This design comes from an exercise in tuning for small area, a short achievable clock period and few clock cycles on the open sky130 flow, not from production work. Function was checked by simulation only, so behaviour that the tests miss may differ from the original. Some runs may be left out. An edit can pass the tests and still lose a function that they never use.

==> run_1/flops_by_reg.png <==
(1.5 px per micron) Other sequential cells in the stronger grey, the rest of the logic in the fainter grey.
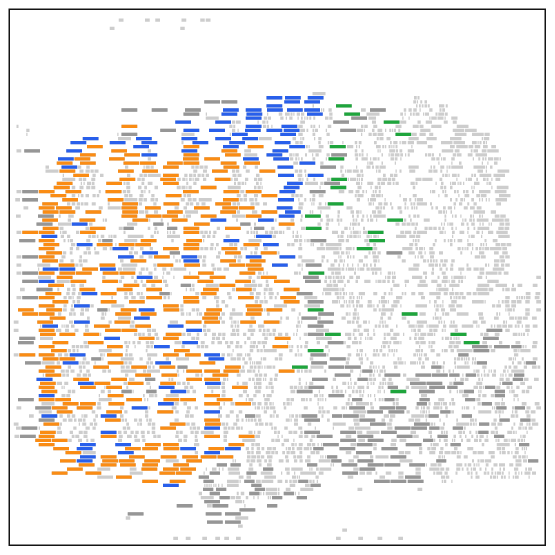
==> run_1/io_fan.png <==
(1.5 px per micron)
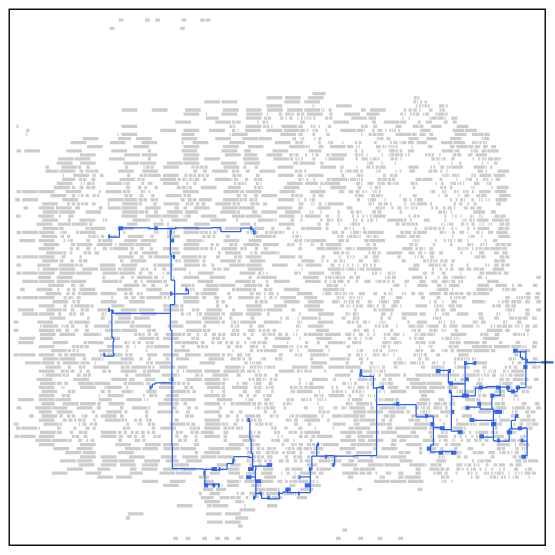
==> run_1/metal_density.png <==
(1 px per micron) The die is cut into 36 by 36 equal tiles; dark purple is low, yellow is high, scaled to the fullest tile. Values are wire area over tile area, all layers added.
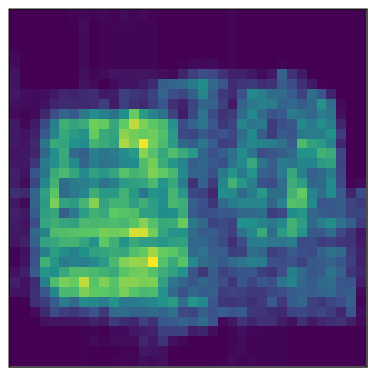
==> flow/design.v <==
`timescale 1ns / 1ps
module RegisterFile(
	input 					clk,
	input 					rst,
	input 		[4:0] 	read_index_1,
	input 		[4:0] 	read_index_2,
	input 		[4:0] 	write_index,
	input 		[23:0] 	write_data,
	input 					write_enable,
	input						data_ready,
	input						left_click,
	input						right_click,
	input			[15:0]	mouse_x,
	input			[15:0]	mouse_y,
	input						x_overflow,
	input						y_overflow,
	output 		[23:0] 	read_data_1,
	output 		[23:0] 	read_data_2
   );
	reg [18:0] r_valid;
	reg [4:0]  lr_valid;
	reg r_x_overflow;
	reg r_y_overflow;
	reg [15:0] r_read_data;
	reg [15:0] r_mouse_x;
	reg [15:0] r_mouse_y;
	reg r_data_ready;
	reg r_left_click;
	reg r_right_click;
	wire [23:0] rv [0:31];
	wire [31:0] valid;
	genvar gi;
	generate
		for (gi = 0; gi < 19; gi = gi + 1) begin : g_r
			reg [15:0] r;
			always @(posedge clk)
				if (write_enable && write_index == gi)
					r <= write_data[15:0];
			assign rv[gi] = {{8{r[15]}}, r};
			assign valid[gi] = r_valid[gi];
		end
		for (gi = 0; gi < 5; gi = gi + 1) begin : g_lr
			reg [23:0] lr;
			always @(posedge clk)
				if (write_enable && write_index == 27 + gi)
					lr <= write_data;
			assign rv[27 + gi] = lr;
			assign valid[27 + gi] = lr_valid[gi];
		end
	endgenerate
	assign rv[19] = {23'b0, r_x_overflow};
	assign rv[20] = {23'b0, r_y_overflow};
	assign rv[21] = {8'b0, r_read_data};
	assign rv[22] = {8'b0, r_mouse_x};
	assign rv[23] = {8'b0, r_mouse_y};
	assign rv[24] = {23'b0, r_data_ready};
	assign rv[25] = {23'b0, r_left_click};
	assign rv[26] = {23'b0, r_right_click};
	assign valid[26:19] = 8'hFF;
	assign read_data_1 = valid[read_index_1] ? rv[read_index_1] : 24'b0;
	assign read_data_2 = valid[read_index_2] ? rv[read_index_2] : 24'b0;
	integer i;
	always @(posedge clk) begin
		r_data_ready <= data_ready;
		if (data_ready) begin
			r_mouse_x     <= mouse_x;
			r_mouse_y     <= mouse_y;
			r_left_click  <= left_click;
			r_right_click <= right_click;
			r_x_overflow  <= x_overflow;
			r_y_overflow  <= y_overflow;
		end
		if (rst)
			r_read_data <= 16'h0000;
		else if (write_enable && write_index == 5'd21)
			r_read_data <= write_data[15:0];
		else if (data_ready)
			r_read_data <= 16'd1;
	end
	always @(posedge clk) begin
		if (rst) begin
			r_valid  <= 19'b0;
			lr_valid <= 5'b0;
		end else begin
			for (i = 0; i < 19; i = i + 1)
				if (write_enable && write_index == i)
					r_valid[i] <= 1'b1;
			for (i = 0; i < 5; i = i + 1)
				if (write_enable && write_index == 27 + i)
					lr_valid[i] <= 1'b1;
		end
	end
endmodule
`timescale 1ns / 1ps
module Core(
	input						clk,
	input						rst,
	input						debug_core,
	input						debug_next_inst,
	input			[15:0]	data_from_ram,
	input			[15:0]	mouse_x,
	input			[15:0]	mouse_y,
	input						x_overflow,
	input						y_overflow,
	input						data_ready,
	input						left_click,
	input						right_click,
	output reg	[14:0]	ram_address,
	output		[15:0]	data_to_ram,
	output					web
	);
	localparam ADD 		= 5'b00000;
	localparam SUB 		= 5'b00001;
	localparam ADDI 		= 5'b00010;
	localparam SHLLI 		= 5'b00011;
	localparam SHRLI 		= 5'b00100;
	localparam JUMP 		= 5'b00101;
	localparam ADDR 		= 5'b00110;
	localparam JUMPL 		= 5'b00111;
	localparam JUMPG 		= 5'b01000;
	localparam JUMPE 		= 5'b01001;
	localparam JUMPNE 	= 5'b01010;
	localparam CMP 		= 5'b01011;
	localparam RET 		= 5'b01100;
	localparam LOAD 		= 5'b01101;
	localparam LOADI 		= 5'b01110;
	localparam STORE 		= 5'b01111;
	localparam MOV 		= 5'b10000;
	localparam INCRSR 	= 5'b10001;
	localparam INDRAW		= 5'b10010;
	localparam INERSR		= 5'b10011;
	localparam SETCOLR	= 5'b10100;
	reg [14:0] fpc;			 
	reg        fv;				 
	reg [15:0] q0, q1;
	reg        q0v, q1v;
	reg [14:0] pc;				 
	reg        e_lda;			 
	reg        e_ldb;			 
	reg        e_st;			 
	reg        e_ex;			 
	reg        e_we;			 
	reg        e_ldwe;		 
	reg [4:0]  e_rd;
	reg        e_wsx;			 
	reg        e_wzx;			 
	reg [23:0] ea, eb;
	reg [5:0]  e_sh;
	reg        e_add, e_sub, e_shl, e_shr, e_addr, e_passb, e_nib, e_cmp, e_setc;
	reg [1:0]  e_nibk;		 
	reg status_ZF, status_GF, status_LF;
	reg [3:0] selected_color;
	wire [23:0] rd_a, rd_b;
	wire [23:0] w_data;
	wire        w_en;
	RegisterFile _RegisterFile(.clk				(clk),
										.rst				(rst),
										.read_data_1	(rd_a),
										.read_data_2	(rd_b),
										.read_index_1	(q0[4:0]),
										.read_index_2	(q0[9:5]),
										.write_index	(e_rd),
										.write_enable	(w_en),
										.write_data		(w_data),
										.mouse_x			(mouse_x),
										.mouse_y			(mouse_y),
										.x_overflow		(x_overflow),
										.y_overflow		(y_overflow),
										.left_click		(left_click),
										.right_click	(right_click),
										.data_ready		(data_ready));
	wire [23:0] sum  = ea + eb;
	wire [23:0] diff = ea - eb;
	wire [23:0] shl  = ea << e_sh;
	wire [23:0] shr  = ea >> e_sh;
	wire [23:0] addr = (ea << 6) + (ea << 4) + (eb >> 2);
	wire [3:0]  nib  = (e_nibk == 2'd0) ? 4'b1111 : (e_nibk == 2'd1) ? selected_color : 4'b0000;
	reg  [15:0] nibw;
	always @* begin
		case (ea[1:0])
			2'd0: nibw = {nib, eb[11:0]};
			2'd1: nibw = {eb[15:12], nib, eb[7:0]};
			2'd2: nibw = {eb[15:8], nib, eb[3:0]};
			default: nibw = {eb[15:4], nib};
		endcase
	end
	reg [3:0] colw;
	always @* begin
		case (ea[1:0])
			2'd0: colw = eb[15:12];
			2'd1: colw = eb[11:8];
			2'd2: colw = eb[7:4];
			default: colw = eb[3:0];
		endcase
	end
	wire [23:0] alu = ({24{e_add}}   & sum)
	                | ({24{e_sub}}   & diff)
	                | ({24{e_shl}}   & shl)
	                | ({24{e_shr}}   & shr)
	                | ({24{e_addr}}  & addr)
	                | ({24{e_passb}} & eb)
	                | ({24{e_nib}}   & {8'b0, nibw});
	assign w_data = e_ldb ? {8'b0, data_from_ram} : alu;
	assign w_en   = (e_ldb & e_ldwe) | e_we;
	wire [23:0] w_fwd = e_wsx ? {{8{w_data[15]}}, w_data[15:0]}
	                  : e_wzx ? {8'b0, w_data[15:0]}
	                  : w_data;
	wire c_zf = (ea == eb);
	wire c_lf = $signed(ea) < $signed(eb);
	wire c_gf = $signed(ea) > $signed(eb);
	wire f_zf = e_ex ? (e_cmp & c_zf) : status_ZF;
	wire f_lf = e_ex ? (e_cmp & c_lf) : status_LF;
	wire f_gf = e_ex ? (e_cmp & c_gf) : status_GF;
	wire port_busy = e_lda | e_st;
	always @* begin
		if (e_lda)     ram_address = eb[14:0];
		else if (e_st) ram_address = ea[14:0];
		else           ram_address = fpc;
	end
	assign web = e_st;
	assign data_to_ram = eb[15:0];
	wire [4:0] d_op = q0[15:11];
	wire [4:0] d_ra = q0[4:0];
	wire [4:0] d_rb = q0[9:5];
	wire [5:0] d_imm = q0[10:5];
	wire fwd_a = w_en & (e_rd == d_ra);
	wire fwd_b = w_en & (e_rd == d_rb);
	wire [23:0] va = fwd_a ? w_fwd : rd_a;
	wire [23:0] vb = fwd_b ? w_fwd : rd_b;
	wire d_is_ld  = (d_op == LOAD);
	wire d_is_st  = (d_op == STORE);
	wire d_jmp    = (d_op == JUMP);
	wire d_jl     = (d_op == JUMPL);
	wire d_jg     = (d_op == JUMPG);
	wire d_je     = (d_op == JUMPE);
	wire d_jne    = (d_op == JUMPNE);
	wire d_addi   = (d_op == ADDI);
	wire d_loadi  = (d_op == LOADI);
	wire d_nib    = (d_op == INCRSR) | (d_op == INDRAW) | (d_op == INERSR);
	wire d_writes = (d_op == ADD) | (d_op == SUB) | d_addi | (d_op == SHLLI) | (d_op == SHRLI)
	              | (d_op == ADDR) | (d_op == MOV) | d_loadi | d_nib;
	wire [4:0] d_wr = (d_op == ADDR) ? 5'd31 : d_nib ? 5'd16 : d_ra;
	wire d_wr_sx = (d_wr <= 5'd18);
	wire d_wr_zx = (d_wr == 5'd21);
	wire d_wr_ok = d_wr_sx | d_wr_zx | (d_wr >= 5'd27);
	wire d_taken = d_jmp | (d_jl & f_lf) | (d_jg & f_gf) | (d_je & f_zf) | (d_jne & ~f_zf);
	wire [14:0] pc1 = pc + 15'd1;
	wire [14:0] target = pc1 + {{4{q0[10]}}, q0[10:0]};
	wire dbg_ok = ~debug_core | debug_next_inst;
	wire issue = q0v & ~e_lda & dbg_ok;
	wire redirect = issue & d_taken;
	wire [1:0] q_after = q0v + q1v + fv - issue;
	wire fetch = ~port_busy & (q_after <= 2'd1);
	always @(posedge clk) begin
		if (rst) begin
			fpc <= 15'd19216;
			pc  <= 15'd19216;
			fv  <= 1'b0;
			q0v <= 1'b0;
			q1v <= 1'b0;
		end else begin
			if (redirect) fpc <= target;
			else if (fetch) fpc <= fpc + 15'd1;
			fv <= fetch & ~redirect;
			if (issue) pc <= redirect ? target : pc1;
			if (redirect) begin
				q0v <= 1'b0;
				q1v <= 1'b0;
			end else if (issue) begin
				q0  <= q1v ? q1 : data_from_ram;
				q0v <= q1v | fv;
				q1  <= data_from_ram;
				q1v <= q1v & fv;
			end else if (q0v) begin
				if (!q1v) q1 <= data_from_ram;
				q1v <= q1v | fv;
			end else begin
				q0  <= data_from_ram;
				q0v <= fv;
			end
		end
	end
	always @(posedge clk) begin
		if (rst) begin
			e_lda <= 1'b0;
			e_ldb <= 1'b0;
			e_st  <= 1'b0;
			e_ex  <= 1'b0;
			e_we  <= 1'b0;
		end else if (issue) begin
			e_lda <= d_is_ld;
			e_ldb <= 1'b0;
			e_st  <= d_is_st;
			e_ex  <= ~d_is_ld & ~d_is_st;
			e_we  <= d_writes & d_wr_ok;
		end else begin
			e_lda <= 1'b0;
			e_ldb <= e_lda;
			e_st  <= 1'b0;
			e_ex  <= 1'b0;
			e_we  <= 1'b0;
		end
	end
	always @(posedge clk) begin
		if (issue) begin
			e_rd   <= d_is_ld ? d_ra : d_wr;
			e_wsx  <= d_is_ld ? (d_ra <= 5'd18) : d_wr_sx;
			e_wzx  <= d_is_ld ? (d_ra == 5'd21) : d_wr_zx;
			e_ldwe <= (d_ra <= 5'd18) | (d_ra == 5'd21) | (d_ra >= 5'd27);
			ea     <= va;
			eb     <= d_addi  ? {8'b0, {10{d_imm[5]}}, d_imm}
			        : d_loadi ? {18'b0, d_imm}
			        : vb;
			e_sh   <= d_imm;
			e_add  <= (d_op == ADD) | d_addi;
			e_sub  <= (d_op == SUB);
			e_shl  <= (d_op == SHLLI);
			e_shr  <= (d_op == SHRLI);
			e_addr <= (d_op == ADDR);
			e_passb <= (d_op == MOV) | d_loadi;
			e_nib  <= d_nib;
			e_nibk <= (d_op == INCRSR) ? 2'd0 : (d_op == INDRAW) ? 2'd1 : 2'd2;
			e_cmp  <= (d_op == CMP);
			e_setc <= (d_op == SETCOLR);
		end
	end
	always @(posedge clk) begin
		if (rst) begin
			status_ZF <= 1'b0;
			status_GF <= 1'b0;
			status_LF <= 1'b0;
			selected_color <= 4'b0100;
		end else begin
			if (e_ex) begin
				status_ZF <= e_cmp & c_zf;
				status_GF <= e_cmp & c_gf;
				status_LF <= e_cmp & c_lf;
				if (e_setc) selected_color <= colw;
			end
		end
	end
endmodule
==> flow/run.sh <==
#!/bin/bash
# synth_recipe.tcl (not shown) runs the flow's synth.tcl, then flattens the netlist and writes it again
# the make line also repeats each setting of config.mk as NAME=value (left out here)
make -C /OpenROAD-flow-scripts/flow DESIGN_CONFIG=/design/flow/config.mk WORK_HOME=/design/flow/orfs CLKGATE_MAP_FILE= SYNTH_SCRIPT=/design/flow/synth_recipe.tcl finish
==> flow/config.mk <==
export PLATFORM = sky130hd
export DESIGN_NAME = Core
export DESIGN_NICKNAME = Core
export VERILOG_FILES = /design/flow/design.v
export SDC_FILE = /design/flow/constraint.sdc
export NUM_CORES = 4
export LEC_CHECK = 0
export CAP_MARGIN = 20
export CORE_MARGIN = 2
export CORE_UTILIZATION = 30
export PLACE_DENSITY = 0.5
export SLEW_MARGIN = 20
==> flow/constraint.sdc <==
create_clock -name core_clock -period 7.0 [get_ports {clk}]
set_input_delay 1.4000 -clock core_clock [delete_from_list [all_inputs] [get_ports {clk}]]
set_output_delay 1.4000 -clock core_clock [all_outputs]
set_load 0.01 [all_outputs]
==> results_dict.tcl, run 1 <==
set metrics [dict create \
    status "no timing/DRC/antenna violations" \
    rows 129 \
    synth_seq_cells 651 \
    synthTopCellsByArea "edfxtp_1, a22oi_1, dfxtp_1" \
    critical_path.most_common_cell "a21oi_1" \
    antenna_found_initial 8 \
    fin_crit_sh 0.738 \
    fillCellCount 12300 \
    synth_area_sq_um 37200 \
    final_antenna_net_count 0 \
    area_delta_synth_final_pct 15.4 \
    clock_latency_ns 0.67 \
    worstHoldPathCells 2 \
    hp-class "reg -> reg" \
    yosys_warnings 2 \
    critical_path_buf_inv_count 1 \
    start_util 0.302 \
    ys_async_sr_fraction 0 \
    holdPathEnd "selected_color[3]$_SDFFE_PP0P_" \
    slew_viol_final 0 \
    r2r-end "_RegisterFile.g_r[11].r[14]$_DFFE_PP_" \
    num_vias 32200 \
    drt-initial-drc-count 4861 \
    viasPerCell 6.30 \
    cts_resized 0 \
    track_usage 0.257 \
    core_region_area_sq_um 123000 \
    fin_nets 3577 \
    grt_pass1_vias 30800 \
    die-height_microns 356 \
    cts.htree.levels 3 \
    die_area_sq_um 127000 \
    r2r_slack_ns 1.83 \
    max_cap_violations 0 \
    slowest_stage "o211ai_1" \
    setup_ws_ns 1.83 \
    drc_errors 0 \
    avgSynthCellArea_sq_um 11.1 \
    drt_first_pass_iters 9 \
    cpPeakStageDelay_ns 0.87 \
    grt-ovfl-total 0 \
    critical_path_class "reg -> reg" \
    port_buffers 88 \
    rsz0062_at_grt "no" \
    cts_tree "built" \
    synth_edf_count 565 \
    ff2ff_path_depth 12 \
    path_max_fanout 24 \
    min_period_ns 5.17 \
    post-place-ws_ns 1.99 \
    worstPathArrival_ns 5.52 \
    grt_pass1_wl_mm 234 \
    layout.cells.non_filler 5108 \
    cts_root_buffer "clkbuf_16" \
    cts_buffer_depth 3 \
    max_slew_margin 0.0971 \
    ys_seq_area_frac 0.502 \
    wire_per_inst_microns 32.9 \
    setup_tns_ns 0 \
    final_area_sq_um 43000 \
    clock-sinks 651 \
    synthCells 3347 \
    path_cells "inv_1 -> ha_1 -> fa_1 -> nand2b_1 -> a211oi_1 -> or3_1 -> a21oi_1 -> o21ai_1 -> a21oi_1 -> xnor2_1 -> o211ai_1 -> and2_1" \
    syn_nets 3512 \
    end_kind "flip-flop" \
    worstHoldStart "selected_color[3]$_SDFFE_PP0P_" \
    finClkSkew_ns 0.0660 \
    final_layout_size_suffix_gt1_frac 0.135 \
    grt_max_degree 81 \
    io_pins 89 \
    post_cts_buffers 0 \
    die_w_microns 356 \
    hold_viol 0 \
    cts_hold_buffers 0 \
    wirelength_mm 168 \
    tightest_slew_ns 1.35 \
    cts_buffers 74 \
    synth_top_area_share 0.456 \
    fmaxAchievable_mhz 194 \
    yosysTopAreaCell "edfxtp_1" \
    required_ns 7.35 \
    clkTransAtPathRegs_ns 0.06 \
    hpwl_mm 108 \
    setup_viol 0 \
    placed_cells 4972 \
    place_area_sq_um 40400 \
    critical-path-top-delay-family "compound AO/OA/AOI/OAI gates" \
    setup.worst_path.start_class "flip-flop" \
    r2r_start "ea[0]$_DFFE_PP_" \
    place_congestion 0.950 \
    synth.distinct_cells 88 \
    synth_top_flop_cell "edfxtp_1" \
    num_antenna_cells 0 \
]
Testbench counts for the RTL of run 1, summed over its fixed seeds: cycles 58,330.
Notes on flops_by_reg.png above:
- orange: _RegisterFile.g_r.r (flops 304)
- blue: _RegisterFile.g_lr.lr (flops 120)
- green: ea (flops 24)

Notes on io_fan.png above:
- blue: rst (bits 1; direction input; end cells 80; buffers 2; wire 1250 microns)

Notes on metal_density.png above:
- nearly empty tiles: 29%
- mean over tiles: 0.23
- fullest tile: 0.91
- tiles over half the peak: 19%
- emptiest ninth of the die: upper left

-- run 1: final cells by class --
class | instances | area [sq um] | share of cell area
Inverter | 107 | 403 | 0.00937
Clock buffer | 92 | 1990 | 0.0463
Sequential cell | 651 | 18700 | 0.435
Multi-Input combinational cell | 2360 | 17400 | 0.406
Timing Repair Buffer | 218 | 1860 | 0.0434
Clock inverter | 43 | 554 | 0.0129
Tap cell | 1637 | 2050 | 0.0476
-- run 1: registers in the layout (all words and copies together) (netlist names), 16 cells and up --
register                   flops
_RegisterFile.g_lr.lr        120
ea                            24
_RegisterFile.r_read_data     16
q0                            16
_RegisterFile.r_mouse_y       16
q1                            16
_RegisterFile.g_r.r          304
_RegisterFile.r_mouse_x       16
_RegisterFile.r_valid         19
eb                            24
-- run 1: per-stage QoR --
| step | util | hold slack, ns |
|---|---|---|
| 2_1_floorplan | - | 0.435 |
| 3_3_place_gp | 0.327 | 0.445 |
| 3_5_place_dp | 0.327 | 0.451 |
| 4_1_cts | 0.348 | 0.462 |
| 5_1_grt | 0.348 | 0.486 |
| 6_report | 0.348 | 0.457 |
-- run 1: synth_stat cells, types with 80 or more instances --
library cell / number
ha_1: 88
a22oi_1: 280
a21oi_1: 139
a221oi_1: 88
dfxtp_1: 86
mux2i_1: 80
inv_1: 106
clkbuf_1: 170
o21ai_0: 132
nand2_1: 209
edfxtp_1: 565
nor2_1: 287
-- run 1: placed cells by master (no fill, tap or decap), types with 22 or more instances in the layout --
master	n
dfxtp_1	86
nor2b_1	23
buf_4	128
a221oi_1	88
a211oi_1	22
edfxtp_1	565
clkdlybuf4s50_1	86
a22o_1	62
nor3_1	54
and3_1	27
ha_1	88
xor2_1	30
nand4_1	72
o21a_1	24
xnor2_1	50
inv_1	106
o221ai_1	26
nand2_1	209
nand3_1	63
o21ai_0	132
a222oi_1	27
nand2b_1	48
a22oi_1	280
a21o_1	37
clkbuf_16	74
mux2_2	71
nor2_1	250
and2_1	22
o211ai_1	38
a31oi_1	24
mux4_2	53
a21oi_1	139
mux2i_1	80
-- run 1: per-layer routing --
| layer | global-route usage | wire, microns |
|---|---|---|
| met3 | 0.0706 | 21000 |
| met4 | 0.115 | 9230 |
| met1 | 0.337 | 65300 |
| met2 | 0.394 | 72800 |
| met5 | 0 | 23 |
-- run 1: worst max path at each step --
stage,end,depth (start not counted),slack (ns),startpoint
after floorplan,fpc[13]$_SDFFE_PP0P_,13,1.35,debug_next_inst
after global placement,_RegisterFile.g_r[1].r[14]$_DFFE_PP_,12,2.03,ea[0]$_DFFE_PP_
after detailed placement,_RegisterFile.g_r[5].r[14]$_DFFE_PP_,12,1.99,ea[0]$_DFFE_PP_
after CTS,_RegisterFile.g_r[14].r[14]$_DFFE_PP_,12,1.97,ea[0]$_DFFE_PP_
after global routing,_RegisterFile.g_r[11].r[14]$_DFFE_PP_,12,1.66,ea[0]$_DFFE_PP_
final,_RegisterFile.g_r[11].r[14]$_DFFE_PP_,12,1.83,ea[0]$_DFFE_PP_
-- run 1: worst min-delay path, stage by stage, from the launching register on --
cell	delay, ns
dfxtp_1	0.31
nand2_1	0.05
a21oi_1	0.05
-- run 1: logic make-up (layout without fill, tap and decap cells) --
family / count (synthesis) / count (layout) / share of synthesized area
buf+inv: 336 / 460 / 0.0379
flops: 651 / 651 / 0.502
compound gates: 1042 / 1042 / 0.204
xor+xnor: 80 / 80 / 0.0188
fa+ha+maj: 108 / 108 / 0.0403
mux: 204 / 204 / 0.0750
simple gates: 926 / 926 / 0.123
==> run_1/routing.png <==
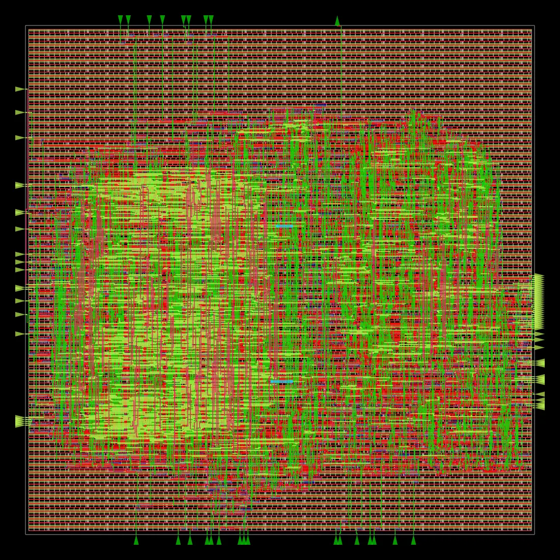

==> run 2, diff against run 1 <==
--- a/flow/design.v
+++ b/flow/design.v
@@ -243,7 +243,7 @@
 	wire d_wr_sx = (d_wr <= 5'd18);
 	wire d_wr_zx = (d_wr == 5'd21);
 	wire d_wr_ok = d_wr_sx | d_wr_zx | (d_wr >= 5'd27);
-	wire d_taken = d_jmp | (d_jl & f_lf) | (d_jg & f_gf) | (d_je & f_zf) | (d_jne & ~f_zf);
+	wire d_taken = (q0[10:0] != 11'd0) & (d_jmp | (d_jl & f_lf) | (d_jg & f_gf) | (d_je & f_zf) | (d_jne & ~f_zf));
 	wire [14:0] pc1 = pc + 15'd1;
 	wire [14:0] target = pc1 + {{4{q0[10]}}, q0[10:0]};
 	wire dbg_ok = ~debug_core | debug_next_inst;
--- a/flow/config.mk
+++ b/flow/config.mk
@@ -7,6 +7,7 @@
 export LEC_CHECK = 0
 export CAP_MARGIN = 20
 export CORE_MARGIN = 2
-export CORE_UTILIZATION = 30
-export PLACE_DENSITY = 0.5
+export CORE_UTILIZATION = 40
+export PLACE_DENSITY = 0.6
+export SETUP_SLACK_MARGIN = 4.2
 export SLEW_MARGIN = 20
==> run_2/routing.png <==
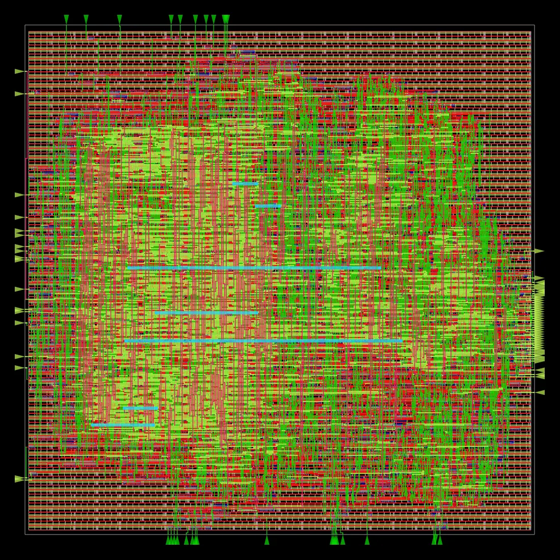
Total Wirelength: 178 mm
Total GRT Usage: 0.359
WL/cell: 35.0 microns

==> run_2/io_fan.png <==
(1.5 px per micron)
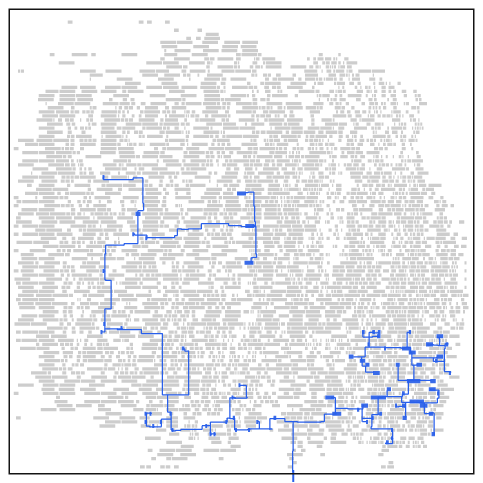
- blue: rst (bits 1; direction input; end cells 77; buffers 2; wire 1240 microns)

==> run 2 against run 1 <==
Effect of this change:
- clock skew shrank 0.029 ns
- critical path type unchanged
- critical path depth grew 3
- global-route usage grew 10 points
- flip-flop and latch count is the same
- synthesized cell count shrank 0.51%
- cell area grew 16%
- non-clock buffer count grew 378
- setup slack gained 1.2 ns
==> results_dict.tcl, run 2 <==
set metrics [dict create \
    fmaxAchievable_mhz 252 \
    placed_cells 4535 \
    synth_edf_count 565 \
    cpPeakStageDelay_ns 0.56 \
    path_max_fanout 3 \
    drt-initial-drc-count 6648 \
    largest_register "_RegisterFile.g_r.r" \
    area_delta_synth_final_pct 34.1 \
    viasPerCell 7.04 \
    clock_latency_ns 0.66 \
    grt_pass1_wl_mm 245 \
    synthAdderAreaFrac 0.0405 \
    worstPathArrival_ns 4.37 \
    setup_viol 0 \
    final_antenna_net_count 0 \
    synth.distinct_cells 94 \
    r2r-end "ea[20]$_DFFE_PP_" \
    core_region_area_sq_um 91800 \
    end_kind "flip-flop" \
    rows 111 \
    worstHoldPathCells 2 \
    fin_util 0.542 \
    synthMostInstantiatedCell "edfxtp_1" \
    min_period_ns 3.97 \
    die_area_sq_um 95200 \
    r2r_slack_ns 3.03 \
    hold_viol 0 \
    die-height_microns 309 \
    grt_pass1_vias 33300 \
    grt_max_degree 54 \
    cts.htree.levels 3 \
    io_pins 89 \
    yosysTopAreaCell "edfxtp_1" \
    start_util 0.404 \
    path_cells "inv_2 -> fa_1 -> inv_2 -> buf_6 -> ha_4 -> a21o_1 -> and4_4 -> o211ai_1 -> buf_4 -> a31oi_4 -> a31oi_4 -> nor3b_2 -> o21ai_2 -> o2111ai_4 -> a221o_1" \
    cts_root_buffer "clkbuf_16" \
    required_ns 7.40 \
    setup_tns_ns 0 \
    reg_top3 "_RegisterFile.g_r.r: 304 flops, _RegisterFile.g_lr.lr: 120 flops" \
    largest_register_ff_count 304 \
    layout.cells.non_filler 5085 \
    final_common_cell "edfxtp_1" \
    clock-sinks 651 \
    setup.worst_path.start_class "flip-flop" \
    finClkSkew_ns 0.0365 \
    synthTopCellsByArea "edfxtp_1, dfxtp_1, a22oi_1" \
    drt_first_pass_iters 12 \
    clkTransAtPathRegs_ns 0.07 \
    drc_errors 0 \
    hp-class "reg -> reg" \
    fin_nets 3947 \
    synth_area_sq_um 37100 \
    ys_seq_area_frac 0.504 \
    max_cap_violations 0 \
    synth_top_flop_cell "edfxtp_1" \
    synth_mux_area_frac 0.0684 \
    worstSetupStartpoint "eb[8]$_DFFE_PP_" \
    synth_seq_cells 651 \
    critPathCapture "ea[20]$_DFFE_PP_" \
    synthTopCellsByCount "edfxtp_1, nor2_1, a22oi_1, nand2_1, clkbuf_1" \
    fin_crit_sh 0.567 \
    slowest_stage "fa_1" \
    avgSynthCellArea_sq_um 11.1 \
    final_layout_size_suffix_gt1_frac 0.324 \
    die_w_microns 309 \
    hpwl_mm 99.0 \
    cts_buffer_depth 3 \
    max_slew_margin 0.222 \
    synthCells 3330 \
    critical_path_class "reg -> reg" \
    synth-xor-area-share 0.0191 \
    antenna_found_initial 3 \
    ff2ff_path_depth 15 \
    num_vias 35800 \
    r2r_start "eb[8]$_DFFE_PP_" \
    status "no timing/DRC/antenna violations" \
    synth_top_area_share 0.457 \
    slew_viol_final 0 \
    hold_ws_ns 0.458 \
    tightest_slew_ns 1.17 \
    cts_buffers 71 \
    synth_top_family_by_area "compound AO/OA/AOI/OAI gates" \
    syn_nets 3495 \
    place_congestion 0.978 \
    ys_async_sr_fraction 0 \
    rsz0062_at_grt "yes" \
    synth_compound_area_frac 0.207 \
    final_cell_mix "edfxtp_1, buf_4, nor2_1, a22oi_1, nand2_1" \
    port_buffers 88 \
    yosys_warnings 2 \
    cts_tree "built" \
    grt-ovfl-total 0 \
    synth-simple-area-share 0.123 \
]
Testbench counts for the RTL of run 2, summed over its fixed seeds: cycles 56,511.
==> run_2/flops_by_reg.png <==
(1.5 px per micron) Other sequential cells in the stronger grey, the rest of the logic in the fainter grey.
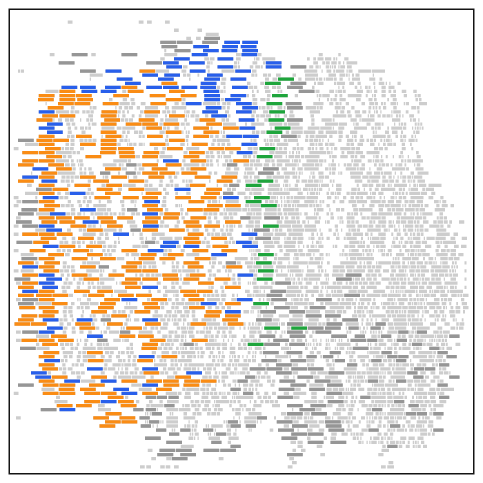
- blue: _RegisterFile.g_lr.lr (flops 120)
- green: ea (flops 24)
- orange: _RegisterFile.g_r.r (flops 304)

[run 2: cell count changes in the layout (fill, tap and decap cells not counted), sizes merged, moves of 20 or more]
| cell | change |
|---|---|
| a22oi | -72 |
| a221oi | +26 |
| buf | +398 |
| a21oi | +22 |
| mux2 | -21 |
| a22o | +31 |
| a21o | -20 |
| clkdlybuf4s50 | -32 |
[run 2: metrics by stage]
stage | instance area [sq um] | setup slack (ns)
4_1_cts | 47400 | 3.13
2_1_floorplan | 37600 | 3.25
3_3_place_gp | 39900 | 1.85
5_1_grt | 49800 | 2.94
3_5_place_dp | 40000 | 1.79
6_report | 49800 | 3.03
[run 2: layout make-up]
type	instances	area, sq um
antenna	4	10.0
clock buffer	91	1960
clock inverter	38	438
fill	7561	42000
inverter	101	452
multi-input combinational	2351	20100
sequential	651	18700
tap	1243	1560
timing repair buffer	596	6440
timing repair inverter	10	70.1
[run 2: how the worst min path moves through the flow]
| stage | from | slack, ns | to |
|---|---|---|---|
| floorplan | selected_color[0]$_SDFFE_PP0P_ | 0.44 | selected_color[0]$_SDFFE_PP0P_ |
| global placement | selected_color[1]$_SDFFE_PP0P_ | 0.45 | selected_color[1]$_SDFFE_PP0P_ |
| detailed placement | selected_color[0]$_SDFFE_PP0P_ | 0.45 | selected_color[0]$_SDFFE_PP0P_ |
| CTS | selected_color[0]$_SDFFE_PP0P_ | 0.46 | selected_color[0]$_SDFFE_PP0P_ |
| global route | selected_color[3]$_SDFFE_PP0P_ | 0.48 | selected_color[3]$_SDFFE_PP0P_ |
| finish | selected_color[3]$_SDFFE_PP0P_ | 0.46 | selected_color[3]$_SDFFE_PP0P_ |
[run 2: metal layers]
layer  vias up  track usage  part of all wire
li1      14200            -                 -
met1     17200        0.456              0.35
met2      3325        0.522              0.41
met3      1011        0.142              0.16
met4        14        0.200             0.079
met5         -      0.00556            0.0026
[run 2: cell families after synthesis]
family | count (synthesis)
and+or+nand+nor | 924
muxes | 175
DFF | 651
buffers and inverters | 344
AOI/OAI and AO/OA | 1047
adders and majority gates | 108
xor gates and xnor gates | 81
[run 2: what timing repair did]
action / in CTS / in global routing
setup endpoints to repair: 763 / 614
hold buffers: 0 / 0
pin swaps: 116 / 141
buffers inserted: 270 / 95
cloned: 43 / 9
resized for setup: 655 / 289
[run 2: worst max-delay path, delay by kind of cell (launching register included)]
kind	cells	cell delay, ns
flip-flops	1	0.49
AO/OA/AOI/OAI	7	1.56
buffers and inverters	4	0.46
AND/OR/NAND/NOR	2	0.42
adder cells (fa/ha/maj)	2	0.80
==> run_2/metal_density.png <==
(1 px per micron) The die is cut into 31 by 31 equal tiles; dark purple is low, yellow is high, scaled to the fullest tile. Values are wire area over tile area, all layers added.
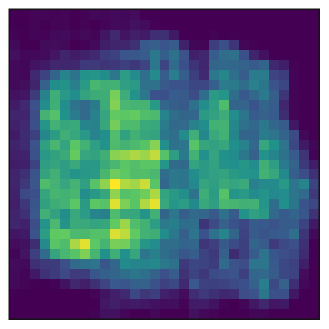

--- run 3 (changed files replaced; the others as in run 2) ---
==> flow/design.v <==
`timescale 1ns / 1ps
module RegisterFile(
	input 					clk,
	input 					rst,
	input 		[4:0] 	read_index_1,
	input 		[4:0] 	read_index_2,
	input 		[4:0] 	write_index,
	input 		[23:0] 	write_data,
	input 					write_enable,
	input						data_ready,
	input						left_click,
	input						right_click,
	input			[15:0]	mouse_x,
	input			[15:0]	mouse_y,
	input						x_overflow,
	input						y_overflow,
	output 		[23:0] 	read_data_1,
	output 		[23:0] 	read_data_2
   );
	reg [18:0] r_valid;
	reg [4:0]  lr_valid;
	reg r_x_overflow;
	reg r_y_overflow;
	reg [15:0] r_read_data;
	reg [15:0] r_mouse_x;
	reg [15:0] r_mouse_y;
	reg r_data_ready;
	reg r_left_click;
	reg r_right_click;
	wire [23:0] rv [0:31];
	wire [31:0] valid;
	genvar gi;
	generate
		for (gi = 0; gi < 19; gi = gi + 1) begin : g_r
			reg [15:0] r;
			always @(posedge clk)
				if (write_enable && write_index == gi)
					r <= write_data[15:0];
			assign rv[gi] = {{8{r[15]}}, r};
			assign valid[gi] = r_valid[gi];
		end
		for (gi = 0; gi < 5; gi = gi + 1) begin : g_lr
			reg [23:0] lr;
			always @(posedge clk)
				if (write_enable && write_index == 27 + gi)
					lr <= write_data;
			assign rv[27 + gi] = lr;
			assign valid[27 + gi] = lr_valid[gi];
		end
	endgenerate
	assign rv[19] = {23'b0, r_x_overflow};
	assign rv[20] = {23'b0, r_y_overflow};
	assign rv[21] = {8'b0, r_read_data};
	assign rv[22] = {8'b0, r_mouse_x};
	assign rv[23] = {8'b0, r_mouse_y};
	assign rv[24] = {23'b0, r_data_ready};
	assign rv[25] = {23'b0, r_left_click};
	assign rv[26] = {23'b0, r_right_click};
	assign valid[26:19] = 8'hFF;
	assign read_data_1 = valid[read_index_1] ? rv[read_index_1] : 24'b0;
	assign read_data_2 = valid[read_index_2] ? rv[read_index_2] : 24'b0;
	integer i;
	always @(posedge clk) begin
		r_data_ready <= data_ready;
		if (data_ready) begin
			r_mouse_x     <= mouse_x;
			r_mouse_y     <= mouse_y;
			r_left_click  <= left_click;
			r_right_click <= right_click;
			r_x_overflow  <= x_overflow;
			r_y_overflow  <= y_overflow;
		end
		if (rst)
			r_read_data <= 16'h0000;
		else if (write_enable && write_index == 5'd21)
			r_read_data <= write_data[15:0];
		else if (data_ready)
			r_read_data <= 16'd1;
	end
	always @(posedge clk) begin
		if (rst) begin
			r_valid  <= 19'b0;
			lr_valid <= 5'b0;
		end else begin
			for (i = 0; i < 19; i = i + 1)
				if (write_enable && write_index == i)
					r_valid[i] <= 1'b1;
			for (i = 0; i < 5; i = i + 1)
				if (write_enable && write_index == 27 + i)
					lr_valid[i] <= 1'b1;
		end
	end
endmodule
`timescale 1ns / 1ps
module Core(
	input						clk,
	input						rst,
	input						debug_core,
	input						debug_next_inst,
	input			[15:0]	data_from_ram,
	input			[15:0]	mouse_x,
	input			[15:0]	mouse_y,
	input						x_overflow,
	input						y_overflow,
	input						data_ready,
	input						left_click,
	input						right_click,
	output reg	[14:0]	ram_address,
	output		[15:0]	data_to_ram,
	output reg				web
	);
	localparam ADD 		= 5'b00000;
	localparam SUB 		= 5'b00001;
	localparam ADDI 		= 5'b00010;
	localparam SHLLI 		= 5'b00011;
	localparam SHRLI 		= 5'b00100;
	localparam JUMP 		= 5'b00101;
	localparam ADDR 		= 5'b00110;
	localparam JUMPL 		= 5'b00111;
	localparam JUMPG 		= 5'b01000;
	localparam JUMPE 		= 5'b01001;
	localparam JUMPNE 	= 5'b01010;
	localparam CMP 		= 5'b01011;
	localparam RET 		= 5'b01100;
	localparam LOAD 		= 5'b01101;
	localparam LOADI 		= 5'b01110;
	localparam STORE 		= 5'b01111;
	localparam MOV 		= 5'b10000;
	localparam INCRSR 	= 5'b10001;
	localparam INDRAW		= 5'b10010;
	localparam INERSR		= 5'b10011;
	localparam SETCOLR	= 5'b10100;
	reg [14:0] fpc;			 
	reg        fv;				 
	reg [15:0] q0, q1;
	reg        q0v, q1v;
	reg [14:0] pc;				 
	reg        e_lda;			 
	reg        e_ldb;			 
	reg        e_st;			 
	reg        e_ex;			 
	reg        e_we;			 
	reg        e_ldwe;		 
	reg [4:0]  e_rd;
	reg        e_wsx;			 
	reg        e_wzx;			 
	reg [23:0] ea, eb;
	reg [5:0]  e_sh;
	reg        e_add, e_sub, e_shl, e_shr, e_addr, e_passb, e_nib, e_cmp, e_setc;
	reg [1:0]  e_nibk;		 
	reg [23:0] wres;			 
	reg [4:0]  w_rd;
	reg        w_we;
	reg        w_sx;			 
	reg        w_zx;			 
	reg status_ZF, status_GF, status_LF;
	reg [3:0] selected_color;
	wire [23:0] rd_a, rd_b;
	RegisterFile _RegisterFile(.clk				(clk),
										.rst				(rst),
										.read_data_1	(rd_a),
										.read_data_2	(rd_b),
										.read_index_1	(q0[4:0]),
										.read_index_2	(q0[9:5]),
										.write_index	(w_rd),
										.write_enable	(w_we),
										.write_data		(wres),
										.mouse_x			(mouse_x),
										.mouse_y			(mouse_y),
										.x_overflow		(x_overflow),
										.y_overflow		(y_overflow),
										.left_click		(left_click),
										.right_click	(right_click),
										.data_ready		(data_ready));
	wire [23:0] wt = w_sx ? {{8{wres[15]}}, wres[15:0]} : w_zx ? {8'b0, wres[15:0]} : wres;
	wire [23:0] A = ea;
	wire [23:0] B = eb;
	wire [23:0] sum;
	Add24 _add(.a(A), .b(B ^ {24{e_sub}}), .cin(e_sub), .s(sum));
	wire [23:0] shl  = A << e_sh;
	wire [23:0] shr  = A >> e_sh;
	wire [23:0] ax = {A[17:0], 6'b0};
	wire [23:0] ay = {A[19:0], 4'b0};
	wire [23:0] az = {2'b0, B[23:2]};
	wire [23:0] acs = ax ^ ay ^ az;
	wire [23:0] acc = (ax & ay) | (ax & az) | (ay & az);
	wire [23:0] addr;
	Add24 _addr(.a(acs), .b({acc[22:0], 1'b0}), .cin(1'b0), .s(addr));
	wire [3:0]  nib  = (e_nibk == 2'd0) ? 4'b1111 : (e_nibk == 2'd1) ? selected_color : 4'b0000;
	reg  [15:0] nibw;
	always @* begin
		case (A[1:0])
			2'd0: nibw = {nib, B[11:0]};
			2'd1: nibw = {B[15:12], nib, B[7:0]};
			2'd2: nibw = {B[15:8], nib, B[3:0]};
			default: nibw = {B[15:4], nib};
		endcase
	end
	reg [3:0] colw;
	always @* begin
		case (A[1:0])
			2'd0: colw = B[15:12];
			2'd1: colw = B[11:8];
			2'd2: colw = B[7:4];
			default: colw = B[3:0];
		endcase
	end
	wire [23:0] alu = ({24{e_add | e_sub}} & sum)
	                | ({24{e_shl}}   & shl)
	                | ({24{e_shr}}   & shr)
	                | ({24{e_addr}}  & addr)
	                | ({24{e_passb}} & B)
	                | ({24{e_nib}}   & {8'b0, nibw});
	wire [23:0] e_res = alu | {8'b0, {16{e_ldb}} & data_from_ram};
	wire e_wr = e_we | (e_ldb & e_ldwe);
	wire [23:0] e_rt = e_wsx ? {{8{e_res[15]}}, e_res[15:0]} : e_wzx ? {8'b0, e_res[15:0]} : e_res;
	wire c_zf = (A == B);
	wire c_lf = $signed(A) < $signed(B);
	wire c_gf = $signed(B) < $signed(A);
	wire f_zf = e_cmp ? c_zf : (~e_ex & status_ZF);
	wire f_lf = e_cmp ? c_lf : (~e_ex & status_LF);
	wire f_gf = e_cmp ? c_gf : (~e_ex & status_GF);
	wire [4:0] d_op = q0[15:11];
	wire [4:0] d_ra = q0[4:0];
	wire [4:0] d_rb = q0[9:5];
	wire [5:0] d_imm = q0[10:5];
	wire d_is_ld  = (d_op == LOAD);
	wire d_is_st  = (d_op == STORE);
	wire d_sub    = (d_op == SUB);
	wire d_addi   = (d_op == ADDI);
	wire d_loadi  = (d_op == LOADI);
	wire d_nib    = (d_op == INCRSR) | (d_op == INDRAW) | (d_op == INERSR);
	wire d_writes = (d_op == ADD) | (d_op == SUB) | d_addi | (d_op == SHLLI) | (d_op == SHRLI)
	              | (d_op == ADDR) | (d_op == MOV) | d_loadi | d_nib;
	wire [4:0] d_wr = (d_op == ADDR) ? 5'd31 : d_nib ? 5'd16 : d_ra;
	wire d_wr_sx = (d_wr <= 5'd18);
	wire d_wr_zx = (d_wr == 5'd21);
	wire d_wr_ok = d_wr_sx | d_wr_zx | (d_wr >= 5'd27);
	wire d_ra_ok = (d_ra <= 5'd18) | (d_ra == 5'd21) | (d_ra >= 5'd27);
	wire w_a = w_we & (w_rd == d_ra);
	wire w_b = w_we & (w_rd == d_rb);
	wire [23:0] va = w_a ? wt : rd_a;
	wire d_bimm = d_addi | d_loadi;
	wire [23:0] b_imm = d_addi ? {8'b0, {10{d_imm[5]}}, d_imm} : {18'b0, d_imm};
	wire [23:0] vb = d_bimm ? b_imm : w_b ? wt : rd_b;
	wire e_a = e_wr & (e_rd == d_ra);
	wire e_b = e_wr & (e_rd == d_rb) & ~d_bimm;
	wire [23:0] xa = e_a ? e_rt : va;
	wire [23:0] xb = e_b ? e_rt : vb;
	wire d_jmp = (d_op == JUMP);
	wire d_jl  = (d_op == JUMPL);
	wire d_jg  = (d_op == JUMPG);
	wire d_je  = (d_op == JUMPE);
	wire d_jne = (d_op == JUMPNE);
	wire d_taken = (q0[10:0] != 11'd0) &
	               (d_jmp | (d_jl & f_lf) | (d_jg & f_gf) | (d_je & f_zf) | (d_jne & ~f_zf));
	wire [14:0] pc1 = pc + 15'd1;
	wire [14:0] target = pc1 + {{4{q0[10]}}, q0[10:0]};
	wire dbg_ok = ~debug_core | debug_next_inst;
	wire issue = q0v & ~e_lda & dbg_ok;
	wire redirect = issue & d_taken;
	wire port_busy = e_lda | e_st;
	wire fetch = ~port_busy & (issue | ~((q0v & q1v) | (q0v & fv) | (q1v & fv)));
	wire [14:0] fpc_next = redirect ? target : fetch ? fpc + 15'd1 : fpc;
	always @(posedge clk) begin
		if (rst) begin
			fpc <= 15'd19216;
			pc  <= 15'd19216;
			fv  <= 1'b0;
			q0v <= 1'b0;
			q1v <= 1'b0;
		end else begin
			fpc <= fpc_next;
			fv  <= fetch & ~redirect;
			if (issue) pc <= redirect ? target : pc1;
			if (redirect) begin
				q0v <= 1'b0;
				q1v <= 1'b0;
			end else if (issue) begin
				q0v <= q1v | fv;
				q1v <= q1v & fv;
			end else if (q0v) begin
				q1v <= q1v | fv;
			end else begin
				q0v <= fv;
			end
		end
	end
	always @(posedge clk) begin
		if (issue) begin
			q0 <= q1v ? q1 : data_from_ram;
			q1 <= data_from_ram;
		end else if (q0v) begin
			if (!q1v) q1 <= data_from_ram;
		end else begin
			q0 <= data_from_ram;
		end
	end
	always @(posedge clk) begin
		if (rst) begin
			ram_address <= 15'd19216;
			web <= 1'b0;
		end else begin
			if (issue & d_is_ld)      ram_address <= xb[14:0];
			else if (issue & d_is_st) ram_address <= xa[14:0];
			else                      ram_address <= fpc_next;
			web <= issue & d_is_st;
		end
	end
	assign data_to_ram = eb[15:0];
	always @(posedge clk) begin
		if (rst) begin
			e_lda <= 1'b0;
			e_ldb <= 1'b0;
			e_st  <= 1'b0;
			e_ex  <= 1'b0;
			e_we  <= 1'b0;
			e_cmp <= 1'b0;
		end else begin
			e_lda <= issue & d_is_ld;
			e_ldb <= e_lda;
			e_st  <= issue & d_is_st;
			e_ex  <= issue & ~d_is_ld & ~d_is_st;
			e_we  <= issue & d_writes & d_wr_ok;
			e_cmp <= issue & (d_op == CMP);
		end
	end
	always @(posedge clk) begin
		if (issue) begin
			e_rd   <= d_is_ld ? d_ra : d_wr;
			e_wsx  <= d_is_ld ? (d_ra <= 5'd18) : d_wr_sx;
			e_wzx  <= d_is_ld ? (d_ra == 5'd21) : d_wr_zx;
			e_ldwe <= d_ra_ok;
		end
	end
	always @(posedge clk) begin
		ea      <= xa;
		eb      <= xb;
		e_sh    <= d_imm;
		e_add   <= issue & ((d_op == ADD) | d_addi);
		e_sub   <= issue & d_sub;
		e_shl   <= issue & (d_op == SHLLI);
		e_shr   <= issue & (d_op == SHRLI);
		e_addr  <= issue & (d_op == ADDR);
		e_passb <= issue & ((d_op == MOV) | d_loadi);
		e_nib   <= issue & d_nib;
		e_nibk  <= (d_op == INCRSR) ? 2'd0 : (d_op == INDRAW) ? 2'd1 : 2'd2;
		e_setc  <= (d_op == SETCOLR);
	end
	always @(posedge clk) begin
		if (rst)
			w_we <= 1'b0;
		else
			w_we <= e_wr;
		w_rd <= e_rd;
		w_sx <= e_wsx;
		w_zx <= e_wzx;
		wres <= e_res;
	end
	always @(posedge clk) begin
		if (rst) begin
			status_ZF <= 1'b0;
			status_GF <= 1'b0;
			status_LF <= 1'b0;
			selected_color <= 4'b0100;
		end else begin
			status_ZF <= f_zf;
			status_GF <= f_gf;
			status_LF <= f_lf;
			if (e_ex & e_setc) selected_color <= colw;
		end
	end
endmodule
module Add24(
	input  [23:0] a,
	input  [23:0] b,
	input         cin,
	output [23:0] s
	);
	wire [23:0] p = a ^ b;
	wire [23:0] g0 = a & b;
	wire [23:0] G [0:5];
	wire [23:0] P [0:5];
	assign G[0] = {g0[23:1], g0[0] | (p[0] & cin)};
	assign P[0] = p;
	genvar l, i;
	generate
		for (l = 0; l < 5; l = l + 1) begin : lv
			for (i = 0; i < 24; i = i + 1) begin : bt
				if (i >= (1 << l)) begin : m
					assign G[l+1][i] = G[l][i] | (P[l][i] & G[l][i - (1 << l)]);
					assign P[l+1][i] = P[l][i] & P[l][i - (1 << l)];
				end else begin : k
					assign G[l+1][i] = G[l][i];
					assign P[l+1][i] = P[l][i];
				end
			end
		end
	endgenerate
	assign s = p ^ {G[5][22:0], cin};
endmodule
==> flow/config.mk <==
export PLATFORM = sky130hd
export DESIGN_NAME = Core
export DESIGN_NICKNAME = Core
export VERILOG_FILES = /design/flow/design.v
export SDC_FILE = /design/flow/constraint.sdc
export NUM_CORES = 4
export LEC_CHECK = 0
export ABC_AREA = 1
export CAP_MARGIN = 20
export CORE_MARGIN = 2
export CORE_UTILIZATION = 40
export PLACE_DENSITY = 0.6
export SETUP_SLACK_MARGIN = 3
export SLEW_MARGIN = 20
==> run_3/metal_density.png <==
(1 px per micron) The die is cut into 32 by 32 equal tiles; dark purple is low, yellow is high, scaled to the fullest tile. Values are wire area over tile area, all layers added.
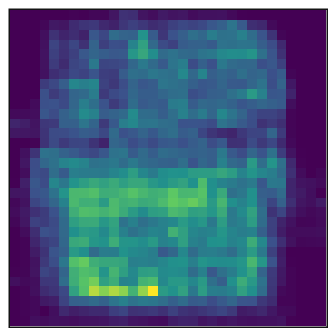
- tiles over half the peak: 15%
- fullest tile: 1.2
- emptiest ninth of the die: upper left
- mean over tiles: 0.32
- densest ninth of the die: centre
- nearly empty tiles: 16%

==> run_3/flops_by_reg.png <==
(1.5 px per micron) Other sequential cells in the stronger grey, the rest of the logic in the fainter grey.
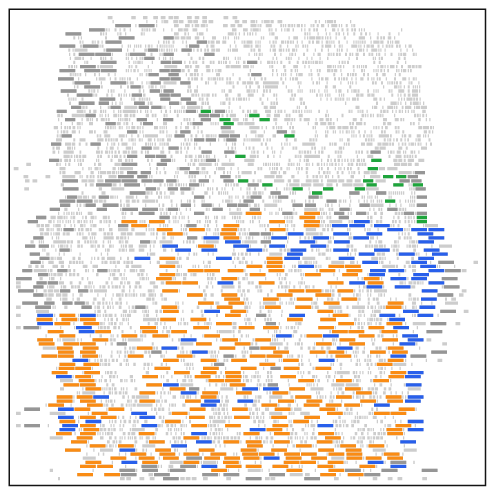
- green: ea (flops 24)
- orange: _RegisterFile.g_r.r (flops 304)
- blue: _RegisterFile.g_lr.lr (flops 120)
- not coloured: 250

==> run 3 against run 2 <==
Effect of this change:
- global-route usage decreased by 1.5 points
- register-to-register slack got worse by 0.11 ns
- critical path type unchanged
- first-iteration DRC count decreased by 3.0%
- critical path depth decreased by 1
- clock skew increased by 0.0095 ns
- setup slack got worse by 0.11 ns
==> results_dict.tcl, run 3 <==
set metrics [dict create \
    status "no timing/DRC/antenna violations" \
    die_w_microns 316 \
    start_util 0.404 \
    area_delta_synth_final_pct 12.1 \
    ff2ff_path_depth 14 \
    end_kind "flip-flop" \
    hold_viol 0 \
    syn_nets 4865 \
    fillCellCount 9575 \
    wirelength_mm 176 \
    grt_pass1_wl_mm 245 \
    drc_errors 0 \
    largest_register "_RegisterFile.g_r.r" \
    fin_nets 4911 \
    synthTopCellsByArea "edfxtp_1, dfxtp_1, nand2_1" \
    final_cell_mix "nand2_1, inv_1, edfxtp_1, nor2_1, o21ai_0" \
    fmaxAchievable_mhz 245 \
    final_antenna_net_count 0 \
    grt_pass1_vias 33900 \
    core_region_area_sq_um 96700 \
    rows 114 \
    viasPerCell 6.16 \
    reg_top3 "_RegisterFile.g_r.r: 304 flops, _RegisterFile.g_lr.lr: 120 flops" \
    synth_top_flop_cell "edfxtp_1" \
    holdPathEnd "w_rd[0]$_DFF_P_" \
    finClkSkew_ns 0.0460 \
    hp-class "reg -> reg" \
    drt-initial-drc-count 6450 \
    synthCells 4706 \
    synth_seq_cells 698 \
    r2r_start "q0[1]$_DFFE_PP_" \
    synth_edf_count 500 \
    path_max_fanout 11 \
    grt-ovfl-total 0 \
    setup_viol 0 \
    clock-sinks 698 \
    place_congestion 1.00 \
    cts_buffer_depth 3 \
    synthTopCellsByCount "nand2_1, inv_1, edfxtp_1" \
    r2r-end "ram_address[11]$_SDFF_PP1_" \
    final_layout_size_suffix_gt1_frac 0.0691 \
    die-height_microns 316 \
    grt_max_degree 67 \
    largest_register_ff_count 304 \
    clkTransAtPathRegs_ns 0.07 \
    worstHoldStart "e_rd[0]$_DFFE_PP_" \
    synth.distinct_cells 63 \
    setup_tns_ns 0 \
    tightest_slew_ns 1.27 \
    setup.worst_path.start_class "flip-flop" \
    cts_tree "built" \
    ys_seq_area_frac 0.486 \
    cts.htree.levels 3 \
    hpwl_mm 118 \
    synthMostInstantiatedCell "nand2_1" \
    worstPathArrival_ns 4.67 \
    avgSynthCellArea_sq_um 8.30 \
    fin_crit_sh 0.583 \
    cts_root_buffer "clkbuf_16" \
    cts_hold_buffers 0 \
    r2r_slack_ns 2.92 \
    worstHoldPathCells 0 \
    yosys_warnings 3 \
    slew_viol_final 0 \
    max_slew_margin 0.149 \
    io_pins 89 \
    critical_path_class "reg -> reg" \
    final_common_cell "nand2_1" \
    max_cap_violations 0 \
    antenna_found_initial 8 \
    port_buffers 88 \
    min_period_ns 4.08 \
    fin_util 0.453 \
]
Testbench counts for the RTL of run 3, summed over its fixed seeds: cycles 56,511.
==> run_3/routing.png <==
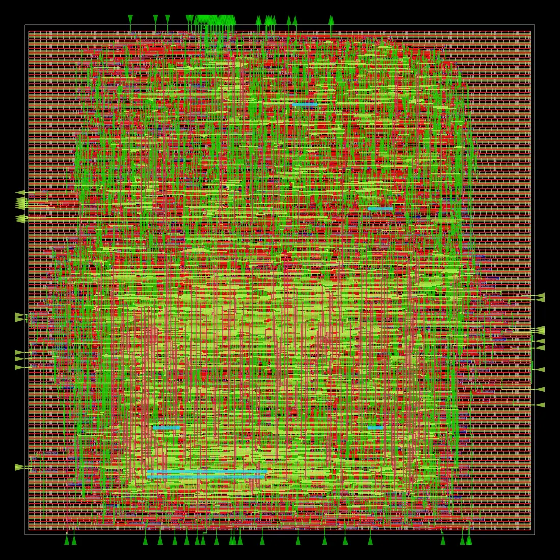
Total GRT Usage: 0.344
WL/cell: 28.9 microns
DR vias: 37500
M1 WL: 69.8 mm

## run 3: what timing repair did
item,CTS,global route
buffers inserted,0,4
gates resized for setup,1,7
setup endpoints to repair,43,40
pin swaps,0,0
## run 3: worst max-delay path by stage
| stage | end | slack (ns) | from |
|---|---|---|---|
| CTS | ram_address[12]$_SDFF_PP0_ | 3.11 | q0[1]$_DFFE_PP_ |
| detailed placement | pc[14]$_SDFFE_PP1P_ | 2.51 | debug_next_inst |
| global route | ram_address[6]$_SDFF_PP0_ | 3.01 | q0[1]$_DFFE_PP_ |
| floorplan | ram_address[12]$_SDFF_PP0_ | 4.12 | debug_next_inst |
| finish | ram_address[11]$_SDFF_PP1_ | 2.92 | q0[1]$_DFFE_PP_ |
| global placement | pc[14]$_SDFFE_PP1P_ | 2.55 | debug_next_inst |
## run 3: final cells by class
type | count | area (sq um) | share of cell area
diodes | 6 | 15.0 | 0.000343
clock buffers | 102 | 2140 | 0.0490
clock inverters | 43 | 358 | 0.00817
inverters | 670 | 2520 | 0.0576
multi-input cells | 3148 | 16800 | 0.384
flip-flops and latches | 698 | 19000 | 0.434
well taps | 1276 | 1600 | 0.0365
repair buffers | 155 | 1370 | 0.0314
## run 3: critical path, cell delays in order, from the launching register on
cell      delay (ns)
edfxtp_1        0.61
nand2_1         0.47
nor2_2          0.61
nand2_2         0.57
inv_1           0.61
nand2_1         0.11
o21ai_0         0.10
a21oi_1         0.06
nand3b_1        0.23
nand3_1         0.12
nand2_1         0.12
nand2_1         0.09
a21oi_1         0.16
nand2_1         0.07
nand2_1         0.05
## run 3: kinds of logic (layout without fill, tap and decap cells)
kind of cell             count (synthesis)  after routing  synth area share
AO/OA/AOI/OAI                         1105           1105             0.167
AND/OR/NAND/NOR                       1861           1861             0.204
multiplexers                             7              7           0.00179
other                                    0              6                 0
flip-flops                             698            698             0.486
adder cells (fa/ha/maj)                102            102            0.0363
XOR/XNOR                                73             73            0.0164
buffers and inverters                  860            970            0.0887
## run 3: stage by stage
stage | worst slack [ns] | hold slack (ns) | instances
finish | 2.92 | 0.444 | 6098
global route | 3.01 | 0.457 | 6092
CTS | 3.11 | 0.444 | 6088
detailed placement | 2.51 | 0.426 | 5943
global placement | 2.55 | 0.425 | 5943
floorplan | 4.12 | 0.349 | 4706
## run 3: per-layer routing
| layer | part of all wire | vias to the layer above | wire (microns) | global-route usage |
|---|---|---|---|---|
| met4 | 0.060 | 12 | 10500 | 0.169 |
| met5 | 0.0011 | - | 193 | 0.00473 |
| met2 | 0.40 | 2935 | 70300 | 0.477 |
| met3 | 0.14 | 704 | 25300 | 0.123 |
| li1 | - | 16300 | - | - |
| met1 | 0.40 | 17600 | 69800 | 0.473 |
==> run_3/io_fan.png <==
(1.5 px per micron)
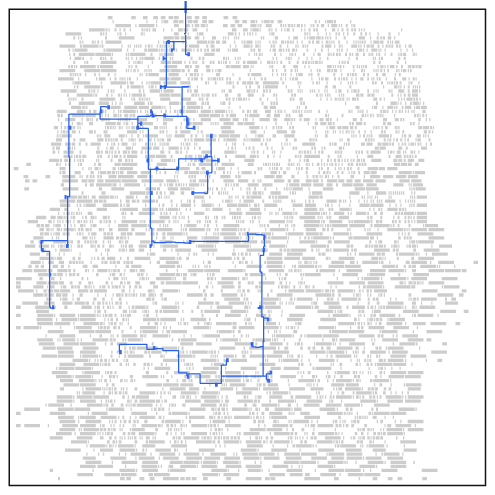

==> run 4, diff against run 3 <==
--- a/flow/design.v
+++ b/flow/design.v
@@ -133,6 +133,7 @@
 	reg [14:0] fpc;			 
 	reg        fv;				 
 	reg [15:0] q0, q1;
+	reg        p_jmp, p_jl, p_jg, p_je, p_jne, p_ld, p_st;
 	reg        q0v, q1v;
 	reg [14:0] pc;				 
 	reg        e_lda;			 
@@ -148,11 +149,6 @@
 	reg [5:0]  e_sh;
 	reg        e_add, e_sub, e_shl, e_shr, e_addr, e_passb, e_nib, e_cmp, e_setc;
 	reg [1:0]  e_nibk;		 
-	reg [23:0] wres;			 
-	reg [4:0]  w_rd;
-	reg        w_we;
-	reg        w_sx;			 
-	reg        w_zx;			 
 	reg status_ZF, status_GF, status_LF;
 	reg [3:0] selected_color;
 	wire [23:0] rd_a, rd_b;
@@ -162,9 +158,9 @@
 										.read_data_2	(rd_b),
 										.read_index_1	(q0[4:0]),
 										.read_index_2	(q0[9:5]),
-										.write_index	(w_rd),
-										.write_enable	(w_we),
-										.write_data		(wres),
+										.write_index	(e_rd),
+										.write_enable	(e_wr),
+										.write_data		(e_res),
 										.mouse_x			(mouse_x),
 										.mouse_y			(mouse_y),
 										.x_overflow		(x_overflow),
@@ -172,7 +168,6 @@
 										.left_click		(left_click),
 										.right_click	(right_click),
 										.data_ready		(data_ready));
-	wire [23:0] wt = w_sx ? {{8{wres[15]}}, wres[15:0]} : w_zx ? {8'b0, wres[15:0]} : wres;
 	wire [23:0] A = ea;
 	wire [23:0] B = eb;
 	wire [23:0] sum;
@@ -224,8 +219,8 @@
 	wire [4:0] d_ra = q0[4:0];
 	wire [4:0] d_rb = q0[9:5];
 	wire [5:0] d_imm = q0[10:5];
-	wire d_is_ld  = (d_op == LOAD);
-	wire d_is_st  = (d_op == STORE);
+	wire d_is_ld  = p_ld;
+	wire d_is_st  = p_st;
 	wire d_sub    = (d_op == SUB);
 	wire d_addi   = (d_op == ADDI);
 	wire d_loadi  = (d_op == LOADI);
@@ -237,23 +232,15 @@
 	wire d_wr_zx = (d_wr == 5'd21);
 	wire d_wr_ok = d_wr_sx | d_wr_zx | (d_wr >= 5'd27);
 	wire d_ra_ok = (d_ra <= 5'd18) | (d_ra == 5'd21) | (d_ra >= 5'd27);
-	wire w_a = w_we & (w_rd == d_ra);
-	wire w_b = w_we & (w_rd == d_rb);
-	wire [23:0] va = w_a ? wt : rd_a;
+	wire [23:0] va = rd_a;
 	wire d_bimm = d_addi | d_loadi;
 	wire [23:0] b_imm = d_addi ? {8'b0, {10{d_imm[5]}}, d_imm} : {18'b0, d_imm};
-	wire [23:0] vb = d_bimm ? b_imm : w_b ? wt : rd_b;
+	wire [23:0] vb = d_bimm ? b_imm : rd_b;
 	wire e_a = e_wr & (e_rd == d_ra);
 	wire e_b = e_wr & (e_rd == d_rb) & ~d_bimm;
 	wire [23:0] xa = e_a ? e_rt : va;
 	wire [23:0] xb = e_b ? e_rt : vb;
-	wire d_jmp = (d_op == JUMP);
-	wire d_jl  = (d_op == JUMPL);
-	wire d_jg  = (d_op == JUMPG);
-	wire d_je  = (d_op == JUMPE);
-	wire d_jne = (d_op == JUMPNE);
-	wire d_taken = (q0[10:0] != 11'd0) &
-	               (d_jmp | (d_jl & f_lf) | (d_jg & f_gf) | (d_je & f_zf) | (d_jne & ~f_zf));
+	wire d_taken = p_jmp | (p_jl & f_lf) | (p_jg & f_gf) | (p_je & f_zf) | (p_jne & ~f_zf);
 	wire [14:0] pc1 = pc + 15'd1;
 	wire [14:0] target = pc1 + {{4{q0[10]}}, q0[10:0]};
 	wire dbg_ok = ~debug_core | debug_next_inst;
@@ -286,15 +273,21 @@
 			end
 		end
 	end
+	wire [15:0] q0_in = q1v ? q1 : data_from_ram;
+	wire        q0_nz = (q0_in[10:0] != 11'd0);
 	always @(posedge clk) begin
-		if (issue) begin
-			q0 <= q1v ? q1 : data_from_ram;
-			q1 <= data_from_ram;
-		end else if (q0v) begin
-			if (!q1v) q1 <= data_from_ram;
-		end else begin
-			q0 <= data_from_ram;
+		if (issue | ~q0v) begin
+			q0    <= q0_in;
+			p_jmp <= q0_nz & (q0_in[15:11] == JUMP);
+			p_jl  <= q0_nz & (q0_in[15:11] == JUMPL);
+			p_jg  <= q0_nz & (q0_in[15:11] == JUMPG);
+			p_je  <= q0_nz & (q0_in[15:11] == JUMPE);
+			p_jne <= q0_nz & (q0_in[15:11] == JUMPNE);
+			p_ld  <= (q0_in[15:11] == LOAD);
+			p_st  <= (q0_in[15:11] == STORE);
 		end
+		if (issue | ~q0v | ~q1v)
+			q1 <= data_from_ram;
 	end
 	always @(posedge clk) begin
 		if (rst) begin
@@ -348,16 +341,6 @@
 		e_setc  <= (d_op == SETCOLR);
 	end
 	always @(posedge clk) begin
-		if (rst)
-			w_we <= 1'b0;
-		else
-			w_we <= e_wr;
-		w_rd <= e_rd;
-		w_sx <= e_wsx;
-		w_zx <= e_wzx;
-		wres <= e_res;
-	end
-	always @(posedge clk) begin
 		if (rst) begin
 			status_ZF <= 1'b0;
 			status_GF <= 1'b0;
--- a/flow/config.mk
+++ b/flow/config.mk
@@ -10,5 +10,5 @@
 export CORE_MARGIN = 2
 export CORE_UTILIZATION = 40
 export PLACE_DENSITY = 0.6
-export SETUP_SLACK_MARGIN = 3
+export SETUP_SLACK_MARGIN = 4.2
 export SLEW_MARGIN = 20
==> run_4/io_fan.png <==
(1.5 px per micron)
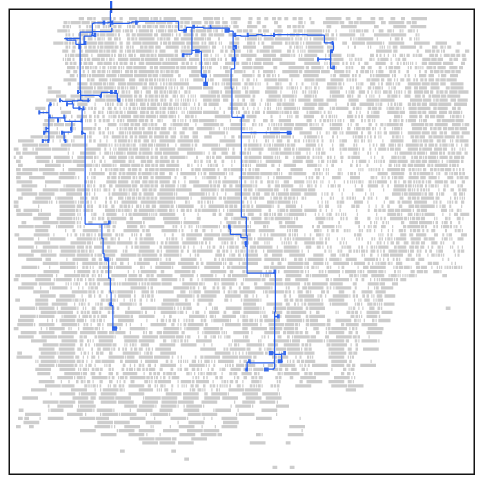
- blue: rst (bits 1; direction input; end cells 63; buffers 2; wire 1100 microns)

==> run_4/routing.png <==
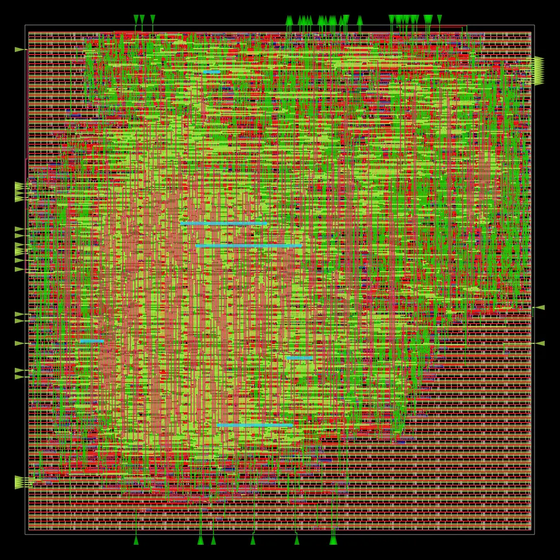
Total Wirelength: 194 mm
DR vias: 39500

==> run 4 against run 3 <==
Effect of this change:
- critical path depth grew 3
- highest routed layer unchanged
- cell area grew 16%
- first-iteration DRC count grew 11%
- core utilization grew 10 points
- die area shrank 4.7%
- sequential share of layout area shrank 6.5 points
- still clean on timing, DRC and antenna
==> results_dict.tcl, run 4 <==
set metrics [dict create \
    status "no timing/DRC/antenna violations" \
    setup_ws_ns 3.74 \
    start_util 0.405 \
    slew_viol_final 0 \
    grt-ovfl-total 0 \
    grt_pass1_vias 35300 \
    clock_latency_ns 0.66 \
    fillCellCount 8047 \
    final_antenna_net_count 0 \
    yosysTopAreaCell "edfxtp_1" \
    critical_path.most_common_cell "nand2_2" \
    synth_seq_cells 673 \
    tightest_slew_ns 1.07 \
    max_cap_violations 0 \
    worstSetupPathDepth 17 \
    setup.worst_path.start_class "flip-flop" \
    post-place-ws_ns 2.74 \
    final_layout_size_suffix_gt1_frac 0.274 \
    worstHoldPathCells 2 \
    setup_tns_ns 0 \
    drt_first_pass_iters 13 \
    largest_register "_RegisterFile.g_r.r" \
    required_ns 7.53 \
    clock-sinks 673 \
    cpPeakStageDelay_ns 0.61 \
    area_delta_synth_final_pct 36.6 \
    die_w_microns 309 \
    critical-path-top-delay-family "simple AND/OR/NAND/NOR gates" \
    cts.htree.levels 3 \
    avgSynthCellArea_sq_um 8.54 \
    grt_max_degree 52 \
    ys_seq_area_frac 0.498 \
    worstPathArrival_ns 3.78 \
    reg_top3 "_RegisterFile.g_r.r: 304 flops, _RegisterFile.g_lr.lr: 120 flops" \
    cts_root_buffer "clkbuf_16" \
    end_kind "flip-flop" \
    rows 111 \
    critical_path_class "reg -> reg" \
    fin_util 0.553 \
    synthTopCellsByArea "edfxtp_1, nand2_1, dfxtp_1" \
    viasPerCell 6.38 \
    synth_top_flop_cell "edfxtp_1" \
    final_cell_mix "nand2_1, edfxtp_1, inv_1, buf_4, nor2_1" \
    synthMostInstantiatedCell "nand2_1" \
    port_buffers 88 \
    setup_viol 0 \
    synth_edf_count 507 \
    fin_crit_sh 0.465 \
    cts_buffer_depth 3 \
    grt_pass1_wl_mm 256 \
    track_usage 0.380 \
    min_period_ns 3.26 \
    synth_top_area_share 0.409 \
    slowest_stage "nand4_1" \
    core_region_area_sq_um 91900 \
    place_congestion 1.07 \
    path_max_fanout 6 \
    drc_errors 0 \
    cts_hold_buffers 0 \
    hp-class "reg -> reg" \
    antenna_found_initial 8 \
    fmaxAchievable_mhz 307 \
    wire_per_inst_microns 31.4 \
    synthCells 4355 \
    rsz0062_at_grt "yes" \
    die-height_microns 309 \
    synth.distinct_cells 64 \
    syn_nets 4514 \
    ff2ff_path_depth 17 \
    hold_ws_ns 0.465 \
    die_area_sq_um 95500 \
    synth_area_sq_um 37200 \
    hold_viol 0 \
    clkTransAtPathRegs_ns 0.06 \
    path_cells "buf_6 -> inv_8 -> nor2_4 -> nand2_2 -> clkinvlp_4 -> nand2_2 -> nand2_2 -> a21oi_2 -> nand2_2 -> nor2_4 -> nand4_1 -> nand3_2 -> nand3_2 -> nand2_1 -> inv_1 -> nand2_1 -> nand2_1" \
    max_slew_margin 0.285 \
    fin_nets 5041 \
    cts_buffers 74 \
    hpwl_mm 120 \
    critical_path_buf_inv_count 4 \
    drt-initial-drc-count 7144 \
    ys_async_sr_fraction 0 \
    synthTopCellsByCount "nand2_1, inv_1, edfxtp_1" \
    final_common_cell "nand2_1" \
    cts_tree "built" \
    largest_register_ff_count 304 \
    finClkSkew_ns 0.0421 \
    io_pins 89 \
    yosys_warnings 3 \
]
Testbench counts for the RTL of run 4, summed over its fixed seeds: cycles 56,511.
==> run_4/flops_by_reg.png <==
(1.5 px per micron) Other sequential cells in the stronger grey, the rest of the logic in the fainter grey.
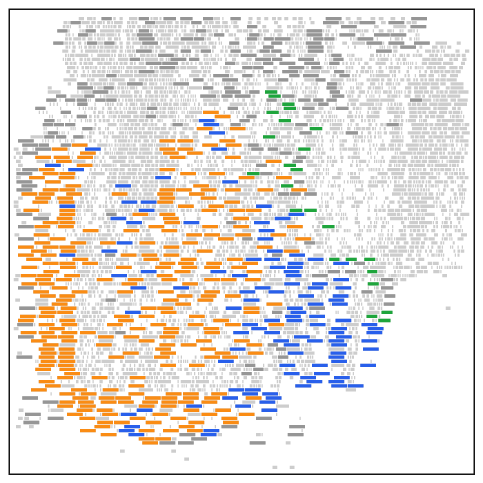
- blue: _RegisterFile.g_lr.lr (flops 120)
- orange: _RegisterFile.g_r.r (flops 304)
- green: ea (flops 24)

[run 4: cell types whose count changed in the layout (fill, tap and decap cells not counted), moves of 62 or more]
cell	change
buf_6	+69
nand3_1	-104
dfxtp_1	-81
nor2_1	-112
o21ai_0	-89
buf_12	+62
a21oi_1	-95
o22ai_1	-115
nand2_2	+74
inv_1	-135
nand2_1	-133
buf_4	+264
[run 4: what timing repair did]
action	CTS	global route
resized for setup	680	527
setup endpoints to repair	639	496
buffers inserted	224	177
pin swaps	137	211
gates cloned	18	18
[run 4: cell families (layout without fill, tap and decap cells)]
kind of cell	Yosys count	count (layout)	synth area share
AOI/OAI and AO/OA	940	940	0.153
xor gates and xnor gates	75	75	0.0177
adders and majority gates	102	102	0.0381
buffers and inverters	733	1302	0.0803
DFF	673	673	0.498
muxes	16	16	0.00430
other	0	5	0
and+or+nand+nor	1816	1832	0.208
[run 4: final timing paths]
check                                   startpoint                                     to  slack, ns
min reg2reg  _RegisterFile.r_valid[1]$_SDFFE_PP0P_  _RegisterFile.r_valid[1]$_SDFFE_PP0P_       0.46
min          _RegisterFile.r_valid[1]$_SDFFE_PP0P_  _RegisterFile.r_valid[1]$_SDFFE_PP0P_       0.46
max                                q0[1]$_DFFE_PP_             ram_address[10]$_SDFF_PP0_       3.74
max reg2reg                        q0[1]$_DFFE_PP_             ram_address[10]$_SDFF_PP0_       3.74
[run 4: layout make-up]
| class | count | area, sq um | share of cell area |
|---|---|---|---|
| inverters | 584 | 2460 | 0.0483 |
| repair buffers | 580 | 5930 | 0.117 |
| flip-flops and latches | 673 | 18700 | 0.368 |
| clock inverters | 35 | 477 | 0.00938 |
| well taps | 1243 | 1560 | 0.0306 |
| diodes | 5 | 12.5 | 0.000246 |
| multi-input cells | 2965 | 19600 | 0.385 |
| repair inverters | 4 | 42.5 | 0.000837 |
| clock buffers | 99 | 2080 | 0.0409 |
[run 4: metrics by stage]
step	std cells	cell area, sq um
final	6188	50800
after global routing	6183	50800
after CTS	5988	46900
after detailed placement	5612	39700
after global placement	5612	39700
after floorplan	4355	37400
[run 4: worst register-to-register path: stages, from the launching register on]
cell and delay (ns):
edfxtp_1 0.52, buf_6 0.19, inv_8 0.07, nor2_4 0.07, nand2_2 0.12, clkinvlp_4 0.29, nand2_2 0.17, nand2_2 0.07
a21oi_2 0.12, nand2_2 0.09, nor2_4 0.22, nand4_1 0.61, nand3_2 0.30, nand3_2 0.10, nand2_1 0.06, inv_1 0.05
nand2_1 0.06, nand2_1 0.05
[run 4: routing by layer]
layer	track usage	up-vias	wire length, microns
met2	0.542	3630	77300
li1	-	16200	-
met1	0.453	18500	65900
met3	0.180	1118	32700
met4	0.259	12	18100
met5	0	-	191
==> run_4/metal_density.png <==
(1 px per micron) The die is cut into 31 by 31 equal tiles; dark purple is low, yellow is high, scaled to the fullest tile. Values are wire area over tile area, all layers added.
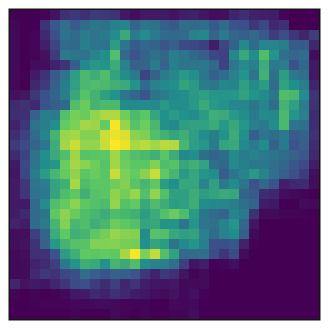

==> run 5, diff against run 4 <==
--- a/flow/config.mk
+++ b/flow/config.mk
@@ -8,7 +8,8 @@
 export ABC_AREA = 1
 export CAP_MARGIN = 20
 export CORE_MARGIN = 2
-export CORE_UTILIZATION = 40
-export PLACE_DENSITY = 0.6
+export CORE_UTILIZATION = 55
+export PLACE_DENSITY = 0.7
 export SETUP_SLACK_MARGIN = 4.2
 export SLEW_MARGIN = 20
+export TNS_END_PERCENT = 0
==> run_5/metal_density.png <==
(1.5 px per micron) The die is cut into 26 by 26 equal tiles; dark purple is low, yellow is high, scaled to the fullest tile. Values are wire area over tile area, all layers added.
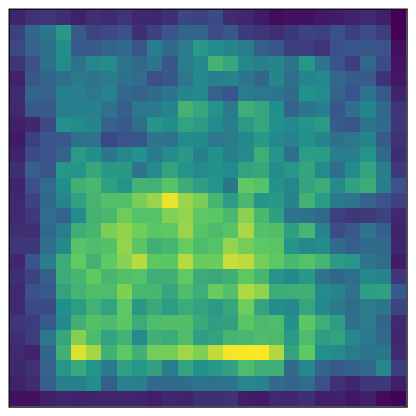
- fullest tile: 1.2
- densest ninth of the die: centre
- mean over tiles: 0.51
- nearly empty tiles: 0.40%
- tiles over half the peak: 37%

==> run_5/routing.png <==
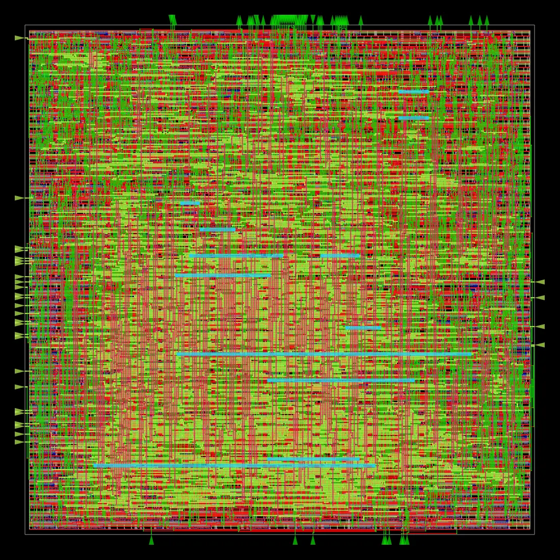
routed wl met3: 32.3 mm
DR vias: 38100
highest routing layer actually used: met5
WL/cell: 32.9 microns

==> run_5/io_fan.png <==
(2 px per micron)
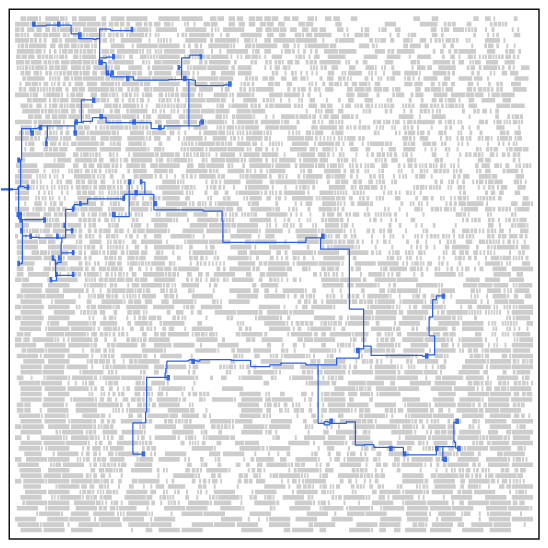
- blue: rst (bits 1; direction input; end cells 63; buffers 2; wire 1230 microns)

==> run 5 against run 4 <==
Effect of this change:
- die area shrank 27%
- setup slack got worse by 0.16 ns
- cell count down 10%
- count of clock-buffer cells in the layout is 3 higher
- maximum frequency down 4.8%
- core utilization up 12 points
- largest cell class is now registers
- via count decreased by 3.5%
- still clean on timing, DRC and antenna
- synthesized area unchanged
==> results_dict.tcl, run 5 <==
set metrics [dict create \
    start_util 0.555 \
    cts_buffers 75 \
    die_area_sq_um 69700 \
    max_slew_margin 0.173 \
    path_max_fanout 12 \
    grt_pass1_wl_mm 247 \
    slowest_stage "nor4_1" \
    min_period_ns 3.42 \
    ys_async_sr_fraction 0 \
    wirelength_mm 182 \
    synth_seq_cells 673 \
    cts_buffer_depth 3 \
    viasPerCell 6.87 \
    final_cell_mix "nand2_1, inv_1, edfxtp_1, nor2_1, o21ai_0" \
    worstSetupPathDepth 13 \
    track_usage 0.502 \
    ys_seq_area_frac 0.498 \
    cts.htree.levels 3 \
    drt_first_pass_iters 13 \
    clock_latency_ns 0.66 \
    ff2ff_path_depth 13 \
    clkTransAtPathRegs_ns 0.06 \
    synthTopCellsByCount "nand2_1, inv_1, edfxtp_1" \
    final_common_cell "nand2_1" \
    place_congestion 1.12 \
    final_antenna_net_count 0 \
    synth_top_flop_cell "edfxtp_1" \
    cpPeakStageDelay_ns 0.71 \
    yosysTopAreaCell "edfxtp_1" \
    setup_tns_ns 0 \
    core_region_area_sq_um 67000 \
    finClkSkew_ns 0.0427 \
    fin_crit_sh 0.488 \
    synthTopCellsByArea "edfxtp_1, nand2_1, dfxtp_1" \
    hold_ws_ns 0.475 \
    hold_viol 0 \
    drc_errors 0 \
    status "no timing/DRC/antenna violations" \
    port_buffers 88 \
    critical_path_class "reg -> reg" \
    setup_viol 0 \
    worstPathArrival_ns 3.96 \
    end_kind "flip-flop" \
    critical-path-top-delay-family "simple AND/OR/NAND/NOR gates" \
    synth_edf_count 507 \
    drt-initial-drc-count 7148 \
    io_pins 89 \
    hpwl_mm 120 \
    largest_register "_RegisterFile.g_r.r" \
    synth.distinct_cells 64 \
    rsz0062_at_grt "yes" \
    path_cells "nand2_1 -> inv_1 -> buf_4 -> nand2_2 -> inv_1 -> nand2_1 -> o21ai_0 -> nor4_1 -> nand4_1 -> nand3_1 -> nand3_1 -> nand3_1 -> nand2_1" \
    area_delta_synth_final_pct 20.3 \
    die-height_microns 264 \
    setup.worst_path.start_class "flip-flop" \
    critical_path_buf_inv_count 3 \
    slew_viol_final 0 \
    tightest_slew_ns 1.24 \
    die_w_microns 264 \
    cts_root_buffer "clkbuf_16" \
    hp-class "reg -> reg" \
    synthMostInstantiatedCell "nand2_1" \
    antenna_found_initial 10 \
    fin_nets 4759 \
    final_layout_size_suffix_gt1_frac 0.157 \
    max_cap_violations 0 \
    grt-ovfl-total 0 \
    avgSynthCellArea_sq_um 8.54 \
    required_ns 7.54 \
    rows 95 \
    yosys_warnings 3 \
    grt_max_degree 64 \
    synth_area_sq_um 37200 \
    reg_top3 "_RegisterFile.g_r.r: 304 flops, _RegisterFile.g_lr.lr: 120 flops" \
    clock-sinks 673 \
    grt_pass1_vias 34300 \
    synthCells 4355 \
    synth_top_area_share 0.409 \
    cts_tree "built" \
    worstHoldPathCells 2 \
    syn_nets 4514 \
    fmaxAchievable_mhz 293 \
    largest_register_ff_count 304 \
]
==> run 5: cells by family after synthesis <==
logic type	Yosys count	synth area share
mux	16	0.00430
xor+xnor	75	0.0177
compound gates	940	0.153
buf+inv	733	0.0803
flops	673	0.498
simple gates	1816	0.208
fa+ha+maj	102	0.0381
==> run 5: timing repair <==
item / CTS / global route
pin swaps: 48 / 67
hold buffers: 0 / 0
endpoints found under the setup margin: 613 / 612
resized for setup: 272 / 199
cloned: 7 / 6
setup buffers: 72 / 58
==> run 5: path summary, 6_finish.rpt <==
kind | from | to | slack [ns]
setup / recovery | q0[3]$_DFFE_PP_ | ram_address[3]$_SDFF_PP0_ | 3.58
hold / removal | _RegisterFile.lr_valid[0]$_SDFFE_PP0P_ | _RegisterFile.lr_valid[0]$_SDFFE_PP0P_ | 0.47
setup reg to reg | q0[3]$_DFFE_PP_ | ram_address[3]$_SDFF_PP0_ | 3.58
hold reg to reg | _RegisterFile.lr_valid[0]$_SDFFE_PP0P_ | _RegisterFile.lr_valid[0]$_SDFFE_PP0P_ | 0.47
==> run 5: final cells by class <==
cell class | count | area, sq um
sequential | 673 | 18700
antenna | 7 | 17.5
clock inverter | 36 | 372
timing repair buffer | 307 | 2970
timing repair inverter | 3 | 23.8
fill | 5532 | 22300
inverter | 584 | 2310
clock buffer | 102 | 2100
tap | 873 | 1090
multi-input combinational | 2956 | 17200
==> run 5: worst register-to-register path, cell delays in order (launching register included) <==
cell and delay, ns:
edfxtp_1 0.52, nand2_1 0.12, inv_1 0.06, buf_4 0.21
nand2_2 0.33, inv_1 0.25, nand2_1 0.10, o21ai_0 0.08
nor4_1 0.71, nand4_1 0.48, nand3_1 0.22, nand3_1 0.09
nand3_1 0.09, nand2_1 0.05
==> run 5: stage by stage <==
step	area, sq um	cells	utilization	setup slack [ns]
after global placement	39200	5253	0.585	2.75
after CTS	43400	5470	0.647	3.94
after detailed placement	39200	5253	0.585	2.67
after floorplan	37300	4355	-	4.07
after global routing	44800	5534	0.668	3.72
final	44800	5541	0.668	3.58
==> run 5: per-layer routing <==
| layer | routed length, microns | track usage | vias to the layer above |
|---|---|---|---|
| met4 | 15900 | 0.307 | 24 |
| met1 | 63700 | 0.631 | 17800 |
| met3 | 32300 | 0.255 | 1006 |
| met5 | 598 | 0.0104 | - |
| li1 | - | - | 15600 |
| met2 | 69900 | 0.680 | 3663 |
==> run_5/flops_by_reg.png <==
(2 px per micron) Other sequential cells in the stronger grey, the rest of the logic in the fainter grey.
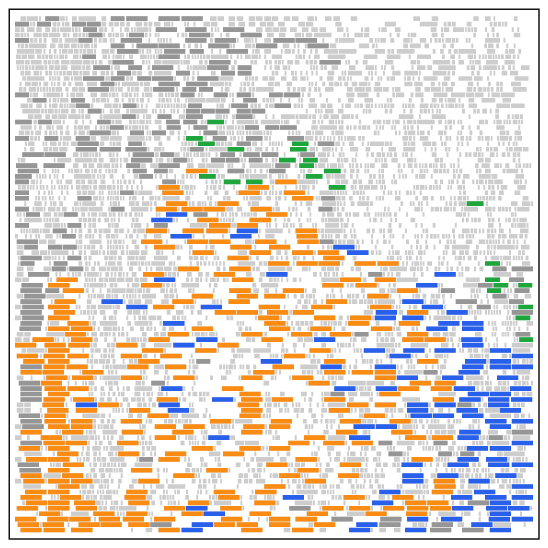

==> run 6, diff against run 5 <==
--- a/flow/config.mk
+++ b/flow/config.mk
@@ -9,6 +9,8 @@
 export CAP_MARGIN = 20
 export CORE_MARGIN = 2
 export CORE_UTILIZATION = 55
+export CTS_CLUSTER_DIAMETER = 100
+export CTS_CLUSTER_SIZE = 25
 export PLACE_DENSITY = 0.7
 export SETUP_SLACK_MARGIN = 4.2
 export SLEW_MARGIN = 20
==> run_6/flops_by_reg.png <==
(2 px per micron) Other sequential cells in the stronger grey, the rest of the logic in the fainter grey.
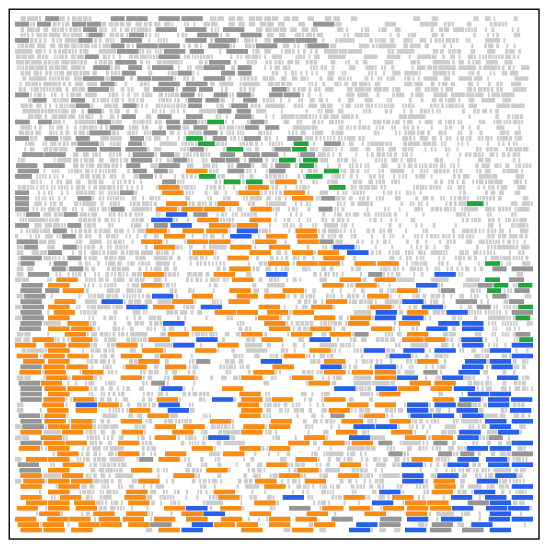
- orange: _RegisterFile.g_r.r (flops 304)
- green: ea (flops 24)
- blue: _RegisterFile.g_lr.lr (flops 120)
- not coloured: 225

==> run_6/routing.png <==
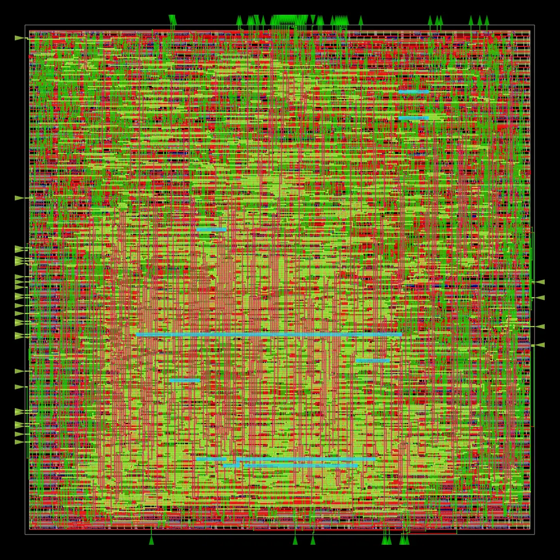
M1 WL: 62.7 mm
DR vias: 37300
wire length on met2: 68.7 mm
Total Wirelength: 178 mm
Total GRT Usage: 0.492

==> run 6 against run 5 <==
Effect of this change:
- still clean
- core utilization fell by 2.9 points
- die area did not move
- hold slack improved by 0.0020 ns
- via count fell by 2.0%
- clock skew rose by 0.015 ns
- cell count fell by 1.9%
- non-clock buffer count fell by 25
==> results_dict.tcl, run 6 <==
set metrics [dict create \
    setup.worst_path.start_class "flip-flop" \
    cts_tree "built" \
    yosys_warnings 3 \
    max_cap_violations 0 \
    cts_buffer_depth 3 \
    hp-class "reg -> reg" \
    port_buffers 88 \
    cpPeakStageDelay_ns 0.56 \
    final_common_cell "nand2_1" \
    die_area_sq_um 69700 \
    ys_seq_area_frac 0.498 \
    largest_register "_RegisterFile.g_r.r" \
    fmaxAchievable_mhz 297 \
    start_util 0.555 \
    synth_top_flop_cell "edfxtp_1" \
    cts_root_buffer "clkbuf_16" \
    clock_latency_ns 0.65 \
    drt-initial-drc-count 7278 \
    viasPerCell 6.87 \
    status "no timing/DRC/antenna violations" \
    tightest_slew_ns 1.21 \
    synth_top_area_share 0.409 \
    clock-sinks 673 \
    die-height_microns 264 \
    cts.htree.levels 2 \
    end_kind "flip-flop" \
    largest_register_ff_count 304 \
    setup_tns_ns 0 \
    synth.distinct_cells 64 \
    synthCells 4355 \
    fin_crit_sh 0.481 \
    ys_async_sr_fraction 0 \
    wire_per_inst_microns 32.8 \
    yosysTopAreaCell "edfxtp_1" \
    place_congestion 1.12 \
    grt-ovfl-total 0 \
    slowest_stage "a211oi_2" \
    required_ns 7.53 \
    hpwl_mm 120 \
    synthTopCellsByCount "nand2_1, inv_1, edfxtp_1" \
    slew_viol_final 0 \
    syn_nets 4514 \
    worstPathArrival_ns 3.90 \
    final_layout_size_suffix_gt1_frac 0.134 \
    worstHoldPathCells 2 \
    grt_max_degree 64 \
    max_slew_margin 0.191 \
    grt_pass1_vias 33600 \
    final_antenna_net_count 0 \
    path_cells "buf_4 -> nor2_4 -> nand2_1 -> buf_4 -> clkinvlp_4 -> buf_4 -> nand2_1 -> o211ai_1 -> a211oi_2 -> nand4_1 -> nand3_1 -> nand3_1 -> nand3_1 -> nand2_1" \
    grt_pass1_wl_mm 243 \
    rsz0062_at_grt "yes" \
    finClkSkew_ns 0.0582 \
    rows 95 \
    fin_nets 4690 \
    drc_errors 0 \
    synth_area_sq_um 37200 \
    drt_first_pass_iters 13 \
    synth_seq_cells 673 \
    critical_path_class "reg -> reg" \
    avgSynthCellArea_sq_um 8.54 \
    final_cell_mix "nand2_1, inv_1, edfxtp_1, nor2_1, o21ai_0" \
    path_max_fanout 12 \
    reg_top3 "_RegisterFile.g_r.r: 304 flops, _RegisterFile.g_lr.lr: 120 flops" \
    synth_edf_count 507 \
    antenna_found_initial 18 \
    cts_hold_buffers 0 \
    ff2ff_path_depth 14 \
    synthTopCellsByArea "edfxtp_1, nand2_1, dfxtp_1" \
    io_pins 89 \
    core_region_area_sq_um 67000 \
    fillCellCount 5797 \
    synthMostInstantiatedCell "nand2_1" \
    area_delta_synth_final_pct 15.2 \
    min_period_ns 3.37 \
    hold_viol 0 \
    clkTransAtPathRegs_ns 0.10 \
    die_w_microns 264 \
    cts_buffers 34 \
    setup_viol 0 \
]
==> run_6/io_fan.png <==
(2 px per micron)
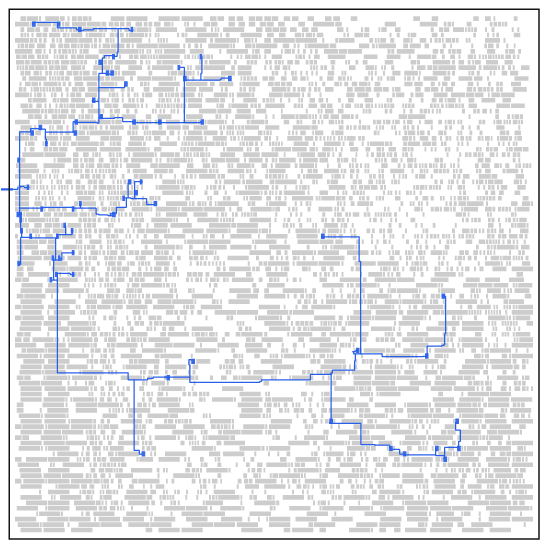
- blue: rst (bits 1; direction input; end cells 63; buffers 2; wire 1160 microns)

[run 6: timing repair]
item,in CTS,in global routing
gates cloned,7,3
endpoints found under the hold margin,0,0
pin swaps,45,51
setup buffers,74,31
gates resized for setup,247,158
setup endpoints to repair,610,613
[run 6: kinds of logic after synthesis]
family | share of synthesized area
muxes | 0.00430
xor gates and xnor gates | 0.0177
DFF | 0.498
buffers and inverters | 0.0803
adders and majority gates | 0.0381
AOI/OAI and AO/OA | 0.153
and+or+nand+nor | 0.208
[run 6: cell type report]
| type | instances | area (sq um) | share of cell area |
|---|---|---|---|
| diodes | 8 | 20.0 | 0.000467 |
| clock buffers | 49 | 928 | 0.0217 |
| clock inverters | 10 | 140 | 0.00327 |
| inverters | 584 | 2280 | 0.0533 |
| multi-input cells | 2953 | 17100 | 0.399 |
| flip-flops and latches | 673 | 18700 | 0.435 |
| well taps | 873 | 1090 | 0.0255 |
| repair buffers | 282 | 2620 | 0.0610 |
| repair inverters | 3 | 23.8 | 0.000555 |
[run 6: through the flow]
stage | cells | hold WS (ns) | instance area (sq um) | util | setup WS (ns)
after floorplan | 4355 | 0.371 | 37300 | - | 4.07
after detailed placement | 5253 | 0.456 | 39200 | 0.585 | 2.67
after CTS | 5393 | 0.474 | 41800 | 0.624 | 3.93
final | 5435 | 0.477 | 42900 | 0.639 | 3.63
after global placement | 5253 | 0.434 | 39200 | 0.585 | 2.75
after global routing | 5429 | 0.494 | 42800 | 0.639 | 3.69
[run 6: path summary, 6_finish.rpt]
check / startpoint / to / slack [ns]
worst min register to register: _RegisterFile.r_read_data[9]$_SDFFE_PP0P_ / _RegisterFile.r_read_data[9]$_SDFFE_PP0P_ / 0.48
worst min-delay path: _RegisterFile.r_read_data[9]$_SDFFE_PP0P_ / _RegisterFile.r_read_data[9]$_SDFFE_PP0P_ / 0.48
worst max register to register: q0[1]$_DFFE_PP_ / ram_address[3]$_SDFF_PP0_ / 3.63
worst max-delay path: q0[1]$_DFFE_PP_ / ram_address[3]$_SDFF_PP0_ / 3.63
[run 6: routing by layer]
metal,GRT usage,vias up,wire (microns)
li1,-,15400,-
met1,0.626,17400,62700
met2,0.669,3660,68700
met3,0.243,887,31800
met4,0.290,18,14700
met5,0.0284,-,358
[run 6: worst max-delay path, delay by kind of cell, from the launching register on]
kind	cells	cell delay [ns]
AND/OR/NAND/NOR	8	1.07
buffers and inverters	4	0.98
AO/OA/AOI/OAI	2	0.68
flip-flops	1	0.51
==> run_6/sizes.png <==
(1.5 px per micron)
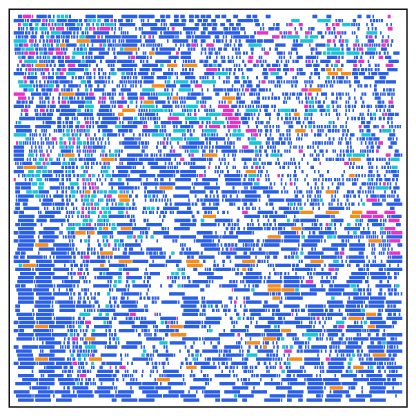

==> run 7, diff against run 6 <==
--- a/flow/config.mk
+++ b/flow/config.mk
@@ -12,6 +12,6 @@
 export CTS_CLUSTER_DIAMETER = 100
 export CTS_CLUSTER_SIZE = 25
 export PLACE_DENSITY = 0.7
-export SETUP_SLACK_MARGIN = 4.2
+export SETUP_SLACK_MARGIN = 4.5
 export SLEW_MARGIN = 20
 export TNS_END_PERCENT = 0
==> run_7/sizes.png <==
(1.5 px per micron)
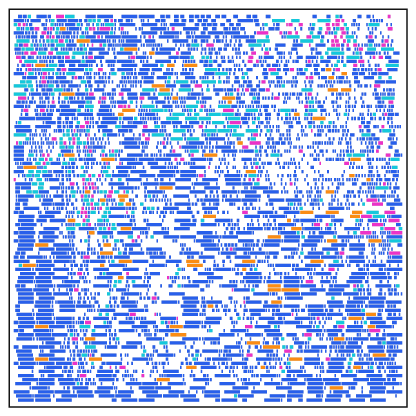
- magenta: _2 cells (cells 241)
- cyan: _3 and _4 cells (cells 358)
- blue: _0 and _1 cells (cells 3899)
- orange: _6 and larger (cells 87)

==> run_7/routing.png <==
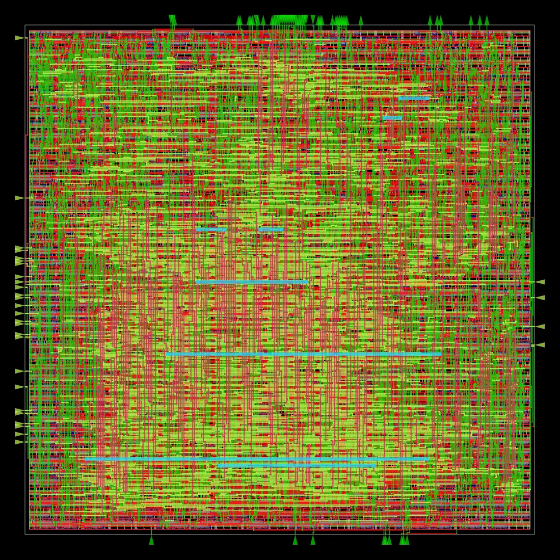
routed wl met3: 31.3 mm
Total Wirelength: 179 mm

==> run 7 against run 6 <==
Effect of this change:
- core utilization up 0.71 points
- sequential share of layout area is 0.40 points lower
- setup slack improved by 0.079 ns
- clock skew decreased by 0.0095 ns
- non-clock buffer count is 31 higher
- cell count grew 0.57%
- flip-flop and latch count unchanged
- largest cell class unchanged
==> results_dict.tcl, run 7 <==
set metrics [dict create \
    status "no timing/DRC/antenna violations" \
    critical-path-top-delay-family "simple AND/OR/NAND/NOR gates" \
    synth_seq_cells 673 \
    path_max_fanout 12 \
    track_usage 0.499 \
    synthTopCellsByArea "edfxtp_1, nand2_1, dfxtp_1" \
    hpwl_mm 120 \
    fmaxAchievable_mhz 304 \
    rows 95 \
    wire_per_inst_microns 32.8 \
    synth_top_flop_cell "edfxtp_1" \
    synthCells 4355 \
    die_area_sq_um 69700 \
    critical_path_class "reg -> reg" \
    final_cell_mix "nand2_1, inv_1, edfxtp_1, nor2_1, o21ai_0" \
    die-height_microns 264 \
    cts_root_buffer "clkbuf_16" \
    fin_nets 4721 \
    place_area_sq_um 39200 \
    final_layout_size_suffix_gt1_frac 0.150 \
    drc_errors 0 \
    fin_crit_sh 0.470 \
    synthMostInstantiatedCell "nand2_1" \
    final_antenna_net_count 0 \
    synth_edf_count 507 \
    largest_register_ff_count 304 \
    required_ns 7.53 \
    clkTransAtPathRegs_ns 0.10 \
    yosys_warnings 3 \
    cts_tree "built" \
    core_region_area_sq_um 67000 \
    synth_area_sq_um 37200 \
    avgSynthCellArea_sq_um 8.54 \
    setup_viol 0 \
    critical_path_buf_inv_count 4 \
    final_area_sq_um 43300 \
    start_util 0.555 \
    worstPathArrival_ns 3.82 \
    max_cap_violations 0 \
    end_kind "flip-flop" \
    ys_seq_area_frac 0.498 \
    hold_viol 0 \
    drt-initial-drc-count 7556 \
    drt_first_pass_iters 14 \
    grt-ovfl-total 0 \
    slew_viol_final 0 \
    synth_top_area_share 0.409 \
    die_w_microns 264 \
    io_pins 89 \
    max_slew_margin 0.220 \
    cts.htree.levels 2 \
    tightest_slew_ns 1.17 \
    fillCellCount 5738 \
    cts_buffer_depth 3 \
    clock_latency_ns 0.64 \
    syn_nets 4514 \
    cts_hold_buffers 0 \
    viasPerCell 6.87 \
    grt_pass1_wl_mm 246 \
    yosysTopAreaCell "edfxtp_1" \
    slowest_stage "a211oi_2" \
    largest_register "_RegisterFile.g_r.r" \
    final_common_cell "nand2_1" \
    cts_buffers 34 \
    synth.distinct_cells 64 \
    clock-sinks 673 \
    grt_max_degree 64 \
    setup_tns_ns 0 \
    hp-class "reg -> reg" \
    cpPeakStageDelay_ns 0.58 \
    critical_path.most_common_cell "nand2_1" \
    setup.worst_path.start_class "flip-flop" \
    min_period_ns 3.29 \
    path_cells "buf_4 -> nand2_1 -> nor2_2 -> nand2_1 -> buf_6 -> clkinvlp_4 -> buf_4 -> nand2_1 -> o211ai_1 -> a211oi_2 -> nand4_1 -> nand3_1 -> nand3_1 -> nand3_1 -> nand2_1" \
    rsz0062_at_grt "yes" \
    antenna_found_initial 14 \
    grt_pass1_vias 34000 \
    port_buffers 88 \
    area_delta_synth_final_pct 16.5 \
    ys_async_sr_fraction 0 \
    finClkSkew_ns 0.0487 \
    place_congestion 1.12 \
    reg_top3 "_RegisterFile.g_r.r: 304 flops, _RegisterFile.g_lr.lr: 120 flops" \
    synthTopCellsByCount "nand2_1, inv_1, edfxtp_1" \
    num_vias 37600 \
]
==> run_7/metal_density.png <==
(1.5 px per micron) The die is cut into 26 by 26 equal tiles; dark purple is low, yellow is high, scaled to the fullest tile. Values are wire area over tile area, all layers added.
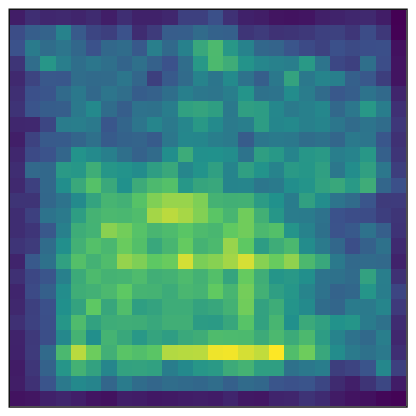
- tiles over half the peak: 36%
- mean over tiles: 0.49
- nearly empty tiles: 0.40%
- fullest tile: 1.2

[run 7: final timing paths]
check / to / depth (start not counted) / slack, ns / startpoint
hold reg to reg: e_ex$_SDFF_PP0_ / 1 / 0.48 / p_st$_DFFE_PP_
hold / removal: e_ex$_SDFF_PP0_ / 1 / 0.48 / p_st$_DFFE_PP_
setup reg to reg: ram_address[3]$_SDFF_PP0_ / 15 / 3.71 / q0[4]$_DFFE_PP_
setup / recovery: ram_address[3]$_SDFF_PP0_ / 15 / 3.71 / q0[4]$_DFFE_PP_
[run 7: stage by stage]
step	hold WS, ns	worst slack [ns]	instances	utilization
after global placement	0.434	2.75	5253	0.585
after detailed placement	0.456	2.67	5253	0.585
after global routing	0.494	3.78	5461	0.646
final	0.482	3.71	5466	0.646
after floorplan	0.371	4.07	4355	-
after CTS	0.474	4.01	5443	0.638
[run 7: cell type report]
type | count | area (sq um) | area share
flip-flops and latches | 673 | 18700 | 0.431
clock buffers | 49 | 928 | 0.0214
repair buffers | 313 | 2840 | 0.0656
repair inverters | 3 | 23.8 | 0.000549
well taps | 873 | 1090 | 0.0252
inverters | 584 | 2290 | 0.0529
clock inverters | 10 | 140 | 0.00323
multi-input cells | 2953 | 17300 | 0.399
diodes | 8 | 20.0 | 0.000462
[run 7: worst reg2reg max path, stage by stage (launching register included)]
cell,delay (ns)
edfxtp_1,0.37
buf_4,0.19
nand2_1,0.11
nor2_2,0.09
nand2_1,0.08
buf_6,0.25
clkinvlp_4,0.21
buf_4,0.24
nand2_1,0.11
o211ai_1,0.12
a211oi_2,0.58
nand4_1,0.42
nand3_1,0.21
nand3_1,0.09
nand3_1,0.09
nand2_1,0.05
[run 7: repair_timing]
item / 4_1_cts / 5_1_grt
setup buffers: 122 / 14
endpoints found under the setup margin: 993 / 839
gates cloned: 9 / 1
gates resized for setup: 365 / 117
pin swaps: 84 / 52
[run 7: logic make-up after synthesis]
kind of cell | after synthesis | synth area share
flip-flops | 673 | 0.498
AO/OA/AOI/OAI | 940 | 0.153
buffers and inverters | 733 | 0.0803
AND/OR/NAND/NOR | 1816 | 0.208
XOR/XNOR | 75 | 0.0177
adder cells (fa/ha/maj) | 102 | 0.0381
multiplexers | 16 | 0.00430
[run 7: routing by layer]
metal	wire length (microns)	global-route usage	up-vias
met5	500	0.0326	-
met4	14400	0.294	16
met3	31300	0.235	902
met2	69500	0.681	3618
met1	63400	0.639	17500
li1	-	-	15500
==> run 8, diff against run 7 <==
--- a/flow/config.mk
+++ b/flow/config.mk
@@ -12,6 +12,6 @@
 export CTS_CLUSTER_DIAMETER = 100
 export CTS_CLUSTER_SIZE = 25
 export PLACE_DENSITY = 0.7
-export SETUP_SLACK_MARGIN = 4.5
+export SETUP_SLACK_MARGIN = 4.8
 export SLEW_MARGIN = 20
 export TNS_END_PERCENT = 0
==> run_8/io_fan.png <==
(2 px per micron)
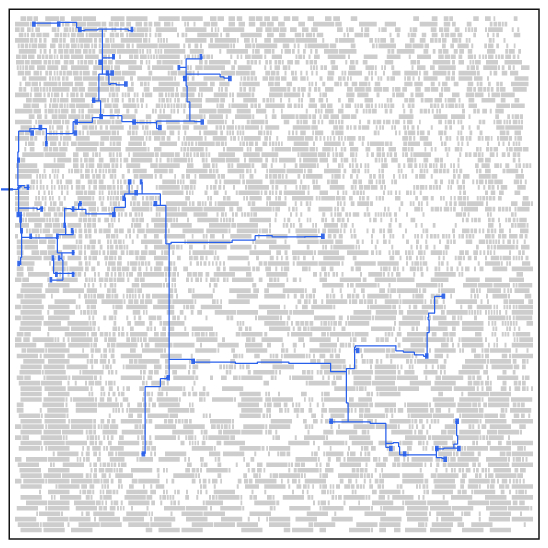
- blue: rst (bits 1; direction input; end cells 63; buffers 2; wire 1160 microns)

==> run_8/flops_by_reg.png <==
(2 px per micron) Other sequential cells in the stronger grey, the rest of the logic in the fainter grey.
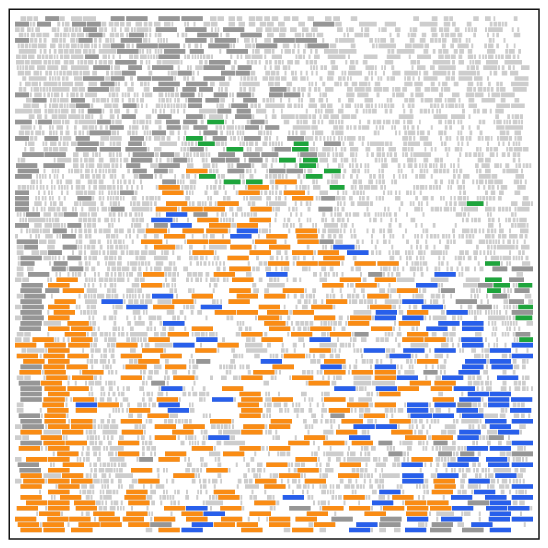
- blue: _RegisterFile.g_lr.lr (flops 120)
- orange: _RegisterFile.g_r.r (flops 304)
- green: ea (flops 24)

==> run 8 against run 7 <==
Effect of this change:
- still clean
- setup slack did not move
- sequential share of layout area unchanged
- non-clock buffer count stayed put
- synthesized cell count stayed put
- register-to-register slack hardly changed
- count of clock-buffer cells in the layout unchanged
- flip-flop and latch count did not move
- cell area stayed put
- critical endpoint unchanged
- largest cell class unchanged
==> results_dict.tcl, run 8 <==
set metrics [dict create \
    status "no timing/DRC/antenna violations" \
    hp-class "reg -> reg" \
    rows 95 \
    die_w_microns 264 \
    wire_per_inst_microns 32.8 \
    viasPerCell 6.87 \
    num_vias 37600 \
    fin_crit_sh 0.470 \
    synthTopCellsByCount "nand2_1, inv_1, edfxtp_1" \
    synth_top_flop_cell "edfxtp_1" \
    yosys_warnings 3 \
    synthMostInstantiatedCell "nand2_1" \
    clock_latency_ns 0.64 \
    die_area_sq_um 69700 \
    grt_max_degree 64 \
    yosysTopAreaCell "edfxtp_1" \
    die-height_microns 264 \
    max_cap_violations 0 \
    core_region_area_sq_um 67000 \
    worstHoldPathCells 1 \
    cts_tree "built" \
    required_ns 7.53 \
    synth.distinct_cells 64 \
    slew_viol_final 0 \
    hold_viol 0 \
    cts_buffer_depth 3 \
    critical_path_class "reg -> reg" \
    max_slew_margin 0.220 \
    end_kind "flip-flop" \
    hpwl_mm 120 \
    fin_nets 4721 \
    ys_seq_area_frac 0.498 \
    tightest_slew_ns 1.17 \
    finClkSkew_ns 0.0487 \
    reg_top3 "_RegisterFile.g_r.r: 304 flops, _RegisterFile.g_lr.lr: 120 flops" \
    synthCells 4355 \
    final_layout_size_suffix_gt1_frac 0.150 \
    fillCellCount 5738 \
    drc_errors 0 \
    drt-initial-drc-count 7556 \
    cts.htree.levels 2 \
    worstHoldStart "p_st$_DFFE_PP_" \
    grt_pass1_vias 34000 \
    io_pins 89 \
    place_area_sq_um 39200 \
    final_cell_mix "nand2_1, inv_1, edfxtp_1, nor2_1, o21ai_0" \
    largest_register "_RegisterFile.g_r.r" \
    grt-ovfl-total 0 \
    avgSynthCellArea_sq_um 8.54 \
    antenna_found_initial 14 \
    path_max_fanout 12 \
    min_period_ns 3.29 \
    clock-sinks 673 \
    grt_pass1_wl_mm 246 \
    cts_buffers 34 \
    r2r-end "ram_address[3]$_SDFF_PP0_" \
    drt_first_pass_iters 14 \
    setup_viol 0 \
    track_usage 0.499 \
    synth_top_area_share 0.409 \
    r2r_slack_ns 3.71 \
    setup_tns_ns 0 \
    largest_register_ff_count 304 \
    rsz0062_at_grt "yes" \
    area_delta_synth_final_pct 16.5 \
    cts_hold_buffers 0 \
    synth_seq_cells 673 \
    final_area_sq_um 43300 \
    synth_edf_count 507 \
    r2r_start "q0[4]$_DFFE_PP_" \
    ff2ff_path_depth 15 \
    holdPathEnd "e_ex$_SDFF_PP0_" \
    worstPathArrival_ns 3.82 \
    clkTransAtPathRegs_ns 0.10 \
    final_common_cell "nand2_1" \
    port_buffers 88 \
    final_antenna_net_count 0 \
    ys_async_sr_fraction 0 \
    fin_util 0.646 \
    synthTopCellsByArea "edfxtp_1, nand2_1, dfxtp_1" \
    place_congestion 1.12 \
    wirelength_mm 179 \
    start_util 0.555 \
    fmaxAchievable_mhz 304 \
    syn_nets 4514 \
    synth_area_sq_um 37200 \
    setup.worst_path.start_class "flip-flop" \
    cts_root_buffer "clkbuf_16" \
]
-- run 8: cell type report --
cell class | count | area, sq um | share of cell area
clock buffer | 49 | 928 | 0.0214
multi-input combinational | 2953 | 17300 | 0.399
timing repair buffer | 313 | 2840 | 0.0656
timing repair inverter | 3 | 23.8 | 0.000549
sequential | 673 | 18700 | 0.431
tap | 873 | 1090 | 0.0252
antenna | 8 | 20.0 | 0.000462
inverter | 584 | 2290 | 0.0529
clock inverter | 10 | 140 | 0.00323
-- run 8: repair_timing --
action                     4_1_cts  5_1_grt
pin swaps                       84       52
gates resized for setup        365      117
buffers inserted               122       14
cloned                           9        1
setup endpoints to repair     1084     1069
-- run 8: worst max-delay path: stages, from the launching register on --
cell,delay [ns]
edfxtp_1,0.37
buf_4,0.19
nand2_1,0.10
nor2_2,0.09
nand2_1,0.08
buf_6,0.25
clkinvlp_4,0.20
buf_4,0.24
nand2_1,0.09
o211ai_1,0.12
a211oi_2,0.58
nand4_1,0.41
nand3_1,0.21
nand3_1,0.09
nand3_1,0.09
nand2_1,0.05
-- run 8: through the flow --
stage / setup slack (ns) / cells / hold slack (ns)
3_3_place_gp: 2.75 / 5253 / 0.434
3_5_place_dp: 2.67 / 5253 / 0.456
6_report: 3.71 / 5466 / 0.482
5_1_grt: 3.78 / 5461 / 0.494
2_1_floorplan: 4.07 / 4355 / 0.371
4_1_cts: 4.01 / 5443 / 0.474
-- run 8: metal layers --
layer | track usage | share of wire | up-vias
met5 | 0.0326 | 0.0028 | -
met4 | 0.294 | 0.080 | 16
met3 | 0.235 | 0.17 | 902
met2 | 0.681 | 0.39 | 3618
met1 | 0.639 | 0.35 | 17500
li1 | - | - | 15500
-- run 8: cells by family (layout without fill, tap and decap cells) --
kind of cell / count (synthesis) / in the layout / synth area share
compound gates: 940 / 940 / 0.153
xor+xnor: 75 / 75 / 0.0177
fa+ha+maj: 102 / 102 / 0.0381
buf+inv: 733 / 959 / 0.0803
flops: 673 / 673 / 0.498
mux: 16 / 16 / 0.00430
other cells: 0 / 8 / 0
simple gates: 1816 / 1820 / 0.208
-- run 8: worst max path at each step --
stage | startpoint | endpoint | slack, ns | depth (start not counted)
3_5_place_dp | eb[11]$_DFF_P_ | eb[15]$_DFF_P_ | 2.67 | 14
5_1_grt | pc[0]$_SDFFE_PP0P_ | ram_address[13]$_SDFF_PP0_ | 3.78 | 17
4_1_cts | eb[12]$_DFF_P_ | _RegisterFile.r_read_data[15]$_SDFFE_PP0P_ | 4.01 | 15
6_report | q0[4]$_DFFE_PP_ | ram_address[3]$_SDFF_PP0_ | 3.71 | 15
3_3_place_gp | eb[11]$_DFF_P_ | eb[15]$_DFF_P_ | 2.75 | 14
2_1_floorplan | debug_next_inst | ram_address[14]$_SDFF_PP1_ | 4.07 | 17
==> run 9, diff against run 8 <==
--- a/flow/config.mk
+++ b/flow/config.mk
@@ -8,10 +8,10 @@
 export ABC_AREA = 1
 export CAP_MARGIN = 20
 export CORE_MARGIN = 2
-export CORE_UTILIZATION = 55
+export CORE_UTILIZATION = 65
 export CTS_CLUSTER_DIAMETER = 100
 export CTS_CLUSTER_SIZE = 25
-export PLACE_DENSITY = 0.7
-export SETUP_SLACK_MARGIN = 4.8
+export PLACE_DENSITY = 0.8
+export SETUP_SLACK_MARGIN = 4.5
 export SLEW_MARGIN = 20
 export TNS_END_PERCENT = 0
==> run 9 against run 8 <==
Effect of this change:
- the run now fails in global routing
- synthesized area unchanged
- synthesized cell count did not move
==> results_dict.tcl, run 9 <==
set metrics [dict create \
    status "stopped before the end" \
    failing_step "global routing" \
    toolErrorMsg "[ERROR GRT-0232] Routing congestion too high. Check the congestion heatmap in the GUI." \
    grt-ovfl-total 3 \
    place_congestion 1.10 \
    die-height_microns 243 \
    synth_top_area_share 0.409 \
    track_usage 0.727 \
    syn_nets 4514 \
    synth_seq_cells 673 \
    synth.distinct_cells 64 \
    cts_hold_buffers 0 \
    cts_buffers 34 \
    cts.htree.levels 2 \
    avgSynthCellArea_sq_um 8.54 \
    worst_endpoint "ram_address[14]$_SDFF_PP1_/D" \
    synthCells 4355 \
    worst-ep-kind "register input" \
    cts_root_buffer "clkbuf_16" \
    synth_area_sq_um 37200 \
    die_w_microns 243 \
    cts_buffer_depth 3 \
    yosys_warnings 3 \
    rows 87 \
    port_buffers 88 \
    synthTopCellsByArea "edfxtp_1, nand2_1, dfxtp_1" \
    synth_edf_count 507 \
    yosysTopAreaCell "edfxtp_1" \
    synth_top_flop_cell "edfxtp_1" \
    clock-sinks 673 \
    io_pins 89 \
    synthMostInstantiatedCell "nand2_1" \
    synthTopCellsByCount "nand2_1, inv_1, edfxtp_1" \
    ys_async_sr_fraction 0 \
    ys_seq_area_frac 0.498 \
    post-place-ws_ns 2.72 \
    start_util 0.659 \
    grt_max_degree 64 \
    hpwl_mm 117 \
    place_area_sq_um 39000 \
]
run 9: cell counts after synthesis:
No cell type changed its count.
run 9: layer usage:
metal	GRT overflow	global-route usage
met1	0	0.790
met2	3	0.851
met3	0	0.593
met4	0	0.601
met5	0	0.389
run 9: logic make-up after synthesis:
family,Yosys count,synth area share
adder cells (fa/ha/maj),102,0.0381
flip-flops,673,0.498
AO/OA/AOI/OAI,940,0.153
multiplexers,16,0.00430
buffers and inverters,733,0.0803
XOR/XNOR,75,0.0177
AND/OR/NAND/NOR,1816,0.208
run 9: metrics by stage:
| step | cells | hold WS (ns) |
|---|---|---|
| after floorplan | 4355 | 0.371 |
| after global placement | 5127 | 0.451 |
| after CTS | 5338 | 0.473 |
| after detailed placement | 5127 | 0.454 |
run 9: worst max path at each step:
stage / to / cells past startpoint / slack [ns]
after global placement: ram_address[4]$_SDFF_PP1_ / 9 / 2.80
after detailed placement: ram_address[4]$_SDFF_PP1_ / 9 / 2.72
after floorplan: ram_address[14]$_SDFF_PP1_ / 17 / 4.07
after CTS: ram_address[14]$_SDFF_PP1_ / 21 / 4.01
run 9: timing repair:
| action | CTS |
|---|---|
| endpoints found under the setup margin | 892 |
| cloned | 10 |
| pin swaps | 77 |
| hold endpoints to repair | 0 |
| gates resized for setup | 367 |
| setup buffers | 141 |

-- port drivers added, routing unchanged --
Ports are ideal in the flow. The routed layouts listed here were re-timed in OpenROAD. Step 1: set_driving_cell puts a clkbuf_16 on clk and a buf_2 on each other input, an assumption about the parent block. Step 2, shift: input delay + t, output delay - t, t = (earliest + latest rising clock arrival at the registers) / 2. This alone moves slack from input paths to output paths. Slacks: ideal ports / drivers / drivers and shift; pairs: ideal ports / drivers.
run	t, ns	setup slack, ns	worst setup path at the end	clock arrival spread, ns	pins driven straight from the clock port
run 1	0.708	1.834 / 1.834 / 1.834	register to register	0.066 / 0.066	1
run 2	0.710	3.031 / 3.031 / 3.009	input to register	0.037 / 0.037	1
run 3	0.735	2.920 / 2.920 / 2.882	input to register	0.048 / 0.048	1
run 4	0.710	3.745 / 3.745 / 3.334	input to register	0.045 / 0.045	1
run 5	0.711	3.581 / 3.581 / 3.323	input to register	0.042 / 0.042	1
run 6	0.693	3.630 / 3.630 / 3.260	input to register	0.058 / 0.058	1
run 7	0.679	3.709 / 3.709 / 3.272	input to register	0.050 / 0.050	1
run 8	0.679	3.709 / 3.709 / 3.272	input to register	0.050 / 0.050	1
After both steps setup and hold are still met in every run listed.
